Context: an optimization exercise on an open-source flow, tuned for small area. The choices shown serve that exercise and are no tape-out recipe. At most, simulation tests tie the RTL to the original design; equivalence was not proved. Some runs may be left out. An edit can pass the tests and still lose a function that they never use. The RTL of runs 3 to 5 was laid out without a check of its function.

Run 1, the metal 2 layer:
Bar = 100 µm.
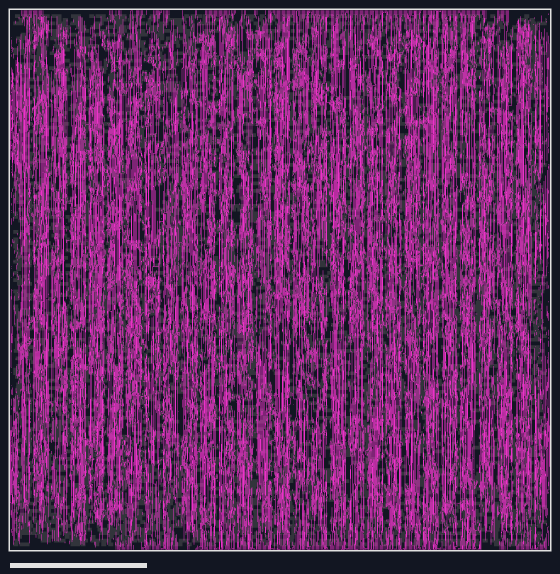
Run 1, routing congestion map:
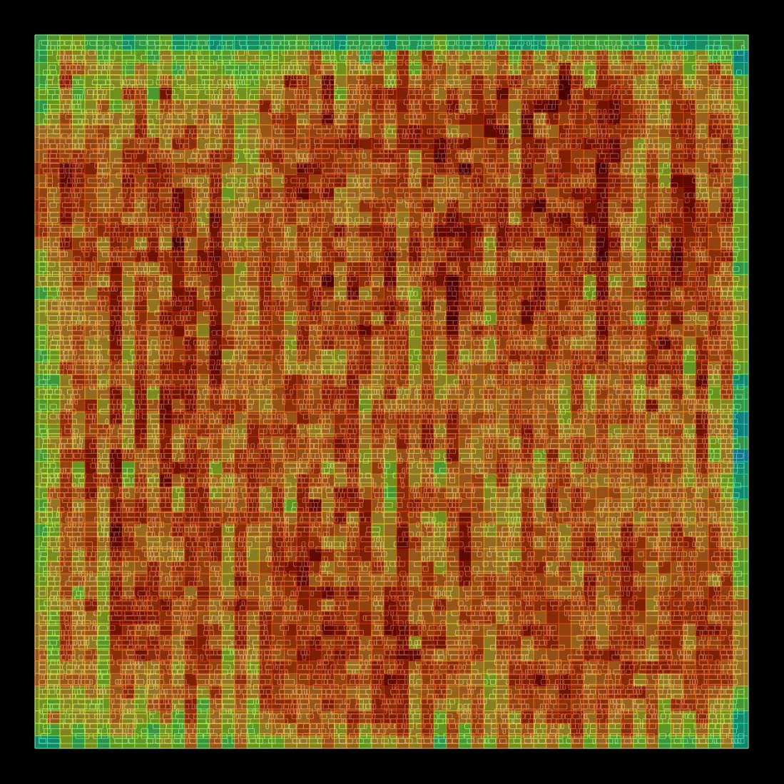
Run 1, the metal 3 layer:
Bar = 100 µm.
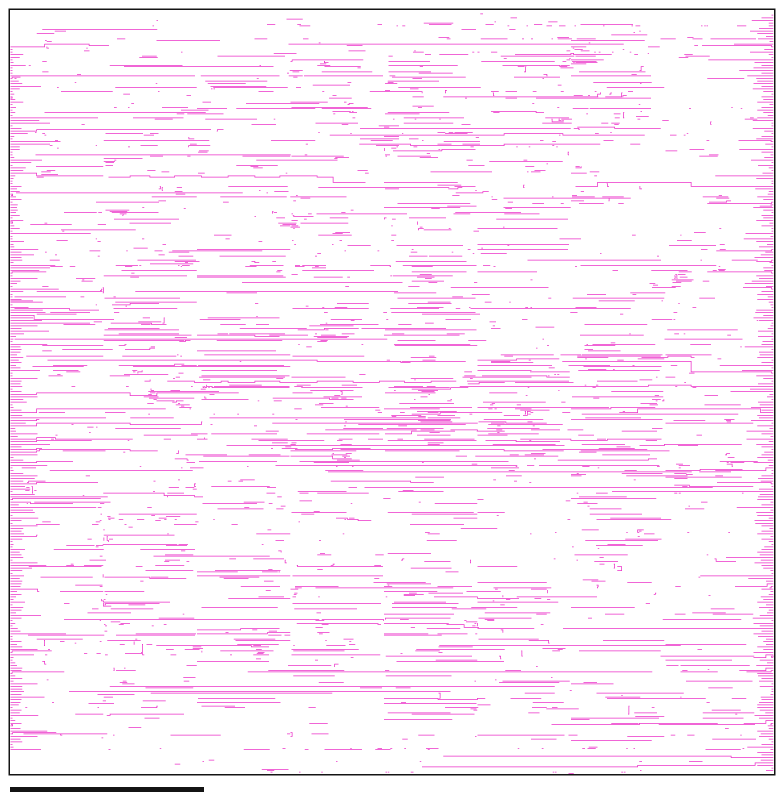
==> design.v <==
module conv1 (
  input clock,
  input reset,
  input vld_in,
  input [5:0][15:0] in,
  output vld_out,
  output [63:0][15:0] out
);
  reg [1:0] vld_r;
  always @(posedge clock) vld_r <= reset ? 2'd0 : {vld_r, vld_in};
  assign vld_out = vld_r[1];
  reg [5:0][15:0] in_r;
  always @(posedge clock) in_r <= in;
  wire [15:0] x0 = in_r[0];
  wire [15:0] x1 = in_r[1];
  wire [15:0] x2 = in_r[2];
  wire [15:0] x3 = in_r[3];
  wire [15:0] x4 = in_r[4];
  wire [15:0] x5 = in_r[5];
  wire [15:0] n0 = x3 - x4;   
  wire [15:0] n1 = x5 + x3;   
  wire [15:0] n2 = x4 + x3;   
  wire [15:0] n3 = x1 - x2;   
  wire [15:0] n4 = x1 - x5;   
  wire [15:0] n5 = x5 + x1;   
  wire [15:0] n6 = x0 - x5;   
  wire [15:0] n7 = x3 + x0;   
  wire [15:0] n8 = n0 - x5;   
  wire [15:0] n9 = x2 - n2;   
  wire [15:0] n10 = x2 - n0;   
  wire [15:0] n11 = n2 + x2;   
  wire [15:0] n12 = n3 - n2;   
  wire [15:0] n13 = n0 + n3;   
  wire [15:0] n14 = n4 - x4;   
  wire [15:0] n15 = x4 + n5;   
  wire [15:0] n16 = n0 + n5;   
  wire [15:0] n17 = x3 + n5;   
  wire [15:0] n18 = x2 + n5;   
  wire [15:0] n19 = n7 - n5;   
  wire [15:0] n20 = n7 - n4;   
  wire [15:0] n21 = n6 - x3;   
  wire [15:0] n22 = n6 - n0;   
  wire [15:0] n23 = x2 + n6;   
  wire [15:0] n24 = n3 + n7;   
  wire [15:0] n25 = n4 + x0;   
  wire [15:0] n26 = n5 + x0;   
  reg [15:0] n1_s2;
  always @(posedge clock) n1_s2 <= n1;
  reg [15:0] n11_s2;
  always @(posedge clock) n11_s2 <= n11;
  wire [15:0] n27 = n11_s2 - n1_s2;   
  reg [15:0] n3_s2;
  always @(posedge clock) n3_s2 <= n3;
  reg [15:0] n16_s2;
  always @(posedge clock) n16_s2 <= n16;
  wire [15:0] n28 = n16_s2 - n3_s2;   
  reg [15:0] n13_s2;
  always @(posedge clock) n13_s2 <= n13;
  wire [15:0] n29 = n13_s2 - n1_s2;   
  reg [15:0] n2_s2;
  always @(posedge clock) n2_s2 <= n2;
  reg [15:0] n18_s2;
  always @(posedge clock) n18_s2 <= n18;
  wire [15:0] n30 = n18_s2 - n2_s2;   
  reg [15:0] n10_s2;
  always @(posedge clock) n10_s2 <= n10;
  reg [15:0] x1_s2;
  always @(posedge clock) x1_s2 <= x1;
  wire [15:0] n31 = n10_s2 + x1_s2;   
  reg [15:0] x4_s2;
  always @(posedge clock) x4_s2 <= x4;
  wire [15:0] n32 = n18_s2 - x4_s2;   
  reg [15:0] n22_s2;
  always @(posedge clock) n22_s2 <= n22;
  wire [15:0] n33 = n22_s2 - x1_s2;   
  reg [15:0] n20_s2;
  always @(posedge clock) n20_s2 <= n20;
  wire [15:0] n34 = n20_s2 - x4_s2;   
  wire [15:0] n35 = n22_s2 - n3_s2;   
  reg [15:0] n9_s2;
  always @(posedge clock) n9_s2 <= n9;
  wire [15:0] n36 = n9_s2 + n20_s2;   
  reg [15:0] n19_s2;
  always @(posedge clock) n19_s2 <= n19;
  wire [15:0] n37 = n10_s2 + n19_s2;   
  wire [15:0] n38 = n10_s2 + n20_s2;   
  reg [15:0] n12_s2;
  always @(posedge clock) n12_s2 <= n12;
  reg [15:0] x0_s2;
  always @(posedge clock) x0_s2 <= x0;
  wire [15:0] n39 = x0_s2 - n12_s2;   
  reg [15:0] n6_s2;
  always @(posedge clock) n6_s2 <= n6;
  wire [15:0] n40 = n6_s2 - n11_s2;   
  reg [15:0] x2_s2;
  always @(posedge clock) x2_s2 <= x2;
  wire [15:0] n41 = n22_s2 - x2_s2;   
  wire [15:0] n42 = x0_s2 - n10_s2;   
  wire [15:0] n43 = n6_s2 - n9_s2;   
  reg [15:0] x3_s2;
  always @(posedge clock) x3_s2 <= x3;
  reg [15:0] n23_s2;
  always @(posedge clock) n23_s2 <= n23;
  wire [15:0] n44 = n23_s2 - x3_s2;   
  reg [15:0] n0_s2;
  always @(posedge clock) n0_s2 <= n0;
  wire [15:0] n45 = n23_s2 - n0_s2;   
  reg [15:0] n26_s2;
  always @(posedge clock) n26_s2 <= n26;
  wire [15:0] n46 = n26_s2 - n11_s2;   
  wire [15:0] n47 = n3_s2 + n22_s2;   
  reg [15:0] n25_s2;
  always @(posedge clock) n25_s2 <= n25;
  wire [15:0] n48 = n25_s2 - n10_s2;   
  wire [15:0] n49 = n26_s2 - n9_s2;   
  wire [15:0] n50 = n25_s2 - x4_s2;   
  wire [15:0] n51 = n26_s2 - x4_s2;   
  wire [15:0] n52 = n9_s2 + n26_s2;   
  wire [15:0] n53 = n10_s2 + n26_s2;   
  wire [15:0] n54 = n11_s2 + n25_s2;   
  wire [15:0] n55 = n11_s2 + n26_s2;   
  wire [15:0] n56 = n33 - x2_s2;   
  wire [15:0] n57 = n40 - n3_s2;   
  wire [15:0] n58 = n39 - x2_s2;   
  wire [15:0] n59 = x1_s2 + n38;   
  wire [15:0] n60 = n28 + n6_s2;   
  wire [15:0] n61 = n28 + x0_s2;   
  wire [15:0] n62 = n10_s2 + n50;   
  wire [15:0] n63 = x2_s2 + n50;   
  wire [15:0] n64 = n16_s2 + n44;   
  wire [15:0] n65 = x3_s2 + n53;   
  wire [15:0] n66 = n54 - x4_s2;   
  assign out[0] = n53;
  assign out[1] = n23_s2;
  assign out[2] = n36;
  assign out[3] = n22_s2;
  assign out[4] = -n64;
  assign out[5] = -n51;
  assign out[6] = n29;
  assign out[7] = -n1_s2;
  reg [15:0] n5_s2;
  always @(posedge clock) n5_s2 <= n5;
  assign out[8] = -n5_s2;
  assign out[9] = n32;
  assign out[10] = -n45;
  assign out[11] = n57;
  assign out[12] = -n35;
  assign out[13] = n38;
  assign out[14] = n56;
  assign out[15] = -n60;
  assign out[16] = n27;
  assign out[17] = x1_s2;
  assign out[18] = -n48;
  assign out[19] = n59;
  assign out[20] = -n19_s2;
  reg [15:0] x5_s2;
  always @(posedge clock) x5_s2 <= x5;
  assign out[21] = -x5_s2;
  assign out[22] = n65;
  assign out[23] = -n42;
  reg [15:0] n21_s2;
  always @(posedge clock) n21_s2 <= n21;
  assign out[24] = n21_s2;
  assign out[25] = n33;
  reg [15:0] n4_s2;
  always @(posedge clock) n4_s2 <= n4;
  assign out[26] = -n4_s2;
  assign out[27] = n50;
  assign out[28] = n25_s2;
  assign out[29] = -n39;
  assign out[30] = n6_s2;
  assign out[31] = n49;
  reg [15:0] n15_s2;
  always @(posedge clock) n15_s2 <= n15;
  assign out[32] = -n15_s2;
  assign out[33] = n34;
  assign out[34] = -n61;
  reg [15:0] n24_s2;
  always @(posedge clock) n24_s2 <= n24;
  assign out[35] = n24_s2;
  assign out[36] = -n41;
  assign out[37] = -n62;
  assign out[38] = -n43;
  assign out[39] = n44;
  assign out[40] = -n37;
  assign out[41] = n13_s2;
  reg [15:0] n17_s2;
  always @(posedge clock) n17_s2 <= n17;
  assign out[42] = -n17_s2;
  assign out[43] = n30;
  assign out[44] = n24_s2;
  assign out[45] = n18_s2;
  assign out[46] = -n52;
  assign out[47] = n47;
  assign out[48] = n46;
  assign out[49] = -n54;
  assign out[50] = 16'd0;
  reg [15:0] n8_s2;
  always @(posedge clock) n8_s2 <= n8;
  assign out[51] = -n8_s2;
  assign out[52] = -n66;
  assign out[53] = n28;
  assign out[54] = n63;
  assign out[55] = -n9_s2;
  assign out[56] = -n17_s2;
  assign out[57] = n31;
  assign out[58] = -n16_s2;
  assign out[59] = n55;
  assign out[60] = -n58;
  assign out[61] = n40;
  assign out[62] = -n12_s2;
  reg [15:0] n14_s2;
  always @(posedge clock) n14_s2 <= n14;
  assign out[63] = n14_s2;
endmodule
==> run.sh <==
#!/bin/bash
# synth_recipe.tcl (not shown) runs the flow's synth.tcl, then flattens the netlist and writes it again
# the make line also repeats each setting of config.mk as NAME=value (left out here)
make -C /OpenROAD-flow-scripts/flow DESIGN_CONFIG=/design/flow/config.mk WORK_HOME=/design/flow/orfs CLKGATE_MAP_FILE= SYNTH_SCRIPT=/design/flow/synth_recipe.tcl finish
==> config.mk <==
export PLATFORM = sky130hd
export DESIGN_NAME = conv1
export DESIGN_NICKNAME = conv1
export VERILOG_FILES = /design/flow/design.v
export SDC_FILE = /design/flow/constraint.sdc
export NUM_CORES = 8
export LEC_CHECK = 0
export CAP_MARGIN = 20
export CORE_MARGIN = 2
export CORE_UTILIZATION = 40
export SLEW_MARGIN = 20
==> constraint.sdc <==
create_clock -name core_clock -period 6.0 [get_ports {clock}]
set_input_delay 1.2000 -clock core_clock [delete_from_list [all_inputs] [get_ports {clock}]]
set_output_delay 1.2000 -clock core_clock [all_outputs]
set_load 0.01 [all_outputs]
==> summary.txt, run 1 <==
status finished with violations; violated layout checks setup timing; first-iteration detailed-routing DRC count 5848; final setup slack of the worst path -0.291 ns; Largest cell class multi-input combinational cells; count of flip-flops with a built-in enable after synthesis 0; routed length on met2 roughly 160000 µm; Hold Startpoint in_r[90]; fraction of area in registers 0.139; library cells used by synthesis 96; worst hold-check slack between 0.4 and 0.5 ns; synthesis warning total 1; logic depth of the worst path, buffers included 22; area of the mapped netlist 61100 µm²; Post-Synth Simple-Gate Area 0.155; RR Startpoint in_r[18]; Min Clock Period, post-route 6.29 ns; type of the most critical hold path reg -> reg; Non-Clock Buffer Area Fraction 0.213; final std cell area, no fill 87700 µm²; final std cells w/o fill about 12000; final max-slew violation count 0; maximum clock frequency between 150 and 200 MHz; cell row count 143; height of the chip 395 µm; GR Overflow Total 0; initial cell density of the core 0.402; share of the synthesized area in the top cell type 0.221; share of the synthesized area in compound gates (AO/OA/AOI/OAI) 0.179; worst stage delay on the critical path 0.38 ns; cell count after placement 11400; Largest delay share family, worst path compound AO/OA/AOI/OAI gates; endpoint kind of the worst setup timing path output pin; post-synthesis cell count around 7500; Worst setup endpoint out[79]; half-perimeter wire length after placement 301000 µm; total setup violations reported at the end of the flow 10; number of buffers created by CTS just over 80; total of fill cells in the finished design about 14000; share of cells above drive strength 1 0.188; number of max-cap violations 0; endpoint of the worst hold path x5_s2[10]; sequential element share of the synthesized area 0.199; top area cells in the synthesized netlist ha_1, dfxtp_1, xnor2_1; adder-cell area share of the yosys netlist 0.245; DR DRC count 0; area of the die 156000 µm²; classification of the worst setup path reg -> out; ports placed on the boundary 1124; endpoint of the most critical register-to-register path n17_s2[15]; clock buf count 106; Sum Neg Setup Slack -1.39 ns; arrival time worst endpoint 5.09 ns; pin count of the biggest net entering global routing 15; register-to-register setup slack roughly 0.36 ns; element type at the critical path start flip-flop; flip-flop count of the largest register after layout 96; final antenna-violating net count 0; wire per inst 29.6 µm; vias in the first global route 65300; Non-Clock Inverter Count 921; Final Core Density 0.578; setup repair after global routing missed its margin yes; fraction of area in multi-input gates 0.548; Data required, critical path 4.80 ns; GP Congestion 1.05; Synth Area in XOR/XNOR 0.153; area of the multi-input gates between 40000 and 50000 µm²; Met3 Wirelength 29500 µm; Min-Delay Path Depth 0; clk sink count 607; worst path bufs/invs 3; multi-input gate count 5854; max layer used met5; cell chosen for the clock root clkbuf_16; transition time at the pin with the least slew margin 1.34 ns; share of the clock period used by the worst path 1.05; share of synthesized area spent on multiplexers 0.00172; Detailed Routing Iterations Pass 1 5; number of antenna violations at the first check in global routing 52; area occupied by registers 12200 µm²; nets 10800; global-route wire length before repair roughly 470000 µm; Placed Instance Area 81000 µm²; setup clock skew after layout 0.0473 ns; number of flip-flops and latches in the synthesized netlist 607; Slew Limit Headroom 0.0923; critical path startpoint n23_s2[0]; number of gates given a new drive strength after cts just under 700; chain of cells forming the critical path inv_2, ha_4, fa_2, nor2b_2, o21ai_2, a21boi_2, o21ai_2, a21boi_2, o21ai_4, a21oi_4, nor2_2, xor2_2, ha_1, ha_4, buf_4, a22o_4, a311oi_4, o41ai_4, a21oi_2, xnor2_2, xnor2_1, buf_2; dominant register cell in the synthesized netlist dfxtp_1; global-route total usage across every layer 0.423; synthesis-to-layout area growth 43.6%; Worst path slowest cell fa_2; flip-flop and latch count 607; clock network latency to the later pin of the worst-skew pair 0.72 ns; register with the highest flop count in_r; largest driver fanout on the critical path 3; mean cell area of the mapped netlist 8.18 µm²; dpl ws -1.17 ns; largest area contributor in the synthesized netlist ha_1; die width ~400 µm; area of the core 152000 µm²
-- 'the metal 2 layer' (at the start) --
The longest straight run is 180 µm. The layer holds 46% of the routed length. 9644 nets have wire on it. The wires run mostly vertical. The layer carries 160 mm of wire.

-- 'routing congestion map' (at the start) --
M3 GR Usage: 0.0801
peak-usage layer in the global routing report: met2
met2 usage in global routing: 0.719
met1 usage: 0.478

-- 'the metal 3 layer' (at the start) --
The longest straight run is 230 µm. The layer holds 8.5% of the routed length. 1620 nets have wire on it. The wires run mostly horizontal.
routed vias: 66400
total routed wirelength: 346000 µm

## run 1: cells by family (layout without fill, tap and decap cells)
kind of cell | count (synthesis) | in the layout
compound gates | 1646 | 1646
xor+xnor | 1058 | 1058
fa+ha+maj | 1157 | 1157
buf+inv | 1023 | 3185
flops | 607 | 607
mux | 10 | 10
other cells | 1 | 27
simple gates | 1967 | 1967
## run 1: synth_stat cells (all sizes together), types with 63 or more instances
master / number
nor2: 705
o41ai: 64
nand3: 164
nor3: 265
a21oi: 463
xnor2: 808
a21boi: 78
and3: 63
ha: 1077
buf: 81
a21o: 110
a211oi: 65
nor4: 80
fa: 67
nand2: 278
xor2: 245
o21ai: 357
o21bai: 125
nor2b: 150
inv: 919
dfxtp: 607
## run 1: layer usage
layer / vias to the layer above / track usage
met5: - / 0
met4: 12 / 0.292
met3: 833 / 0.0801
met2: 3364 / 0.719
met1: 32100 / 0.478
li1: 30200 / -
Run 1, signal wires by layer:
Bar = 100 µm.
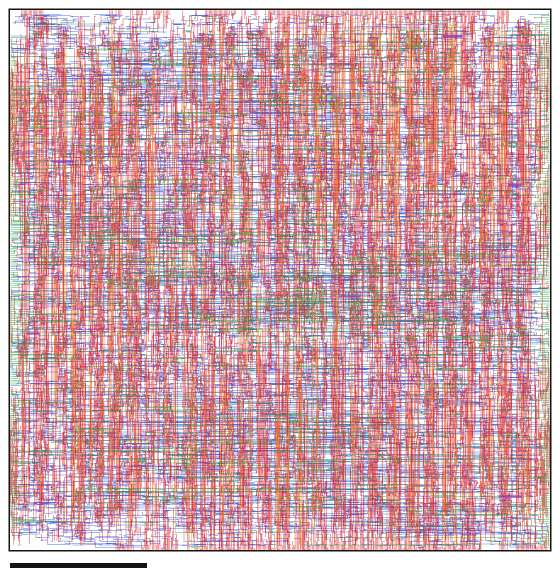

==> run 2: a larger rewrite; changed files in full <==
==> design.v <==
module conv1 (
  input clock,
  input reset,
  input vld_in,
  input [5:0][15:0] in,
  output vld_out,
  output [63:0][15:0] out
);
  reg [2:0] vld_r;
  always @(posedge clock) vld_r <= reset ? 3'd0 : {vld_r, vld_in};
  assign vld_out = vld_r[2];
  reg [5:0][15:0] in_r;
  always @(posedge clock) in_r <= in;
  wire [15:0] x0 = in_r[0];
  wire [15:0] x1 = in_r[1];
  wire [15:0] x2 = in_r[2];
  wire [15:0] x3 = in_r[3];
  wire [15:0] x4 = in_r[4];
  wire [15:0] x5 = in_r[5];
  wire [15:0] n0 = x3 - x4;   
  wire [15:0] n1 = x5 + x3;   
  wire [15:0] n2 = x4 + x3;   
  wire [15:0] n3 = x1 - x2;   
  wire [15:0] n4 = x1 - x5;   
  wire [15:0] n5 = x5 + x1;   
  wire [15:0] n6 = x0 - x5;   
  wire [15:0] n7 = x3 + x0;   
  reg [15:0] x5_s2;
  always @(posedge clock) x5_s2 <= x5;
  reg [15:0] n0_s2;
  always @(posedge clock) n0_s2 <= n0;
  wire [15:0] n8 = n0_s2 - x5_s2;   
  reg [15:0] n2_s2;
  always @(posedge clock) n2_s2 <= n2;
  reg [15:0] x2_s2;
  always @(posedge clock) x2_s2 <= x2;
  wire [15:0] n9 = x2_s2 - n2_s2;   
  wire [15:0] n10 = x2_s2 - n0_s2;   
  wire [15:0] n11 = n2_s2 + x2_s2;   
  reg [15:0] n3_s2;
  always @(posedge clock) n3_s2 <= n3;
  wire [15:0] n12 = n3_s2 - n2_s2;   
  wire [15:0] n13 = n0_s2 + n3_s2;   
  reg [15:0] x4_s2;
  always @(posedge clock) x4_s2 <= x4;
  reg [15:0] n4_s2;
  always @(posedge clock) n4_s2 <= n4;
  wire [15:0] n14 = n4_s2 - x4_s2;   
  reg [15:0] n5_s2;
  always @(posedge clock) n5_s2 <= n5;
  wire [15:0] n15 = x4_s2 + n5_s2;   
  wire [15:0] n16 = n0_s2 + n5_s2;   
  reg [15:0] x3_s2;
  always @(posedge clock) x3_s2 <= x3;
  wire [15:0] n17 = x3_s2 + n5_s2;   
  wire [15:0] n18 = x2_s2 + n5_s2;   
  reg [15:0] n7_s2;
  always @(posedge clock) n7_s2 <= n7;
  wire [15:0] n19 = n7_s2 - n5_s2;   
  wire [15:0] n20 = n7_s2 - n4_s2;   
  reg [15:0] n6_s2;
  always @(posedge clock) n6_s2 <= n6;
  wire [15:0] n21 = n6_s2 - x3_s2;   
  wire [15:0] n22 = n6_s2 - n0_s2;   
  wire [15:0] n23 = x2_s2 + n6_s2;   
  wire [15:0] n24 = n3_s2 + n7_s2;   
  reg [15:0] x0_s2;
  always @(posedge clock) x0_s2 <= x0;
  wire [15:0] n25 = n4_s2 + x0_s2;   
  wire [15:0] n26 = n5_s2 + x0_s2;   
  reg [15:0] n1_s2;
  always @(posedge clock) n1_s2 <= n1;
  wire [15:0] n27 = n11 - n1_s2;   
  wire [15:0] n28 = n16 - n3_s2;   
  wire [15:0] n29 = n13 - n1_s2;   
  wire [15:0] n30 = n18 - n2_s2;   
  reg [15:0] x1_s2;
  always @(posedge clock) x1_s2 <= x1;
  wire [15:0] n31 = n10 + x1_s2;   
  wire [15:0] n32 = n18 - x4_s2;   
  wire [15:0] n33 = n22 - x1_s2;   
  wire [15:0] n34 = n20 - x4_s2;   
  wire [15:0] n35 = n22 - n3_s2;   
  wire [15:0] n36 = n9 + n20;   
  wire [15:0] n37 = n10 + n19;   
  wire [15:0] n38 = n10 + n20;   
  wire [15:0] n39 = x0_s2 - n12;   
  wire [15:0] n40 = n6_s2 - n11;   
  wire [15:0] n41 = n22 - x2_s2;   
  wire [15:0] n42 = x0_s2 - n10;   
  wire [15:0] n43 = n6_s2 - n9;   
  wire [15:0] n44 = n23 - x3_s2;   
  wire [15:0] n45 = n23 - n0_s2;   
  wire [15:0] n46 = n26 - n11;   
  wire [15:0] n47 = n3_s2 + n22;   
  wire [15:0] n48 = n25 - n10;   
  wire [15:0] n49 = n26 - n9;   
  wire [15:0] n50 = n25 - x4_s2;   
  wire [15:0] n51 = n26 - x4_s2;   
  wire [15:0] n52 = n9 + n26;   
  wire [15:0] n53 = n10 + n26;   
  wire [15:0] n54 = n11 + n25;   
  wire [15:0] n55 = n11 + n26;   
  reg [15:0] x2_s3;
  always @(posedge clock) x2_s3 <= x2_s2;
  reg [15:0] n33_s3;
  always @(posedge clock) n33_s3 <= n33;
  wire [15:0] n56 = n33_s3 - x2_s3;   
  reg [15:0] n3_s3;
  always @(posedge clock) n3_s3 <= n3_s2;
  reg [15:0] n40_s3;
  always @(posedge clock) n40_s3 <= n40;
  wire [15:0] n57 = n40_s3 - n3_s3;   
  reg [15:0] n39_s3;
  always @(posedge clock) n39_s3 <= n39;
  wire [15:0] n58 = n39_s3 - x2_s3;   
  reg [15:0] x1_s3;
  always @(posedge clock) x1_s3 <= x1_s2;
  reg [15:0] n38_s3;
  always @(posedge clock) n38_s3 <= n38;
  wire [15:0] n59 = x1_s3 + n38_s3;   
  reg [15:0] n28_s3;
  always @(posedge clock) n28_s3 <= n28;
  reg [15:0] n6_s3;
  always @(posedge clock) n6_s3 <= n6_s2;
  wire [15:0] n60 = n28_s3 + n6_s3;   
  reg [15:0] x0_s3;
  always @(posedge clock) x0_s3 <= x0_s2;
  wire [15:0] n61 = n28_s3 + x0_s3;   
  reg [15:0] n10_s3;
  always @(posedge clock) n10_s3 <= n10;
  reg [15:0] n50_s3;
  always @(posedge clock) n50_s3 <= n50;
  wire [15:0] n62 = n10_s3 + n50_s3;   
  wire [15:0] n63 = x2_s3 + n50_s3;   
  reg [15:0] n16_s3;
  always @(posedge clock) n16_s3 <= n16;
  reg [15:0] n44_s3;
  always @(posedge clock) n44_s3 <= n44;
  wire [15:0] n64 = n16_s3 + n44_s3;   
  reg [15:0] x3_s3;
  always @(posedge clock) x3_s3 <= x3_s2;
  reg [15:0] n53_s3;
  always @(posedge clock) n53_s3 <= n53;
  wire [15:0] n65 = x3_s3 + n53_s3;   
  reg [15:0] x4_s3;
  always @(posedge clock) x4_s3 <= x4_s2;
  reg [15:0] n54_s3;
  always @(posedge clock) n54_s3 <= n54;
  wire [15:0] n66 = n54_s3 - x4_s3;   
  assign out[0] = n53_s3;
  reg [15:0] n23_s3;
  always @(posedge clock) n23_s3 <= n23;
  assign out[1] = n23_s3;
  reg [15:0] n36_s3;
  always @(posedge clock) n36_s3 <= n36;
  assign out[2] = n36_s3;
  reg [15:0] n22_s3;
  always @(posedge clock) n22_s3 <= n22;
  assign out[3] = n22_s3;
  assign out[4] = -n64;
  reg [15:0] n51_s3;
  always @(posedge clock) n51_s3 <= n51;
  assign out[5] = -n51_s3;
  reg [15:0] n29_s3;
  always @(posedge clock) n29_s3 <= n29;
  assign out[6] = n29_s3;
  reg [15:0] n1_s3;
  always @(posedge clock) n1_s3 <= n1_s2;
  assign out[7] = -n1_s3;
  reg [15:0] n5_s3;
  always @(posedge clock) n5_s3 <= n5_s2;
  assign out[8] = -n5_s3;
  reg [15:0] n32_s3;
  always @(posedge clock) n32_s3 <= n32;
  assign out[9] = n32_s3;
  reg [15:0] n45_s3;
  always @(posedge clock) n45_s3 <= n45;
  assign out[10] = -n45_s3;
  assign out[11] = n57;
  reg [15:0] n35_s3;
  always @(posedge clock) n35_s3 <= n35;
  assign out[12] = -n35_s3;
  assign out[13] = n38_s3;
  assign out[14] = n56;
  assign out[15] = -n60;
  reg [15:0] n27_s3;
  always @(posedge clock) n27_s3 <= n27;
  assign out[16] = n27_s3;
  assign out[17] = x1_s3;
  reg [15:0] n48_s3;
  always @(posedge clock) n48_s3 <= n48;
  assign out[18] = -n48_s3;
  assign out[19] = n59;
  reg [15:0] n19_s3;
  always @(posedge clock) n19_s3 <= n19;
  assign out[20] = -n19_s3;
  reg [15:0] x5_s3;
  always @(posedge clock) x5_s3 <= x5_s2;
  assign out[21] = -x5_s3;
  assign out[22] = n65;
  reg [15:0] n42_s3;
  always @(posedge clock) n42_s3 <= n42;
  assign out[23] = -n42_s3;
  reg [15:0] n21_s3;
  always @(posedge clock) n21_s3 <= n21;
  assign out[24] = n21_s3;
  assign out[25] = n33_s3;
  reg [15:0] n4_s3;
  always @(posedge clock) n4_s3 <= n4_s2;
  assign out[26] = -n4_s3;
  assign out[27] = n50_s3;
  reg [15:0] n25_s3;
  always @(posedge clock) n25_s3 <= n25;
  assign out[28] = n25_s3;
  assign out[29] = -n39_s3;
  assign out[30] = n6_s3;
  reg [15:0] n49_s3;
  always @(posedge clock) n49_s3 <= n49;
  assign out[31] = n49_s3;
  reg [15:0] n15_s3;
  always @(posedge clock) n15_s3 <= n15;
  assign out[32] = -n15_s3;
  reg [15:0] n34_s3;
  always @(posedge clock) n34_s3 <= n34;
  assign out[33] = n34_s3;
  assign out[34] = -n61;
  reg [15:0] n24_s3;
  always @(posedge clock) n24_s3 <= n24;
  assign out[35] = n24_s3;
  reg [15:0] n41_s3;
  always @(posedge clock) n41_s3 <= n41;
  assign out[36] = -n41_s3;
  assign out[37] = -n62;
  reg [15:0] n43_s3;
  always @(posedge clock) n43_s3 <= n43;
  assign out[38] = -n43_s3;
  assign out[39] = n44_s3;
  reg [15:0] n37_s3;
  always @(posedge clock) n37_s3 <= n37;
  assign out[40] = -n37_s3;
  reg [15:0] n13_s3;
  always @(posedge clock) n13_s3 <= n13;
  assign out[41] = n13_s3;
  reg [15:0] n17_s3;
  always @(posedge clock) n17_s3 <= n17;
  assign out[42] = -n17_s3;
  reg [15:0] n30_s3;
  always @(posedge clock) n30_s3 <= n30;
  assign out[43] = n30_s3;
  assign out[44] = n24_s3;
  reg [15:0] n18_s3;
  always @(posedge clock) n18_s3 <= n18;
  assign out[45] = n18_s3;
  reg [15:0] n52_s3;
  always @(posedge clock) n52_s3 <= n52;
  assign out[46] = -n52_s3;
  reg [15:0] n47_s3;
  always @(posedge clock) n47_s3 <= n47;
  assign out[47] = n47_s3;
  reg [15:0] n46_s3;
  always @(posedge clock) n46_s3 <= n46;
  assign out[48] = n46_s3;
  assign out[49] = -n54_s3;
  assign out[50] = 16'd0;
  reg [15:0] n8_s3;
  always @(posedge clock) n8_s3 <= n8;
  assign out[51] = -n8_s3;
  assign out[52] = -n66;
  assign out[53] = n28_s3;
  assign out[54] = n63;
  reg [15:0] n9_s3;
  always @(posedge clock) n9_s3 <= n9;
  assign out[55] = -n9_s3;
  assign out[56] = -n17_s3;
  reg [15:0] n31_s3;
  always @(posedge clock) n31_s3 <= n31;
  assign out[57] = n31_s3;
  assign out[58] = -n16_s3;
  reg [15:0] n55_s3;
  always @(posedge clock) n55_s3 <= n55;
  assign out[59] = n55_s3;
  assign out[60] = -n58;
  assign out[61] = n40_s3;
  reg [15:0] n12_s3;
  always @(posedge clock) n12_s3 <= n12;
  assign out[62] = -n12_s3;
  reg [15:0] n14_s3;
  always @(posedge clock) n14_s3 <= n14;
  assign out[63] = n14_s3;
endmodule
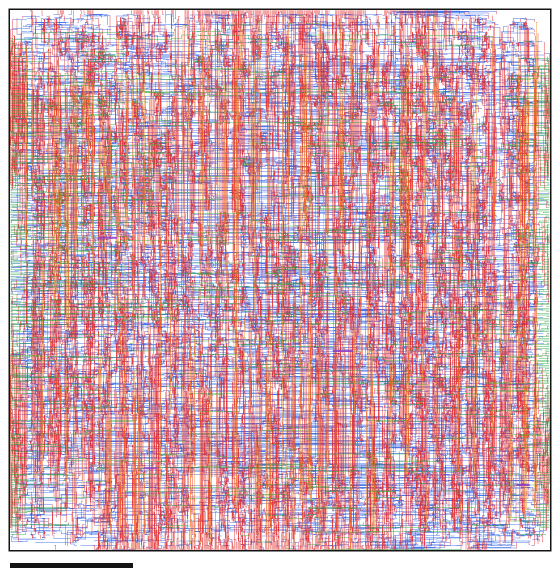
Run 2: signal wires by layer
Bar = 100 µm.
met4: in orange, wire length 32.7 mm. met2: in red, wire length 178 mm. met3: in green, wire length 24.1 mm. met5: in purple, wire length 46.9 µm. met1: in blue, wire length 142 mm.
routed vias: 69100
wire per inst: 29.7 µm
global-route total usage across every layer: 0.380

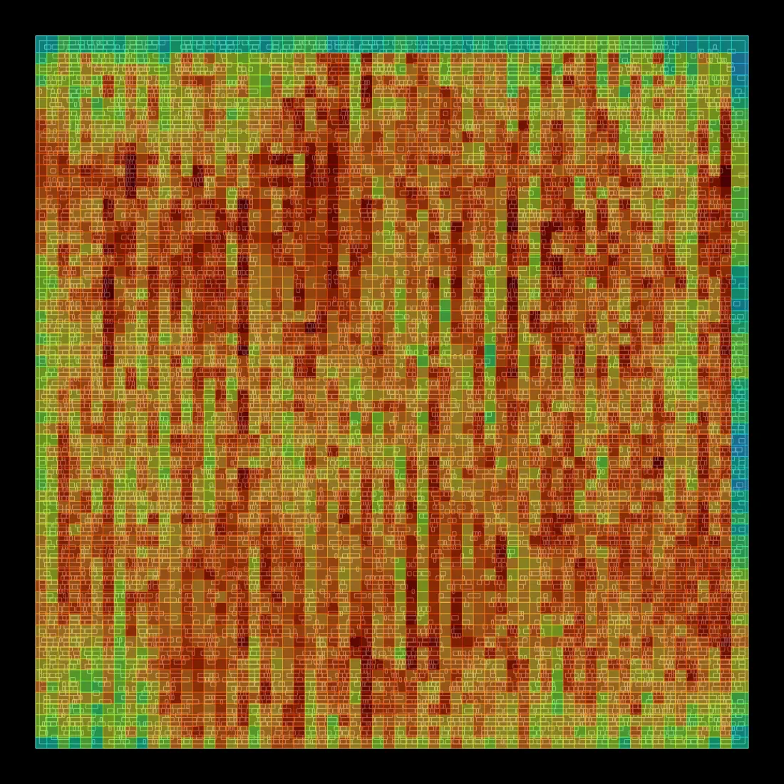
Run 2: routing congestion map
Final Core Density: 0.516
M3 GR Usage: 0.0674

==> run 2 against run 1 <==
  * The run now finishes clean
  * Hold slack worse by 0.081 ns
  * Final cell count up 8.5%
==> summary.txt, run 2 <==
count of flip-flops with a built-in enable after synthesis 0; clock transition time at the flip-flop clock pins of the worst setup and hold paths around 0.06 ns; final antenna-violating net count 0; Data required, critical path 4.80 ns; endpoint kind of the worst setup timing path output pin; transition time at the pin with the least slew margin 1.29 ns; Reg2Reg Depth 19; Largest delay share family, worst path compound AO/OA/AOI/OAI gates; sequential element share of the synthesized area 0.321; count of hold-fix buffers inserted at cts 0; Max Buffers Root-to-Sink 3; die width roughly 440 µm; initial cell density of the core 0.402; mean cell area of the mapped netlist approximately 9 µm²; Slew Limit Headroom 0.134; area of the mapped netlist 75400 µm²; number of max-cap violations 0; share of synthesized registers carrying an async set or reset 0; Detailed Routing Iterations Pass 1 8; register-to-register setup slack 0.60 ns; count of final hold-check violations 0; arrival time worst endpoint 4.63 ns; post-synthesis cell count 8578; endpoint of the worst hold path x5_s3[3]; nets about 11000; half-perimeter wire length after placement ~320000 µm; status timing/DRC/antenna clean; final std cell area, no fill 96900 µm²; critical path startpoint x2_s3[1]; IO buf count 1107; Min Clock Period, post-route 5.83 ns; Min-Delay Path Depth 0; area of the core between 150000 and 200000 µm²; ports placed on the boundary roughly 1100; worst path bufs/invs 2; top area cells in the synthesized netlist dfxtp_1, ha_1, xnor2_1; average vias per placed instance 5.45; endpoint of the most critical register-to-register path n39_s3[15]; type of the most critical hold path reg -> reg; vias in the first global route 69700; cell chosen for the clock root clkbuf_16; classification of the worst setup path reg -> out; final max-slew violation count 0; dpl ws 0.307 ns; synthesis warning total 1; chain of cells forming the critical path ha_1, a21o_1, a21oi_1, o21ai_0, a21oi_1, o21ai_0, a21oi_2, o21ai_0, o41ai_2, buf_4, o2111ai_1, a21oi_1, xnor2_1, clkdlybuf4s50_1; worst hold-check slack 0.348 ns; library cells used by synthesis 108; register with the highest flop count in_r; share of cells above drive strength 1 0.0697; Hold Startpoint x5_s2[3]; most used standard cell by instance count after synthesis dfxtp_1; Worst path slowest cell clkdlybuf4s50_1; Placed Instance Area 91300 µm²; largest driver fanout on the critical path 4; clock network latency to the later pin of the worst-skew pair 0.84 ns; number of flip-flops and latches in the synthesized netlist 1207; most frequent standard cell in the layout excluding fill and tap cells dfxtp_1; CTS tree built; total setup violations reported at the end of the flow 0; final setup slack of the worst path 0.168 ns; Sum Neg Setup Slack 0 ns; dominant register cell in the synthesized netlist dfxtp_1; flip-flop count of the largest register after layout 96; Worst setup endpoint out[879]; worst stage delay on the critical path 0.56 ns; total routed wirelength 377000 µm; largest area contributor in the synthesized netlist dfxtp_1; DR DRC count 0; share of the clock period used by the worst path 0.972; global-route wire length before repair between 500000 and 600000 µm; synthesis-to-layout area growth 28.5%; cell count after placement 12400; maximum clock frequency 171 MHz; number of antenna violations at the first check in global routing 35; GP Congestion 1.00; GR Overflow Total 0; RR Startpoint n0_s2[0]; pin count of the biggest net entering global routing 19; CTS H-tree lvls 4; clk sink count 1207; leading cell types in the layout, fill and taps excluded dfxtp_1, clkdlybuf4s50_1, inv_1; share of the synthesized area in the top cell type 0.321; final std cells w/o fill 12700; number of buffers created by CTS 147; logic depth of the worst path, buffers included 14; element type at the critical path start flip-flop; setup clock skew after layout 0.0337 ns; cell row count 159; first-iteration detailed-routing DRC count 5220; height of the chip 438 µm; most used standard cells in the synthesized netlist dfxtp_1, inv_1, ha_1; area of the die 192000 µm²
run 2: kinds of logic after synthesis:
kind of cell	Yosys count	synth area share
and+or+nand+nor	2268	0.147
AOI/OAI and AO/OA	1696	0.147
DFF	1207	0.321
buffers and inverters	1188	0.0635
adders and majority gates	1125	0.193
xor gates and xnor gates	1083	0.127
muxes	10	0.00134
other	1	0.0000497
run 2: timing repair:
action                                  4_1_cts  5_1_grt
buffers inserted                              3        4
pin swaps                                     4       15
endpoints found under the setup margin       37       37
gates resized for setup                      51       58
run 2: per-layer routing:
layer	GRT usage	wire length [µm]
met5	0	46
met3	0.0674	24100
met2	0.651	178000
met1	0.421	142000
met4	0.282	32700
run 2: final cells by class:
class,count,area (µm²)
fill,17400,90700
clock inverter,70,1020
inverter,1068,4010
tap,2495,3120
timing repair buffer,1425,13500
sequential,1207,24200
multi-input combinational,6198,46700
clock buffer,200,4280
antenna,14,35.0
Run 2, the metal 2 layer:
Bar = 100 µm.
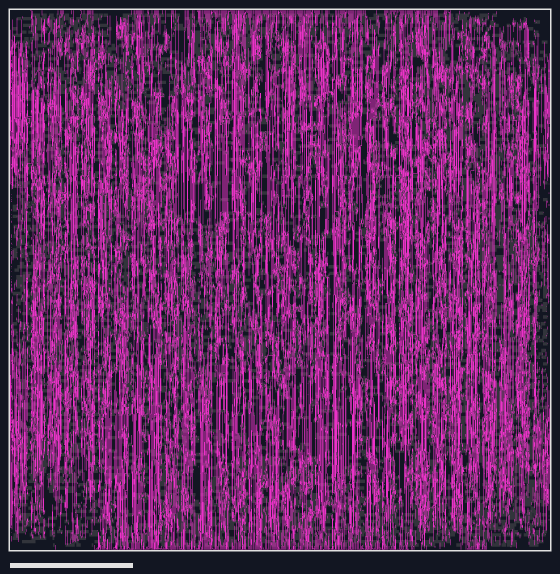

==> run 3: a larger rewrite; changed files in full <==
==> design.v <==
module conv1 (
input clock,
input reset,
input vld_in,
input [5:0][15:0] in,
output vld_out,
output [63:0][15:0] out
);
reg [4:0] vld_reg;
wire [4:0] resets;
reg [3:0] rst_reg;
assign resets = { rst_reg, reset };
assign vld_out = vld_reg[4];
always @( posedge clock ) begin
vld_reg <= reset ? 5'b0 : { vld_reg[3:0], vld_in };
rst_reg <= resets[3:0];
end
reg [15:0] tree_0;
always @( posedge clock ) begin
tree_0 <= ( $signed( in[3] ) ) - ( $signed( in[4] ) ) - ( $signed( 16'h0 ) );
end
reg [15:0] tree_1;
always @( posedge clock ) begin
tree_1 <= ( $signed( in[1] ) ) + ( $signed( in[5] ) ) - ( $signed( 16'h0 ) );
end
reg [15:0] tree_2;
always @( posedge clock ) begin
tree_2 <= ( $signed( in[0] ) ) - ( $signed( in[5] ) ) - ( $signed( 16'h0 ) );
end
reg [15:0] tree_3;
always @( posedge clock ) begin
tree_3 <= ( $signed( in[1] ) ) - ( $signed( in[2] ) ) - ( $signed( 16'h0 ) );
end
reg [15:0] tree_4;
always @( posedge clock ) begin
tree_4 <= ( $signed( tree_0 ) ) - ( $signed( tree_2 ) ) - ( $signed( 16'h0 ) );
end
reg [15:0] tree_5;
always @( posedge clock ) begin
tree_5 <= ( $signed( in[1] ) ) - ( $signed( in[4] ) ) - ( $signed( 16'h0 ) );
end
reg [15:0] tree_6;
always @( posedge clock ) begin
tree_6 <= ( $signed( in[0] ) ) + ( $signed( in[2] ) ) - ( $signed( 16'h0 ) );
end
reg [15:0] tree_7;
always @( posedge clock ) begin
tree_7 <= ( $signed( in[4] ) ) + ( $signed( in[5] ) ) - ( $signed( 16'h0 ) );
end
reg [15:0] tree_8;
always @( posedge clock ) begin
tree_8 <= ( $signed( in[3] ) ) + ( $signed( in[5] ) ) + ( $signed( 16'h0 ) );
end
reg [15:0] tree_9;
always @( posedge clock ) begin
tree_9 <= ( $signed( tree_1 ) ) + ( $signed( 16'h0 ) ) + ( $signed( 16'h0 ) );
end
reg [15:0] tree_10;
always @( posedge clock ) begin
tree_10 <= ( $signed( in[2] ) ) - ( $signed( 16'h0 ) ) - ( $signed( 16'h0 ) );
end
reg [15:0] tree_11;
always @( posedge clock ) begin
tree_11 <= ( $signed( tree_10 ) ) + ( $signed( tree_1 ) ) - ( $signed( 16'h0 ) );
end
reg [15:0] tree_12;
always @( posedge clock ) begin
tree_12 <= ( $signed( in[3] ) ) + ( $signed( in[4] ) ) - ( $signed( 16'h0 ) );
end
reg [15:0] tree_13;
always @( posedge clock ) begin
tree_13 <= ( $signed( in[0] ) ) - ( $signed( 16'h0 ) ) - ( $signed( 16'h0 ) );
end
reg [15:0] tree_14;
always @( posedge clock ) begin
tree_14 <= ( $signed( tree_13 ) ) - ( $signed( tree_1 ) ) - ( $signed( 16'h0 ) );
end
reg [15:0] tree_15;
always @( posedge clock ) begin
tree_15 <= ( $signed( in[2] ) ) + ( $signed( 16'h0 ) ) + ( $signed( 16'h0 ) );
end
reg [15:0] tree_16;
always @( posedge clock ) begin
tree_16 <= ( $signed( tree_15 ) ) + ( $signed( tree_0 ) ) + ( $signed( 16'h0 ) );
end
reg [15:0] tree_17;
always @( posedge clock ) begin
tree_17 <=  - ( $signed( tree_16 ) ) + ( $signed( tree_14 ) ) - ( $signed( 16'h0 ) );
end
reg [15:0] tree_18;
always @( posedge clock ) begin
tree_18 <= ( $signed( tree_0 ) ) + ( $signed( tree_6 ) ) + ( $signed( 16'h0 ) );
end
reg [15:0] tree_19;
always @( posedge clock ) begin
tree_19 <= ( $signed( in[2] ) ) + ( $signed( in[4] ) ) - ( $signed( 16'h0 ) );
end
reg [15:0] tree_20;
always @( posedge clock ) begin
tree_20 <= ( $signed( in[1] ) ) - ( $signed( 16'h0 ) ) - ( $signed( 16'h0 ) );
end
reg [15:0] tree_21;
always @( posedge clock ) begin
tree_21 <= ( $signed( tree_0 ) ) + ( $signed( tree_3 ) ) - ( $signed( 16'h0 ) );
end
reg [15:0] tree_22;
always @( posedge clock ) begin
tree_22 <= ( $signed( tree_6 ) ) + ( $signed( tree_7 ) ) - ( $signed( 16'h0 ) );
end
reg [15:0] tree_23;
always @( posedge clock ) begin
tree_23 <= ( $signed( in[3] ) ) + ( $signed( 16'h0 ) ) + ( $signed( 16'h0 ) );
end
reg [15:0] tree_24;
always @( posedge clock ) begin
tree_24 <= ( $signed( tree_23 ) ) + ( $signed( 16'h0 ) ) + ( $signed( 16'h0 ) );
end
reg [15:0] tree_25;
always @( posedge clock ) begin
tree_25 <= ( $signed( tree_24 ) ) + ( $signed( tree_14 ) ) + ( $signed( 16'h0 ) );
end
reg [15:0] tree_26;
always @( posedge clock ) begin
tree_26 <= ( $signed( in[5] ) ) + ( $signed( 16'h0 ) ) + ( $signed( 16'h0 ) );
end
reg [15:0] tree_27;
always @( posedge clock ) begin
tree_27 <= ( $signed( in[3] ) ) - ( $signed( 16'h0 ) ) - ( $signed( 16'h0 ) );
end
reg [15:0] tree_28;
always @( posedge clock ) begin
tree_28 <= ( $signed( tree_27 ) ) - ( $signed( tree_2 ) ) - ( $signed( 16'h0 ) );
end
reg [15:0] tree_29;
always @( posedge clock ) begin
tree_29 <= ( $signed( tree_0 ) ) + ( $signed( 16'h0 ) ) + ( $signed( 16'h0 ) );
end
reg [15:0] tree_30;
always @( posedge clock ) begin
tree_30 <=  - ( $signed( tree_29 ) ) + ( $signed( tree_14 ) ) - ( $signed( 16'h0 ) );
end
reg [15:0] tree_31;
always @( posedge clock ) begin
tree_31 <=  - ( $signed( in[1] ) ) + ( $signed( in[5] ) ) - ( $signed( 16'h0 ) );
end
reg [15:0] tree_32;
always @( posedge clock ) begin
tree_32 <= ( $signed( tree_2 ) ) + ( $signed( tree_5 ) ) - ( $signed( 16'h0 ) );
end
reg [15:0] tree_33;
always @( posedge clock ) begin
tree_33 <= ( $signed( in[1] ) ) - ( $signed( 16'h0 ) ) - ( $signed( 16'h0 ) );
end
reg [15:0] tree_34;
always @( posedge clock ) begin
tree_34 <= ( $signed( tree_33 ) ) + ( $signed( tree_2 ) ) - ( $signed( 16'h0 ) );
end
reg [15:0] tree_35;
always @( posedge clock ) begin
tree_35 <= ( $signed( tree_2 ) ) - ( $signed( 16'h0 ) ) - ( $signed( 16'h0 ) );
end
reg [15:0] tree_36;
always @( posedge clock ) begin
tree_36 <= ( $signed( in[2] ) ) - ( $signed( 16'h0 ) ) - ( $signed( 16'h0 ) );
end
reg [15:0] tree_37;
always @( posedge clock ) begin
tree_37 <= ( $signed( tree_36 ) ) - ( $signed( tree_12 ) ) - ( $signed( 16'h0 ) );
end
reg [15:0] tree_38;
always @( posedge clock ) begin
tree_38 <= ( $signed( in[4] ) ) + ( $signed( 16'h0 ) ) + ( $signed( 16'h0 ) );
end
reg [15:0] tree_39;
always @( posedge clock ) begin
tree_39 <= ( $signed( tree_38 ) ) + ( $signed( tree_1 ) ) + ( $signed( 16'h0 ) );
end
reg [15:0] tree_40;
always @( posedge clock ) begin
tree_40 <= ( $signed( in[5] ) ) - ( $signed( 16'h0 ) ) - ( $signed( 16'h0 ) );
end
reg [15:0] tree_41;
always @( posedge clock ) begin
tree_41 <= ( $signed( tree_40 ) ) + ( $signed( tree_0 ) ) - ( $signed( 16'h0 ) );
end
reg [15:0] tree_42;
always @( posedge clock ) begin
tree_42 <= ( $signed( tree_6 ) ) + ( $signed( 16'h0 ) ) + ( $signed( 16'h0 ) );
end
reg [15:0] tree_43;
always @( posedge clock ) begin
tree_43 <= ( $signed( tree_42 ) ) + ( $signed( tree_41 ) ) + ( $signed( 16'h0 ) );
end
reg [15:0] tree_44;
always @( posedge clock ) begin
tree_44 <= ( $signed( in[0] ) ) + ( $signed( in[3] ) ) - ( $signed( 16'h0 ) );
end
reg [15:0] tree_45;
always @( posedge clock ) begin
tree_45 <= ( $signed( in[2] ) ) - ( $signed( 16'h0 ) ) - ( $signed( 16'h0 ) );
end
reg [15:0] tree_46;
always @( posedge clock ) begin
tree_46 <= ( $signed( tree_45 ) ) - ( $signed( 16'h0 ) ) - ( $signed( 16'h0 ) );
end
reg [15:0] tree_47;
always @( posedge clock ) begin
tree_47 <= ( $signed( tree_46 ) ) + ( $signed( tree_4 ) ) - ( $signed( 16'h0 ) );
end
reg [15:0] tree_48;
always @( posedge clock ) begin
tree_48 <= ( $signed( in[1] ) ) + ( $signed( in[2] ) ) + ( $signed( 16'h0 ) );
end
reg [15:0] tree_49;
always @( posedge clock ) begin
tree_49 <= ( $signed( tree_48 ) ) + ( $signed( 16'h0 ) ) + ( $signed( 16'h0 ) );
end
reg [15:0] tree_50;
always @( posedge clock ) begin
tree_50 <=  - ( $signed( tree_49 ) ) + ( $signed( tree_28 ) ) - ( $signed( 16'h0 ) );
end
reg [15:0] tree_51;
always @( posedge clock ) begin
tree_51 <= ( $signed( tree_2 ) ) + ( $signed( 16'h0 ) ) + ( $signed( 16'h0 ) );
end
reg [15:0] tree_52;
always @( posedge clock ) begin
tree_52 <=  - ( $signed( tree_51 ) ) + ( $signed( tree_37 ) ) - ( $signed( 16'h0 ) );
end
reg [15:0] tree_53;
always @( posedge clock ) begin
tree_53 <= ( $signed( in[2] ) ) - ( $signed( 16'h0 ) ) - ( $signed( 16'h0 ) );
end
reg [15:0] tree_54;
always @( posedge clock ) begin
tree_54 <= ( $signed( tree_53 ) ) - ( $signed( 16'h0 ) ) - ( $signed( 16'h0 ) );
end
reg [15:0] tree_55;
always @( posedge clock ) begin
tree_55 <= ( $signed( tree_54 ) ) - ( $signed( tree_28 ) ) - ( $signed( 16'h0 ) );
end
reg [15:0] tree_56;
always @( posedge clock ) begin
tree_56 <= ( $signed( tree_19 ) ) + ( $signed( 16'h0 ) ) + ( $signed( 16'h0 ) );
end
reg [15:0] tree_57;
always @( posedge clock ) begin
tree_57 <= ( $signed( tree_56 ) ) + ( $signed( tree_14 ) ) + ( $signed( 16'h0 ) );
end
reg [15:0] tree_58;
always @( posedge clock ) begin
tree_58 <= ( $signed( tree_21 ) ) - ( $signed( 16'h0 ) ) - ( $signed( 16'h0 ) );
end
reg [15:0] tree_59;
always @( posedge clock ) begin
tree_59 <= ( $signed( in[3] ) ) - ( $signed( 16'h0 ) ) - ( $signed( 16'h0 ) );
end
reg [15:0] tree_60;
always @( posedge clock ) begin
tree_60 <= ( $signed( tree_59 ) ) + ( $signed( tree_1 ) ) - ( $signed( 16'h0 ) );
end
reg [15:0] tree_61;
always @( posedge clock ) begin
tree_61 <= ( $signed( tree_1 ) ) - ( $signed( 16'h0 ) ) - ( $signed( 16'h0 ) );
end
reg [15:0] tree_62;
always @( posedge clock ) begin
tree_62 <= ( $signed( tree_61 ) ) + ( $signed( tree_37 ) ) - ( $signed( 16'h0 ) );
end
reg [15:0] tree_63;
always @( posedge clock ) begin
tree_63 <= ( $signed( tree_11 ) ) - ( $signed( 16'h0 ) ) - ( $signed( 16'h0 ) );
end
reg [15:0] tree_64;
always @( posedge clock ) begin
tree_64 <= ( $signed( tree_3 ) ) - ( $signed( 16'h0 ) ) - ( $signed( 16'h0 ) );
end
reg [15:0] tree_65;
always @( posedge clock ) begin
tree_65 <= ( $signed( tree_64 ) ) - ( $signed( tree_4 ) ) - ( $signed( 16'h0 ) );
end
reg [15:0] tree_66;
always @( posedge clock ) begin
tree_66 <= ( $signed( in[2] ) ) - ( $signed( 16'h0 ) ) - ( $signed( 16'h0 ) );
end
reg [15:0] tree_67;
always @( posedge clock ) begin
tree_67 <= ( $signed( tree_66 ) ) + ( $signed( tree_12 ) ) - ( $signed( 16'h0 ) );
end
reg [15:0] tree_68;
always @( posedge clock ) begin
tree_68 <= ( $signed( in[5] ) ) - ( $signed( 16'h0 ) ) - ( $signed( 16'h0 ) );
end
reg [15:0] tree_69;
always @( posedge clock ) begin
tree_69 <= ( $signed( tree_68 ) ) - ( $signed( tree_0 ) ) - ( $signed( 16'h0 ) );
end
reg [15:0] tree_70;
always @( posedge clock ) begin
tree_70 <= ( $signed( in[2] ) ) - ( $signed( 16'h0 ) ) - ( $signed( 16'h0 ) );
end
reg [15:0] tree_71;
always @( posedge clock ) begin
tree_71 <= ( $signed( tree_70 ) ) - ( $signed( 16'h0 ) ) - ( $signed( 16'h0 ) );
end
reg [15:0] tree_72;
always @( posedge clock ) begin
tree_72 <= ( $signed( tree_71 ) ) + ( $signed( tree_41 ) ) - ( $signed( 16'h0 ) );
end
reg [15:0] tree_73;
always @( posedge clock ) begin
tree_73 <= ( $signed( tree_37 ) ) + ( $signed( 16'h0 ) ) + ( $signed( 16'h0 ) );
end
reg [15:0] tree_74;
always @( posedge clock ) begin
tree_74 <= ( $signed( tree_60 ) ) + ( $signed( 16'h0 ) ) + ( $signed( 16'h0 ) );
end
reg [15:0] tree_75;
always @( posedge clock ) begin
tree_75 <= ( $signed( tree_1 ) ) + ( $signed( tree_0 ) ) + ( $signed( 16'h0 ) );
end
reg [15:0] tree_76;
always @( posedge clock ) begin
tree_76 <=  - ( $signed( in[0] ) ) + ( $signed( in[1] ) ) - ( $signed( 16'h0 ) );
end
reg [15:0] tree_77;
always @( posedge clock ) begin
tree_77 <= ( $signed( tree_76 ) ) - ( $signed( tree_12 ) ) - ( $signed( 16'h0 ) );
end
reg [15:0] tree_78;
always @( posedge clock ) begin
tree_78 <= ( $signed( tree_2 ) ) - ( $signed( 16'h0 ) ) - ( $signed( 16'h0 ) );
end
reg [15:0] tree_79;
always @( posedge clock ) begin
tree_79 <= ( $signed( tree_78 ) ) - ( $signed( tree_67 ) ) - ( $signed( 16'h0 ) );
end
reg [15:0] tree_80;
always @( posedge clock ) begin
tree_80 <=  - ( $signed( tree_3 ) ) + ( $signed( tree_12 ) ) - ( $signed( 16'h0 ) );
end
reg [15:0] tree_81;
always @( posedge clock ) begin
tree_81 <= ( $signed( in[5] ) ) + ( $signed( 16'h0 ) ) + ( $signed( 16'h0 ) );
end
reg [15:0] tree_82;
always @( posedge clock ) begin
tree_82 <=  - ( $signed( tree_81 ) ) + ( $signed( tree_5 ) ) - ( $signed( 16'h0 ) );
end
reg [15:0] tree_83;
always @( posedge clock ) begin
tree_83 <= ( $signed( in[2] ) ) - ( $signed( 16'h0 ) ) - ( $signed( 16'h0 ) );
end
reg [15:0] tree_84;
always @( posedge clock ) begin
tree_84 <= ( $signed( tree_83 ) ) - ( $signed( tree_0 ) ) - ( $signed( 16'h0 ) );
end
reg [15:0] tree_85;
always @( posedge clock ) begin
tree_85 <= ( $signed( in[0] ) ) - ( $signed( 16'h0 ) ) - ( $signed( 16'h0 ) );
end
reg [15:0] tree_86;
always @( posedge clock ) begin
tree_86 <= ( $signed( tree_85 ) ) + ( $signed( tree_1 ) ) - ( $signed( 16'h0 ) );
end
reg [15:0] tree_87;
always @( posedge clock ) begin
tree_87 <= ( $signed( in[2] ) ) - ( $signed( 16'h0 ) ) - ( $signed( 16'h0 ) );
end
reg [15:0] tree_88;
always @( posedge clock ) begin
tree_88 <= ( $signed( tree_87 ) ) + ( $signed( tree_2 ) ) - ( $signed( 16'h0 ) );
end
reg [15:0] tree_89;
always @( posedge clock ) begin
tree_89 <= ( $signed( in[0] ) ) - ( $signed( 16'h0 ) ) - ( $signed( 16'h0 ) );
end
reg [15:0] tree_90;
always @( posedge clock ) begin
tree_90 <= ( $signed( tree_89 ) ) - ( $signed( tree_3 ) ) - ( $signed( 16'h0 ) );
end
reg [15:0] tree_91;
always @( posedge clock ) begin
tree_91 <= ( $signed( tree_4 ) ) + ( $signed( 16'h0 ) ) + ( $signed( 16'h0 ) );
end
reg [15:0] tree_92;
always @( posedge clock ) begin
tree_92 <= ( $signed( tree_5 ) ) + ( $signed( tree_6 ) ) + ( $signed( 16'h0 ) );
end
reg [15:0] tree_93;
always @( posedge clock ) begin
tree_93 <= ( $signed( in[4] ) ) - ( $signed( 16'h0 ) ) - ( $signed( 16'h0 ) );
end
reg [15:0] tree_94;
always @( posedge clock ) begin
tree_94 <= ( $signed( tree_93 ) ) - ( $signed( 16'h0 ) ) - ( $signed( 16'h0 ) );
end
reg [15:0] tree_95;
always @( posedge clock ) begin
tree_95 <= ( $signed( tree_94 ) ) - ( $signed( tree_86 ) ) - ( $signed( 16'h0 ) );
end
reg [15:0] tree_96;
always @( posedge clock ) begin
tree_96 <= ( $signed( tree_3 ) ) - ( $signed( tree_7 ) ) - ( $signed( 16'h0 ) );
end
reg [15:0] tree_97;
always @( posedge clock ) begin
tree_97 <= ( $signed( in[4] ) ) + ( $signed( 16'h0 ) ) + ( $signed( 16'h0 ) );
end
reg [15:0] tree_98;
always @( posedge clock ) begin
tree_98 <= ( $signed( tree_97 ) ) + ( $signed( 16'h0 ) ) + ( $signed( 16'h0 ) );
end
reg [15:0] tree_99;
always @( posedge clock ) begin
tree_99 <=  - ( $signed( tree_98 ) ) + ( $signed( tree_11 ) ) - ( $signed( 16'h0 ) );
end
reg [15:0] tree_100;
always @( posedge clock ) begin
tree_100 <= ( $signed( tree_2 ) ) + ( $signed( 16'h0 ) ) + ( $signed( 16'h0 ) );
end
reg [15:0] tree_101;
always @( posedge clock ) begin
tree_101 <= ( $signed( tree_100 ) ) + ( $signed( tree_84 ) ) + ( $signed( 16'h0 ) );
end
reg [15:0] tree_102;
always @( posedge clock ) begin
tree_102 <= ( $signed( tree_12 ) ) + ( $signed( 16'h0 ) ) + ( $signed( 16'h0 ) );
end
reg [15:0] tree_103;
always @( posedge clock ) begin
tree_103 <=  - ( $signed( tree_102 ) ) + ( $signed( tree_14 ) ) - ( $signed( 16'h0 ) );
end
reg [15:0] tree_104;
always @( posedge clock ) begin
tree_104 <= ( $signed( tree_14 ) ) + ( $signed( tree_84 ) ) + ( $signed( 16'h0 ) );
end
reg [15:0] tree_105;
always @( posedge clock ) begin
tree_105 <= ( $signed( tree_7 ) ) - ( $signed( 16'h0 ) ) - ( $signed( 16'h0 ) );
end
reg [15:0] tree_106;
always @( posedge clock ) begin
tree_106 <= ( $signed( tree_105 ) ) + ( $signed( tree_90 ) ) - ( $signed( 16'h0 ) );
end
reg [15:0] tree_107;
always @( posedge clock ) begin
tree_107 <= ( $signed( in[5] ) ) + ( $signed( 16'h0 ) ) + ( $signed( 16'h0 ) );
end
reg [15:0] tree_108;
always @( posedge clock ) begin
tree_108 <=  - ( $signed( tree_107 ) ) + ( $signed( tree_19 ) ) - ( $signed( 16'h0 ) );
end
reg [15:0] tree_109;
always @( posedge clock ) begin
tree_109 <= ( $signed( tree_2 ) ) + ( $signed( 16'h0 ) ) + ( $signed( 16'h0 ) );
end
reg [15:0] tree_110;
always @( posedge clock ) begin
tree_110 <= ( $signed( tree_109 ) ) + ( $signed( tree_21 ) ) + ( $signed( 16'h0 ) );
end
reg [15:0] tree_111;
always @( posedge clock ) begin
tree_111 <= ( $signed( tree_19 ) ) - ( $signed( 16'h0 ) ) - ( $signed( 16'h0 ) );
end
reg [15:0] tree_112;
always @( posedge clock ) begin
tree_112 <= ( $signed( tree_111 ) ) + ( $signed( tree_86 ) ) - ( $signed( 16'h0 ) );
end
reg [15:0] tree_113;
always @( posedge clock ) begin
tree_113 <= ( $signed( in[0] ) ) + ( $signed( 16'h0 ) ) + ( $signed( 16'h0 ) );
end
reg [15:0] tree_114;
always @( posedge clock ) begin
tree_114 <= ( $signed( tree_113 ) ) + ( $signed( 16'h0 ) ) + ( $signed( 16'h0 ) );
end
reg [15:0] tree_115;
always @( posedge clock ) begin
tree_115 <=  - ( $signed( tree_114 ) ) + ( $signed( tree_84 ) ) - ( $signed( 16'h0 ) );
end
reg [15:0] tree_116;
always @( posedge clock ) begin
tree_116 <= ( $signed( tree_28 ) ) + ( $signed( 16'h0 ) ) + ( $signed( 16'h0 ) );
end
reg [15:0] tree_117;
always @( posedge clock ) begin
tree_117 <= ( $signed( tree_12 ) ) + ( $signed( 16'h0 ) ) + ( $signed( 16'h0 ) );
end
reg [15:0] tree_118;
always @( posedge clock ) begin
tree_118 <= ( $signed( tree_117 ) ) + ( $signed( tree_90 ) ) + ( $signed( 16'h0 ) );
end
reg [15:0] tree_119;
always @( posedge clock ) begin
tree_119 <=  - ( $signed( tree_37 ) ) + ( $signed( tree_86 ) ) - ( $signed( 16'h0 ) );
end
reg [15:0] tree_120;
always @( posedge clock ) begin
tree_120 <= ( $signed( in[0] ) ) - ( $signed( in[1] ) ) - ( $signed( 16'h0 ) );
end
reg [15:0] tree_121;
always @( posedge clock ) begin
tree_121 <= ( $signed( tree_120 ) ) - ( $signed( 16'h0 ) ) - ( $signed( 16'h0 ) );
end
reg [15:0] tree_122;
always @( posedge clock ) begin
tree_122 <= ( $signed( tree_121 ) ) + ( $signed( tree_41 ) ) - ( $signed( 16'h0 ) );
end
reg [15:0] tree_123;
always @( posedge clock ) begin
tree_123 <= ( $signed( tree_3 ) ) + ( $signed( tree_44 ) ) - ( $signed( 16'h0 ) );
end
reg [15:0] tree_124;
always @( posedge clock ) begin
tree_124 <= ( $signed( tree_60 ) ) + ( $signed( 16'h0 ) ) + ( $signed( 16'h0 ) );
end
reg [15:0] tree_125;
always @( posedge clock ) begin
tree_125 <= ( $signed( tree_123 ) ) - ( $signed( 16'h0 ) ) - ( $signed( 16'h0 ) );
end
reg [15:0] tree_126;
always @( posedge clock ) begin
tree_126 <= ( $signed( tree_37 ) ) + ( $signed( tree_86 ) ) + ( $signed( 16'h0 ) );
end
reg [15:0] tree_127;
always @( posedge clock ) begin
tree_127 <= ( $signed( tree_86 ) ) - ( $signed( tree_67 ) ) - ( $signed( 16'h0 ) );
end
reg [15:0] tree_128;
always @( posedge clock ) begin
tree_128 <= ( $signed( in[1] ) ) - ( $signed( 16'h0 ) ) - ( $signed( 16'h0 ) );
end
reg [15:0] tree_129;
always @( posedge clock ) begin
tree_129 <= ( $signed( tree_128 ) ) - ( $signed( 16'h0 ) ) - ( $signed( 16'h0 ) );
end
reg [15:0] tree_130;
always @( posedge clock ) begin
tree_130 <= ( $signed( tree_129 ) ) + ( $signed( tree_88 ) ) - ( $signed( 16'h0 ) );
end
reg [15:0] tree_131;
always @( posedge clock ) begin
tree_131 <= ( $signed( in[3] ) ) + ( $signed( 16'h0 ) ) + ( $signed( 16'h0 ) );
end
reg [15:0] tree_132;
always @( posedge clock ) begin
tree_132 <= ( $signed( tree_131 ) ) + ( $signed( 16'h0 ) ) + ( $signed( 16'h0 ) );
end
reg [15:0] tree_133;
always @( posedge clock ) begin
tree_133 <= ( $signed( tree_132 ) ) + ( $signed( 16'h0 ) ) + ( $signed( 16'h0 ) );
end
reg [15:0] tree_134;
always @( posedge clock ) begin
tree_134 <= ( $signed( tree_133 ) ) + ( $signed( tree_130 ) ) + ( $signed( 16'h0 ) );
end
reg [15:0] tree_135;
always @( posedge clock ) begin
tree_135 <= ( $signed( tree_5 ) ) - ( $signed( 16'h0 ) ) - ( $signed( 16'h0 ) );
end
reg [15:0] tree_136;
always @( posedge clock ) begin
tree_136 <= ( $signed( tree_135 ) ) + ( $signed( tree_88 ) ) - ( $signed( 16'h0 ) );
end
reg [15:0] tree_137;
always @( posedge clock ) begin
tree_137 <= ( $signed( in[1] ) ) - ( $signed( 16'h0 ) ) - ( $signed( 16'h0 ) );
end
reg [15:0] tree_138;
always @( posedge clock ) begin
tree_138 <= ( $signed( tree_137 ) ) - ( $signed( 16'h0 ) ) - ( $signed( 16'h0 ) );
end
reg [15:0] tree_139;
always @( posedge clock ) begin
tree_139 <= ( $signed( tree_138 ) ) + ( $signed( tree_84 ) ) - ( $signed( 16'h0 ) );
end
reg [15:0] tree_140;
always @( posedge clock ) begin
tree_140 <= ( $signed( tree_86 ) ) + ( $signed( tree_67 ) ) - ( $signed( 16'h0 ) );
end
reg [15:0] tree_141;
always @( posedge clock ) begin
tree_141 <= ( $signed( tree_84 ) ) + ( $signed( tree_86 ) ) - ( $signed( 16'h0 ) );
end
reg [15:0] tree_142;
always @( posedge clock ) begin
tree_142 <= ( $signed( tree_88 ) ) - ( $signed( 16'h0 ) ) - ( $signed( 16'h0 ) );
end
reg [15:0] tree_143;
always @( posedge clock ) begin
tree_143 <=  - ( $signed( in[4] ) ) + ( $signed( in[5] ) ) - ( $signed( 16'h0 ) );
end
reg [15:0] tree_144;
always @( posedge clock ) begin
tree_144 <= ( $signed( tree_143 ) ) - ( $signed( 16'h0 ) ) - ( $signed( 16'h0 ) );
end
reg [15:0] tree_145;
always @( posedge clock ) begin
tree_145 <= ( $signed( tree_144 ) ) + ( $signed( tree_90 ) ) - ( $signed( 16'h0 ) );
end
reg [15:0] tree_146;
always @( posedge clock ) begin
tree_146 <= ( $signed( tree_123 ) ) - ( $signed( 16'h0 ) ) - ( $signed( 16'h0 ) );
end
reg [15:0] tree_147;
always @( posedge clock ) begin
tree_147 <= ( $signed( tree_12 ) ) + ( $signed( 16'h0 ) ) + ( $signed( 16'h0 ) );
end
reg [15:0] tree_148;
always @( posedge clock ) begin
tree_148 <= ( $signed( tree_147 ) ) + ( $signed( 16'h0 ) ) + ( $signed( 16'h0 ) );
end
reg [15:0] tree_149;
always @( posedge clock ) begin
tree_149 <= ( $signed( tree_148 ) ) + ( $signed( tree_130 ) ) + ( $signed( 16'h0 ) );
end
reg [15:0] tree_150;
always @( posedge clock ) begin
tree_150 <=  - ( $signed( tree_8 ) ) - ( $signed( 16'h0 ) ) - ( $signed( 16'h0 ) );
end
reg [15:0] tree_151;
always @( posedge clock ) begin
tree_151 <=  - ( $signed( tree_9 ) ) - ( $signed( 16'h0 ) ) - ( $signed( 16'h0 ) );
end
reg [15:0] tree_152;
always @( posedge clock ) begin
tree_152 <=  - ( $signed( tree_18 ) ) - ( $signed( 16'h0 ) ) - ( $signed( 16'h0 ) );
end
reg [15:0] tree_153;
always @( posedge clock ) begin
tree_153 <=  - ( $signed( tree_25 ) ) - ( $signed( 16'h0 ) ) - ( $signed( 16'h0 ) );
end
reg [15:0] tree_154;
always @( posedge clock ) begin
tree_154 <=  - ( $signed( tree_26 ) ) - ( $signed( 16'h0 ) ) - ( $signed( 16'h0 ) );
end
reg [15:0] tree_155;
always @( posedge clock ) begin
tree_155 <=  - ( $signed( tree_39 ) ) - ( $signed( 16'h0 ) ) - ( $signed( 16'h0 ) );
end
reg [15:0] tree_156;
always @( posedge clock ) begin
tree_156 <=  - ( $signed( tree_43 ) ) - ( $signed( 16'h0 ) ) - ( $signed( 16'h0 ) );
end
reg [15:0] tree_157;
always @( posedge clock ) begin
tree_157 <=  - ( $signed( tree_57 ) ) - ( $signed( 16'h0 ) ) - ( $signed( 16'h0 ) );
end
reg [15:0] tree_158;
always @( posedge clock ) begin
tree_158 <=  - ( $signed( tree_73 ) ) - ( $signed( 16'h0 ) ) - ( $signed( 16'h0 ) );
end
reg [15:0] tree_159;
always @( posedge clock ) begin
tree_159 <=  - ( $signed( tree_74 ) ) - ( $signed( 16'h0 ) ) - ( $signed( 16'h0 ) );
end
reg [15:0] tree_160;
always @( posedge clock ) begin
tree_160 <=  - ( $signed( tree_75 ) ) - ( $signed( 16'h0 ) ) - ( $signed( 16'h0 ) );
end
reg [15:0] tree_161;
always @( posedge clock ) begin
tree_161 <=  - ( $signed( tree_91 ) ) - ( $signed( 16'h0 ) ) - ( $signed( 16'h0 ) );
end
reg [15:0] tree_162;
always @( posedge clock ) begin
tree_162 <=  - ( $signed( tree_92 ) ) - ( $signed( 16'h0 ) ) - ( $signed( 16'h0 ) );
end
reg [15:0] tree_163;
always @( posedge clock ) begin
tree_163 <=  - ( $signed( tree_101 ) ) - ( $signed( 16'h0 ) ) - ( $signed( 16'h0 ) );
end
reg [15:0] tree_164;
always @( posedge clock ) begin
tree_164 <=  - ( $signed( tree_104 ) ) - ( $signed( 16'h0 ) ) - ( $signed( 16'h0 ) );
end
reg [15:0] tree_165;
always @( posedge clock ) begin
tree_165 <=  - ( $signed( tree_110 ) ) - ( $signed( 16'h0 ) ) - ( $signed( 16'h0 ) );
end
reg [15:0] tree_166;
always @( posedge clock ) begin
tree_166 <=  - ( $signed( tree_116 ) ) - ( $signed( 16'h0 ) ) - ( $signed( 16'h0 ) );
end
reg [15:0] tree_167;
always @( posedge clock ) begin
tree_167 <=  - ( $signed( tree_118 ) ) - ( $signed( 16'h0 ) ) - ( $signed( 16'h0 ) );
end
reg [15:0] tree_168;
always @( posedge clock ) begin
tree_168 <=  - ( $signed( tree_124 ) ) - ( $signed( 16'h0 ) ) - ( $signed( 16'h0 ) );
end
reg [15:0] tree_169;
always @( posedge clock ) begin
tree_169 <=  - ( $signed( tree_126 ) ) - ( $signed( 16'h0 ) ) - ( $signed( 16'h0 ) );
end
reg [15:0] tree_170;
always @( posedge clock ) begin
tree_170 <=  - ( $signed( tree_134 ) ) - ( $signed( 16'h0 ) ) - ( $signed( 16'h0 ) );
end
reg [15:0] tree_171;
always @( posedge clock ) begin
tree_171 <=  - ( $signed( tree_149 ) ) - ( $signed( 16'h0 ) ) - ( $signed( 16'h0 ) );
end
reg [1:0][15:0] out_0;
assign out[0] = out_0[1];
reg [1:0][15:0] out_1;
assign out[1] = out_1[1];
reg [1:0][15:0] out_2;
assign out[2] = out_2[1];
reg [15:0] out_3;
assign out[3] = out_3;
reg [1:0][15:0] out_4;
assign out[4] = out_4[1];
reg [1:0][15:0] out_5;
assign out[5] = out_5[1];
reg [2:0][15:0] out_6;
assign out[6] = out_6[2];
reg [2:0][15:0] out_7;
assign out[7] = out_7[2];
reg [1:0][15:0] out_8;
assign out[8] = out_8[1];
reg [1:0][15:0] out_9;
assign out[9] = out_9[1];
reg [15:0] out_10;
assign out[10] = out_10;
reg [1:0][15:0] out_11;
assign out[11] = out_11[1];
reg [15:0] out_12;
assign out[12] = out_12;
reg [1:0][15:0] out_13;
assign out[13] = out_13[1];
reg [1:0][15:0] out_14;
assign out[14] = out_14[1];
reg [1:0][15:0] out_15;
assign out[15] = out_15[1];
reg [2:0][15:0] out_16;
assign out[16] = out_16[2];
reg [3:0][15:0] out_17;
assign out[17] = out_17[3];
reg [15:0] out_18;
assign out[18] = out_18;
reg [2:0][15:0] out_19;
assign out[19] = out_19[2];
reg [15:0] out_20;
assign out[20] = out_20;
reg [2:0][15:0] out_21;
assign out[21] = out_21[2];
reg [1:0][15:0] out_22;
assign out[22] = out_22[1];
reg [1:0][15:0] out_23;
assign out[23] = out_23[1];
reg [15:0] out_24;
assign out[24] = out_24;
reg [1:0][15:0] out_25;
assign out[25] = out_25[1];
reg [3:0][15:0] out_26;
assign out[26] = out_26[3];
reg [2:0][15:0] out_27;
assign out[27] = out_27[2];
reg [2:0][15:0] out_28;
assign out[28] = out_28[2];
reg [15:0] out_29;
assign out[29] = out_29;
reg [2:0][15:0] out_30;
assign out[30] = out_30[2];
reg [1:0][15:0] out_31;
assign out[31] = out_31[1];
reg [1:0][15:0] out_32;
assign out[32] = out_32[1];
reg [1:0][15:0] out_33;
assign out[33] = out_33[1];
reg [15:0] out_34;
assign out[34] = out_34;
reg [1:0][15:0] out_35;
assign out[35] = out_35[1];
reg [1:0][15:0] out_36;
assign out[36] = out_36[1];
reg [1:0][15:0] out_37;
assign out[37] = out_37[1];
reg [1:0][15:0] out_38;
assign out[38] = out_38[1];
reg [1:0][15:0] out_39;
assign out[39] = out_39[1];
reg [15:0] out_40;
assign out[40] = out_40;
reg [1:0][15:0] out_41;
assign out[41] = out_41[1];
reg [15:0] out_42;
assign out[42] = out_42;
reg [1:0][15:0] out_43;
assign out[43] = out_43[1];
reg [1:0][15:0] out_44;
assign out[44] = out_44[1];
reg [1:0][15:0] out_45;
assign out[45] = out_45[1];
reg [15:0] out_46;
assign out[46] = out_46;
reg [1:0][15:0] out_47;
assign out[47] = out_47[1];
reg [1:0][15:0] out_48;
assign out[48] = out_48[1];
assign out[49] = tree_171;
assign out[50] = 16'h0;
reg [2:0][15:0] out_51;
assign out[51] = out_51[2];
assign out[52] = tree_170;
reg [1:0][15:0] out_53;
assign out[53] = out_53[1];
reg [1:0][15:0] out_54;
assign out[54] = out_54[1];
reg [15:0] out_55;
assign out[55] = out_55;
reg [15:0] out_56;
assign out[56] = out_56;
reg [1:0][15:0] out_57;
assign out[57] = out_57[1];
reg [1:0][15:0] out_58;
assign out[58] = out_58[1];
reg [1:0][15:0] out_59;
assign out[59] = out_59[1];
reg [2:0][15:0] out_60;
assign out[60] = out_60[2];
reg [1:0][15:0] out_61;
assign out[61] = out_61[1];
reg [2:0][15:0] out_62;
assign out[62] = out_62[2];
reg [2:0][15:0] out_63;
assign out[63] = out_63[2];
always @( posedge clock ) begin
out_0 <= { out_0[0:0], tree_141};
out_1 <= { out_1[0:0], tree_142};
out_2 <= { out_2[0:0], tree_145};
out_3 <= tree_161;
out_4 <= { out_4[0:0], tree_162};
out_5 <= { out_5[0:0], tree_95};
out_6 <= { out_6[1:0], tree_96};
out_7 <= { out_7[1:0], tree_150};
out_8 <= { out_8[0:0], tree_151};
out_9 <= { out_9[0:0], tree_99};
out_10 <= tree_163;
out_11 <= { out_11[0:0], tree_103};
out_12 <= tree_164;
out_13 <= { out_13[0:0], tree_106};
out_14 <= { out_14[0:0], tree_17};
out_15 <= { out_15[0:0], tree_152};
out_16 <= { out_16[1:0], tree_108};
out_17 <= { out_17[2:0], tree_20};
out_18 <= tree_165;
out_19 <= { out_19[1:0], tree_22};
out_20 <= tree_153;
out_21 <= { out_21[1:0], tree_154};
out_22 <= { out_22[0:0], tree_112};
out_23 <= { out_23[0:0], tree_115};
out_24 <= tree_166;
out_25 <= { out_25[0:0], tree_30};
out_26 <= { out_26[2:0], tree_31};
out_27 <= { out_27[1:0], tree_32};
out_28 <= { out_28[1:0], tree_34};
out_29 <= tree_167;
out_30 <= { out_30[1:0], tree_35};
out_31 <= { out_31[0:0], tree_119};
out_32 <= { out_32[0:0], tree_155};
out_33 <= { out_33[0:0], tree_122};
out_34 <= tree_156;
out_35 <= { out_35[0:0], tree_146};
out_36 <= { out_36[0:0], tree_47};
out_37 <= { out_37[0:0], tree_50};
out_38 <= { out_38[0:0], tree_52};
out_39 <= { out_39[0:0], tree_55};
out_40 <= tree_157;
out_41 <= { out_41[0:0], tree_58};
out_42 <= tree_168;
out_43 <= { out_43[0:0], tree_62};
out_44 <= { out_44[0:0], tree_125};
out_45 <= { out_45[0:0], tree_63};
out_46 <= tree_169;
out_47 <= { out_47[0:0], tree_65};
out_48 <= { out_48[0:0], tree_127};
out_51 <= { out_51[1:0], tree_69};
out_53 <= { out_53[0:0], tree_72};
out_54 <= { out_54[0:0], tree_136};
out_55 <= tree_158;
out_56 <= tree_159;
out_57 <= { out_57[0:0], tree_139};
out_58 <= { out_58[0:0], tree_160};
out_59 <= { out_59[0:0], tree_140};
out_60 <= { out_60[1:0], tree_77};
out_61 <= { out_61[0:0], tree_79};
out_62 <= { out_62[1:0], tree_80};
out_63 <= { out_63[1:0], tree_82};
end
endmodule
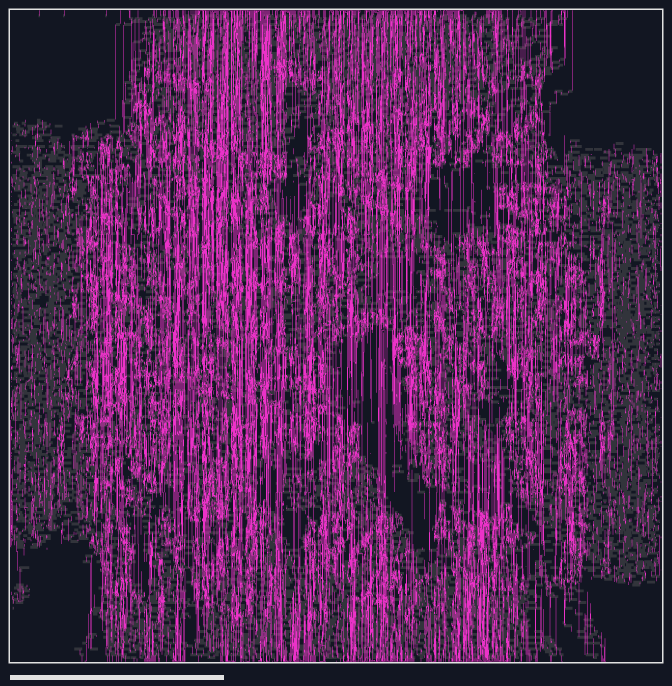
Run 3: the metal 2 layer
Bar = 200 µm.
12961 nets have wire on it. The layer carries 223 mm of wire. The longest straight run is 177 µm. The wires run mostly vertical. The layer holds 43% of the routed length.
met2 usage in global routing: 0.410
routed vias: 98100

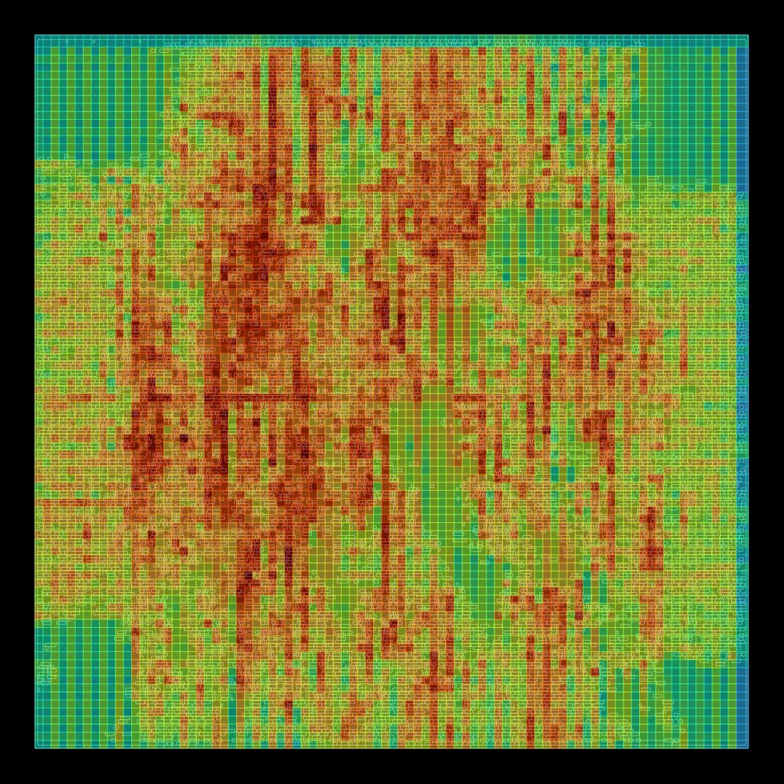
Run 3: routing congestion map
M3 GR Usage: 0.0491
global-route total usage across every layer: 0.267
wire per inst: 26.4 µm
Final Core Density: 0.474

==> run 3 against run 2 <==
  * Critical path type is now in -> reg
  * Critical endpoint is now tree_5[14]
  * Critical path depth down 4
  * Still clean
  * Sequential share of layout area rose by 21 points
  * Design area rose by 79%
  * Global-route usage is 11 points lower
==> summary.txt, run 3 <==
share of cells above drive strength 1 0.0627; Worst setup endpoint tree_5[14]; Post-CTS Setup Inserts 0; ports placed on the boundary 1124; Reg2Reg Depth 11; count of final hold-check violations 0; max layer used met5; dominant register cell in the synthesized netlist dfxtp_1; area of the core ~370000 µm²; area occupied by registers 80400 µm²; height of the chip around 610 µm; DR DRC count 0; count of hold-fix buffers inserted at cts 0; number of gates given a new drive strength after cts 0; pin count of the biggest net entering global routing 17; DRT met1 WL 223000 µm; total of fill cells in the finished design 33400; Min Clock Period, post-route slightly above 4 ns; area of the multi-input gates 57000 µm²; CTS H-tree lvls 5; mean cell area of the mapped netlist 10.9 µm²; synthesis warning total 1; element type at the critical path start input pin; Post-Synth Simple-Gate Area 0.0925; GP Congestion roughly 0.94; post-synthesis cell count between 10000 and 15000; status timing/DRC/antenna clean; die width 611 µm; half-perimeter wire length after placement a little over 400000 µm; arrival time worst endpoint 5.02 ns; average vias per placed instance 5.02; cell chosen for the clock root clkbuf_16; area of the mapped netlist 147000 µm²; classification of the worst setup path in -> reg; met1 usage 0.351; cell row count 222; final setup slack of the worst path between 1.5 and 2 ns; nets 15700; dpl ws between 1 and 1.5 ns; most frequent standard cell in the layout excluding fill and tap cells dfxtp_1; adder-cell area share of the yosys netlist 0.113; dominant combinational cell family by area after synthesis adder cells; endpoint of the most critical register-to-register path tree_123[14]; initial cell density of the core 0.402; area of the die 373000 µm²; count of flip-flops with a built-in enable after synthesis 0; worst stage delay on the critical path 0.85 ns; clock transition time at the flip-flop clock pins of the worst setup and hold paths 0.06 ns; Met3 Wirelength 36100 µm; total routed wirelength 516000 µm; first-iteration detailed-routing DRC count 8602; leading cell types in the layout, fill and taps excluded dfxtp_1, ha_1, clkdlybuf4s50_1; clk sink count between 4000 and 5000; final max-slew violation count 0; Min-Delay Path Depth 0; transition time at the pin with the least slew margin 1.18 ns; largest driver fanout on the critical path 9; library cells used by synthesis 82; type of the most critical hold path reg -> reg; register with the highest flop count out_26; flip-flop count of the largest register after layout 62; final antenna-violating net count 0; number of flip-flops and latches in the synthesized netlist around 4000; IO buf count 1107; share of synthesized area spent on multiplexers 0.00227; Hold Startpoint out_2[8]; final std cell area, no fill 173000 µm²; most used standard cell by instance count after synthesis dfxtp_1; share of the synthesized area in compound gates (AO/OA/AOI/OAI) 0.110; top area cells in the synthesized netlist dfxtp_1, ha_1, xnor2_1; Detailed Routing Iterations Pass 1 6
[run 3: changes by cell type in the layout (fill, tap and decap cells not counted), moves of 156 or more]
| cell | delta |
|---|---|
| buf_4 | -182 |
| o21ai_0 | +241 |
| clkbuf_16 | +252 |
| nor2_1 | +195 |
| a21oi_1 | +230 |
| ha_1 | +156 |
| dfxtp_1 | +2809 |
[run 3: area by class of cell]
| class | count | share of cell area |
|---|---|---|
| Inverter | 932 | 0.0202 |
| Antenna cell | 71 | 0.00102 |
| Timing Repair Buffer | 1241 | 0.0698 |
| Sequential cell | 4015 | 0.463 |
| Tap cell | 4816 | 0.0347 |
| Clock inverter | 203 | 0.0172 |
| Clock buffer | 540 | 0.0655 |
| Multi-Input combinational cell | 7721 | 0.328 |
[run 3: critical path: cells and delay by family]
family          cells  cell delay [ns]
buf+inv             2             1.53
compound gates      5             1.38
simple gates        2             0.57
fa+ha+maj           1             0.32
Run 3, clock distribution:
Bar = 200 µm.
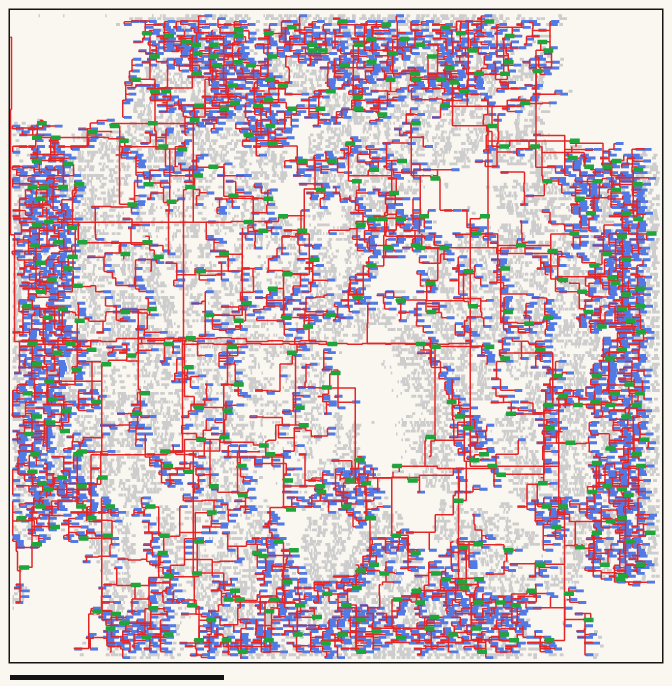

--- run 4: outline of the changes from run 3 ---
design.v: 894 -> 193 lines; modules unchanged: 0
  conv1: edited, 894 -> 193 lines
==> module conv1 as of run 4 <==
module conv1 (
  input clock,
  input reset,
  input vld_in,
  input [5:0][15:0] in,
  output vld_out,
  output [63:0][15:0] out
);
  reg vld_r;
  always @(posedge clock) vld_r <= vld_in & ~reset;
  assign vld_out = vld_r;
  wire [15:0] i0 = in[0];
  wire [15:0] i1 = in[1];
  wire [15:0] i2 = in[2];
  wire [15:0] i3 = in[3];
  wire [15:0] i4 = in[4];
  wire [15:0] i5 = in[5];
  wire [15:0] a0 = i1 + i5;
  wire [15:0] a1 = i2 + i4;
  wire [15:0] a2 = i2 + ~i4 + 16'd1;
  wire [15:0] a3 = i0 + i3;
  wire [15:0] a4 = i3 + i5;
  wire [15:0] a5 = ~i1 + i5 + 16'd1;
  wire [15:0] a6 = i3 + ~a2 + 16'd1;
  wire [15:0] a7 = i0 + ~a4 + 16'd1;
  wire [15:0] a8 = ~i5 + a1 + 16'd1;
  wire [15:0] a9 = ~a1 + ~a5 + 16'd1;
  wire [15:0] a10 = i0 + ~a8 + 16'd1;
  wire [15:0] a11 = i0 + ~a9;
  reg [15:0] r0;
  always @(posedge clock) r0 <= a11;
  reg [15:0] r1;
  always @(posedge clock) r1 <= a0;
  reg [15:0] r2;
  always @(posedge clock) r2 <= a6;
  reg [15:0] r3;
  always @(posedge clock) r3 <= a1;
  reg [15:0] r4;
  always @(posedge clock) r4 <= a2;
  reg [15:0] r5;
  always @(posedge clock) r5 <= a7;
  reg [15:0] r6;
  always @(posedge clock) r6 <= a3;
  reg [15:0] r7;
  always @(posedge clock) r7 <= a4;
  reg [15:0] r8;
  always @(posedge clock) r8 <= i2;
  reg [15:0] r9;
  always @(posedge clock) r9 <= i1;
  reg [15:0] r10;
  always @(posedge clock) r10 <= a5;
  reg [15:0] r11;
  always @(posedge clock) r11 <= a9;
  reg [15:0] r12;
  always @(posedge clock) r12 <= a10;
  reg [15:0] r13;
  always @(posedge clock) r13 <= i0;
  reg [15:0] r14;
  always @(posedge clock) r14 <= a8;
  wire [15:0] b0 = r4 + r7;
  wire [15:0] b1 = r7 + r11 + 16'd1;
  wire [15:0] b2 = r8 + r11 + 16'd1;
  wire [15:0] b3 = r7 + r9;
  wire [15:0] b3_inc = ~b3 + 16'd1;
  wire [15:0] b4 = r1 + ~r2 + 16'd1;
  wire [15:0] b5 = r1 + r4;
  wire [15:0] b6 = r1 + r8;
  wire [15:0] b7 = r1 + ~r6 + 16'd1;
  wire [15:0] b8 = ~r3 + r5 + 16'd1;
  wire [15:0] b9 = r4 + ~r5 + 16'd1;
  wire [15:0] b10 = r3 + ~r6 + 16'd1;
  wire [15:0] b11 = r6 + ~r7 + 16'd1;
  wire [15:0] b12 = r5 + r8;
  wire [15:0] b13 = r3 + r5;
  wire [15:0] b13_inc = ~b13 + 16'd1;
  wire [15:0] b14 = r0 + r9;
  wire [15:0] b15 = r4 + r6;
  wire [15:0] b15_inc = ~b15 + 16'd1;
  wire [15:0] b16 = ~r6 + ~r11 + 16'd1;
  wire [15:0] b17 = ~r10 + r13 + 16'd1;
  wire [15:0] b18 = r1 + ~r7 + 16'd1;
  wire [15:0] b19 = ~r8 + r9;
  wire [15:0] b20 = r3 + r6;
  wire [15:0] b21 = r8 + r12;
  wire [15:0] b22 = ~r4 + r6;
  wire [15:0] b56 = ~r3 + r14 + 16'd1;
  wire [15:0] b23 = ~b2 + b18 + 16'd1;
  wire [15:0] b24 = r3 + ~b18 + 16'd1;
  wire [15:0] b25 = r4 + ~b6 + 16'd1;
  wire [15:0] b26 = ~b0 + ~b19 + 16'd1;
  wire [15:0] b27 = r3 + b18;
  wire [15:0] b28 = ~r9 + ~b9 + 16'd1;
  wire [15:0] b28_inc = b28 + 16'd1;
  wire [15:0] b29 = b8 + ~b19;
  wire [15:0] b30 = ~b9 + ~b19 + 16'd1;
  wire [15:0] b31 = ~b18 + b21 + 16'd1;
  wire [15:0] b32 = b19 + ~b22 + 16'd1;
  wire [15:0] b33 = r9 + ~b13 + 16'd1;
  wire [15:0] b34 = ~b19 + b21;
  wire [15:0] b35 = ~b13 + b18 + 16'd1;
  wire [15:0] b36 = r9 + ~b20 + 16'd1;
  wire [15:0] b37 = ~b22 + ~b56 + 16'd1;
  wire [15:0] b38 = r8 + ~b9 + 16'd1;
  wire [15:0] b39 = b17 + ~b19;
  wire [15:0] b40 = ~b15 + b56 + 16'd1;
  wire [15:0] b41 = r12 + b18;
  wire [15:0] b42 = r9 + ~b9 + 16'd1;
  wire [15:0] b43 = r6 + b19 + 16'd1;
  wire [15:0] b44 = r1 + b22 + 16'd1;
  wire [15:0] b45 = r13 + b2;
  wire [15:0] b46 = r9 + b21;
  wire [15:0] b46_inc = ~b46 + 16'd1;
  wire [15:0] b47 = r13 + b4;
  wire [15:0] b47_inc = ~b47 + 16'd1;
  wire [15:0] b48 = r9 + b12;
  wire [15:0] b48_inc = ~b48 + 16'd1;
  wire [15:0] b49 = b14 + b18;
  wire [15:0] b50 = r4 + b17;
  wire [15:0] b51 = b15 + b18;
  wire [15:0] b51_inc = ~b51 + 16'd1;
  wire [15:0] b52 = r9 + b14;
  wire [15:0] b53 = b2 + b20;
  wire [15:0] b53_inc = ~b53 + 16'd1;
  wire [15:0] b54 = r10 + ~b20 + 16'd1;
  wire [15:0] b55 = r1 + b20;
  wire [15:0] a0_inc = ~r1 + 16'd1;
  wire [15:0] a4_inc = ~r7 + 16'd1;
  wire [15:0] a9_inc = r11 + 16'd1;
  assign out[0] = b49;
  assign out[1] = b39;
  assign out[2] = b34;
  assign out[3] = b38;
  assign out[4] = b51_inc;
  assign out[5] = b46_inc;
  assign out[6] = a9_inc;
  assign out[7] = a4_inc;
  assign out[8] = a0_inc;
  assign out[9] = b5;
  assign out[10] = b13_inc;
  assign out[11] = b29;
  assign out[12] = b33;
  assign out[13] = r0;
  assign out[14] = b28_inc;
  assign out[15] = b15_inc;
  assign out[16] = r14;
  assign out[17] = r9;
  assign out[18] = b16;
  assign out[19] = b14;
  assign out[20] = b7;
  assign out[21] = b56;
  assign out[22] = b52;
  assign out[23] = b10;
  assign out[24] = r5;
  assign out[25] = b30;
  assign out[26] = r10;
  assign out[27] = b45;
  assign out[28] = b17;
  assign out[29] = b36;
  assign out[30] = b11;
  assign out[31] = b44;
  assign out[32] = b25;
  assign out[33] = b31;
  assign out[34] = b40;
  assign out[35] = b43;
  assign out[36] = b9;
  assign out[37] = b48_inc;
  assign out[38] = b37;
  assign out[39] = b12;
  assign out[40] = b35;
  assign out[41] = b1;
  assign out[42] = b3_inc;
  assign out[43] = b4;
  assign out[44] = b43;
  assign out[45] = b6;
  assign out[46] = b47_inc;
  assign out[47] = b42;
  assign out[48] = b41;
  assign out[49] = b54;
  assign out[50] = 16'd0;
  assign out[51] = b23;
  assign out[52] = b53_inc;
  assign out[53] = b0;
  assign out[54] = b50;
  assign out[55] = r2;
  assign out[56] = b3_inc;
  assign out[57] = b27;
  assign out[58] = b26;
  assign out[59] = b55;
  assign out[60] = b32;
  assign out[61] = b8;
  assign out[62] = b24;
  assign out[63] = b2;
endmodule
new, not shown: flow/run.sh
new, not shown: flow/gen.py
new, not shown: flow/nlgen2.py
new, not shown: flow/plan.json
new, not shown: standard.sh
removed: run.sh
--- a/config.mk
+++ b/config.mk
@@ -8,4 +8,4 @@
 export CAP_MARGIN = 20
 export CORE_MARGIN = 2
-export CORE_UTILIZATION = 40
+export CORE_UTILIZATION = 35
 export SLEW_MARGIN = 20
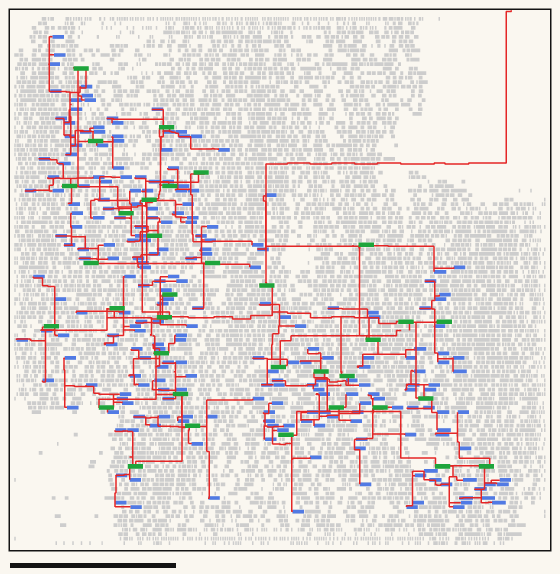
Run 4: clock distribution
Bar = 100 µm.
clock wires: in red, length 4840 µm. flip-flops: in blue, count 239. cells driving clock nets: in green, count 34.
There are 35 routed clock nets.

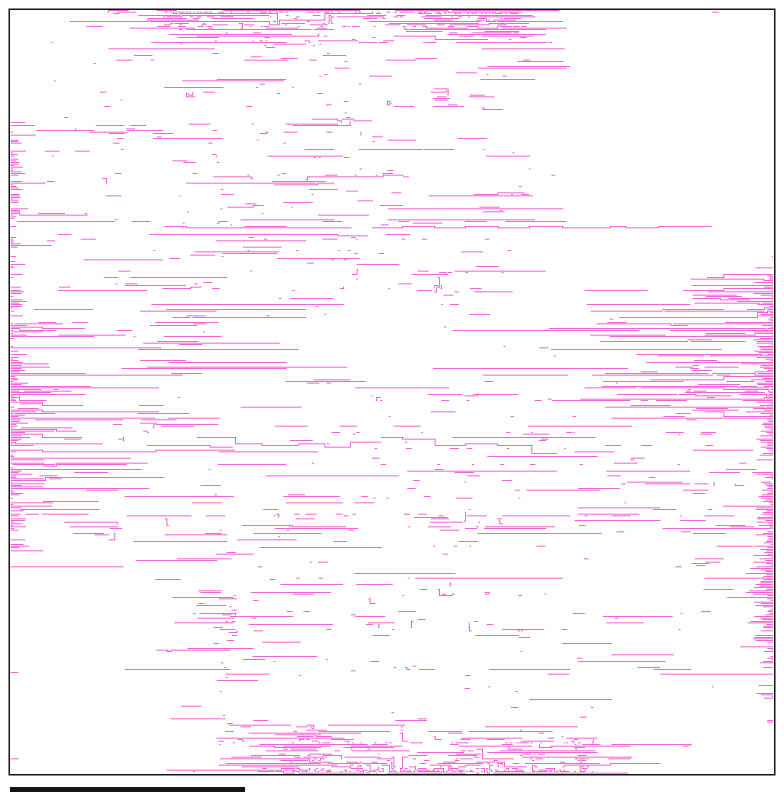
Run 4: the metal 3 layer
Bar = 100 µm.
The layer carries 15900 µm of wire. 1117 nets have wire on it.
routed vias: 44100
total routed wirelength: 211000 µm
M3 GR Usage: 0.0810

==> run 4 against run 3 <==
  * Now fails the layout checks on setup timing
  * Design area down 64%
  * Fmax down 32%
  * Critical endpoint is now out[942]
  * Final cell count down 56%
  * Wire length down 59%
  * Highest routed layer unchanged
  * Die area down 72%
  * Via count down 55%
  * Synthesized cell count down 66%
  * Hold slack better by 0.51 ns
  * Synthesized area down 76%
  * Largest cell class is now multi-input combinational cells
==> summary.txt, run 4 <==
dpl ws -0.820 ns; final max-slew violation count 0; setup repair after global routing missed its margin yes; final std cells w/o fill between 8000 and 9000; clk sink count 239; area of the mapped netlist around 36000 µm²; final setup slack of the worst path -0.0794 ns; Final Core Density 0.621; first-iteration detailed-routing DRC count 3000; final antenna-violating net count 0; most frequent standard cell in the layout excluding fill and tap cells buf_4; leading cell types in the layout, fill and taps excluded buf_4, xor2_1, buf_1; synthesis-to-layout area growth 75.4%; synthesis warning total 1; Data required, critical path approximately 4.8 ns; violated layout checks setup timing; total setup violations reported at the end of the flow 7; global-route total usage across every layer 0.364; Sum Neg Setup Slack -0.249 ns; Max Buffers Root-to-Sink 3; fraction of area in multi-input gates 0.621; Largest cell class multi-input combinational cells; post-synthesis cell count about 4600; die width approximately 320 µm; GR Overflow Total 0; endpoint kind of the worst setup timing path output pin; count of final hold-check violations 0; height of the chip roughly 320 µm; cell count after placement between 8000 and 9000; Min Clock Period, post-route 6.08 ns; worst hold-check slack slightly below 0.8 ns; clock buf count 42; area of the multi-input gates 39300 µm²; final-layout clock-cell area share 0.0184; number of antenna violations at the first check in global routing 24; arrival time worst endpoint 4.88 ns; share of the clock period used by the worst path 1.01; cell row count 117; Well Taps 1368; mean cell area of the mapped netlist between 7 and 8 µm²; nets 7393; CTS H-tree lvls 2; initial cell density of the core 0.354; wire per inst 24.4 µm; half-perimeter wire length after placement ~170000 µm; count of hold-fix buffers inserted at cts 0; DR DRC count 0; Placed Instance Area 51700 µm²; ports placed on the boundary 1124; IO buf count 1107; Non-Clock Inverter Count 43; area occupied by registers 4830 µm²; number of gates given a new drive strength after cts 738; number of buffers created by CTS 34; largest driver fanout on the critical path 6; Post-CTS Setup Inserts between 70 and 80; number of max-cap violations 0; CTS tree built; cell chosen for the clock root clkbuf_16; global-route wire length before repair 281000 µm; average vias per placed instance about 5; pin count of the biggest net entering global routing 22; Ant. Diodes 22; type of the most critical hold path in -> reg; share of cells above drive strength 1 0.389; fraction of area in registers 0.0763; classification of the worst setup path reg -> out; total of fill cells in the finished design 8775; status finished with violations; final std cell area, no fill 63200 µm²; vias in the first global route between 40000 and 50000; Detailed Routing Iterations Pass 1 10; area of the die 106000 µm²; flip-flop and latch count 239; transition time at the pin with the least slew margin ~1.1 ns; multi-input gate count 4325; count of plain and timing-repair buffers in the layout 2591; GP Congestion 1.15; clock transition time at the flip-flop clock pins of the worst setup and hold paths 0.06 ns; Slew Limit Headroom 0.254; Non-Clock Buffer Area Fraction 0.254; maximum clock frequency 164 MHz; element type at the critical path start flip-flop; area of the core 102000 µm²
==> run 4: final timing paths <==
kind | from | to | slack, ns | cells after the start
max | r8[1] | out[942] | -0.08 | 25
min | reset | vld_r | 0.77 | 2
==> run 4: worst max-delay path, cell delays in order (launching register included) <==
cell and delay [ns]:
dfxtp_4 0.36, buf_8 0.15, xnor2_4 0.18, a21oi_4 0.10
xnor2_1 0.27, buf_4 0.20, buf_4 0.19, xor2_2 0.20
o21ai_2 0.09, buf_4 0.16, a21oi_4 0.18, o21ai_4 0.11
a21oi_4 0.23, o21ai_4 0.08, a21oi_2 0.18, buf_4 0.17
o21ai_4 0.08, a21oi_2 0.16, buf_4 0.17, o21ai_4 0.08
a21oi_4 0.17, o21ai_2 0.09, a21oi_2 0.19, buf_4 0.16
xor2_4 0.18, buf_2 0.17
==> run 4: layer usage <==
layer  vias up  share of wire  GRT usage
met5         -        0.00052    0.00136
met1     21400           0.37      0.413
met4        16           0.10      0.302
met2      2043           0.45      0.584
met3       784          0.076     0.0810
li1      19900              -          -
## Run 5: what changed since run 4
--- a/flow/run.sh
+++ b/flow/run.sh
@@ -10,4 +10,4 @@
 python3 flow/gen.py flow/plan.json std_1_2_yosys.v hand_netlist.v > gen.log 2>&1
 cp hand_netlist.v $R/1_2_yosys.v
 rm -f $R/1_synth.odb
-bash standard.sh BUFFER_PORTS_ARGS="-buffer_cell sky130_fd_sc_hd__buf_1" PLACE_PINS_ARGS="-min_distance 1 -min_distance_in_tracks" finish > std_finish.log 2>&1
+bash standard.sh BUFFER_PORTS_ARGS="-buffer_cell sky130_fd_sc_hd__buf_1" finish > std_finish.log 2>&1
--- a/config.mk
+++ b/config.mk
@@ -7,5 +7,5 @@
 export LEC_CHECK = 0
 export CAP_MARGIN = 20
 export CORE_MARGIN = 2
-export CORE_UTILIZATION = 35
+export CORE_UTILIZATION = 40
 export SLEW_MARGIN = 20
==> run 5 against run 4 <==
  * The flow now stops in 3_2_place_iop
  * Synthesized cell count did not move
  * Synthesized area did not move
==> summary.txt, run 5 <==
status did not finish; stage where the flow stopped 3_2_place_iop; error that ended the run [ERROR PPL-0024] Number of IO pins (1124) exceeds maximum number of available positions (1098). Increase the die perimeter from 1216.76um to 1528.64um.; mean cell area of the mapped netlist between 7 and 8 µm²; initial cell density of the core 0.402; post-synthesis cell count 4592; die width 304 µm; area of the mapped netlist ~36000 µm²; cell row count 110; height of the chip 304 µm; synthesis warning total 1

-- what the ideal ports hide --
The results above use ideal ports. As a check the final layouts listed here were re-extracted and re-timed, cells and wires unchanged.
Step 1: set_driving_cell puts a clkbuf_16 on clock and a buf_2 on each other input, an assumption about the parent block.
Step 2 adds t to the input delays and takes it off the output delays; t is the mean of the earliest and latest rising clock arrival at the registers after step 1. Input paths then give back, and output paths get back, about the clock's delay inside the block.
a / b / c = ideal ports / drivers / drivers and shift; a / b = the first two.
run	t, ns	setup slack, ns	worst hold slack (ns)	worst setup path at the end	worst data-port slew with drivers (ns)
run 1	0.791	-0.291 / -0.382 / 0.358	0.429 / 0.429 / 0.429	register to register	0.10
run 2	0.925	0.168 / 0.067 / 0.600	0.348 / 0.348 / 0.348	register to register	0.09
run 3	1.074	1.858 / 1.856 / 0.782	0.268 / 0.268 / 0.268	input to register	0.20
run 4	0.644	-0.079 / -0.155 / -0.467	0.775 / 0.724 / 1.368	input to register	0.14
The setup slack of run 3, which loses most, moves by -0.002 ns with the drivers and by -1.076 ns with both steps.
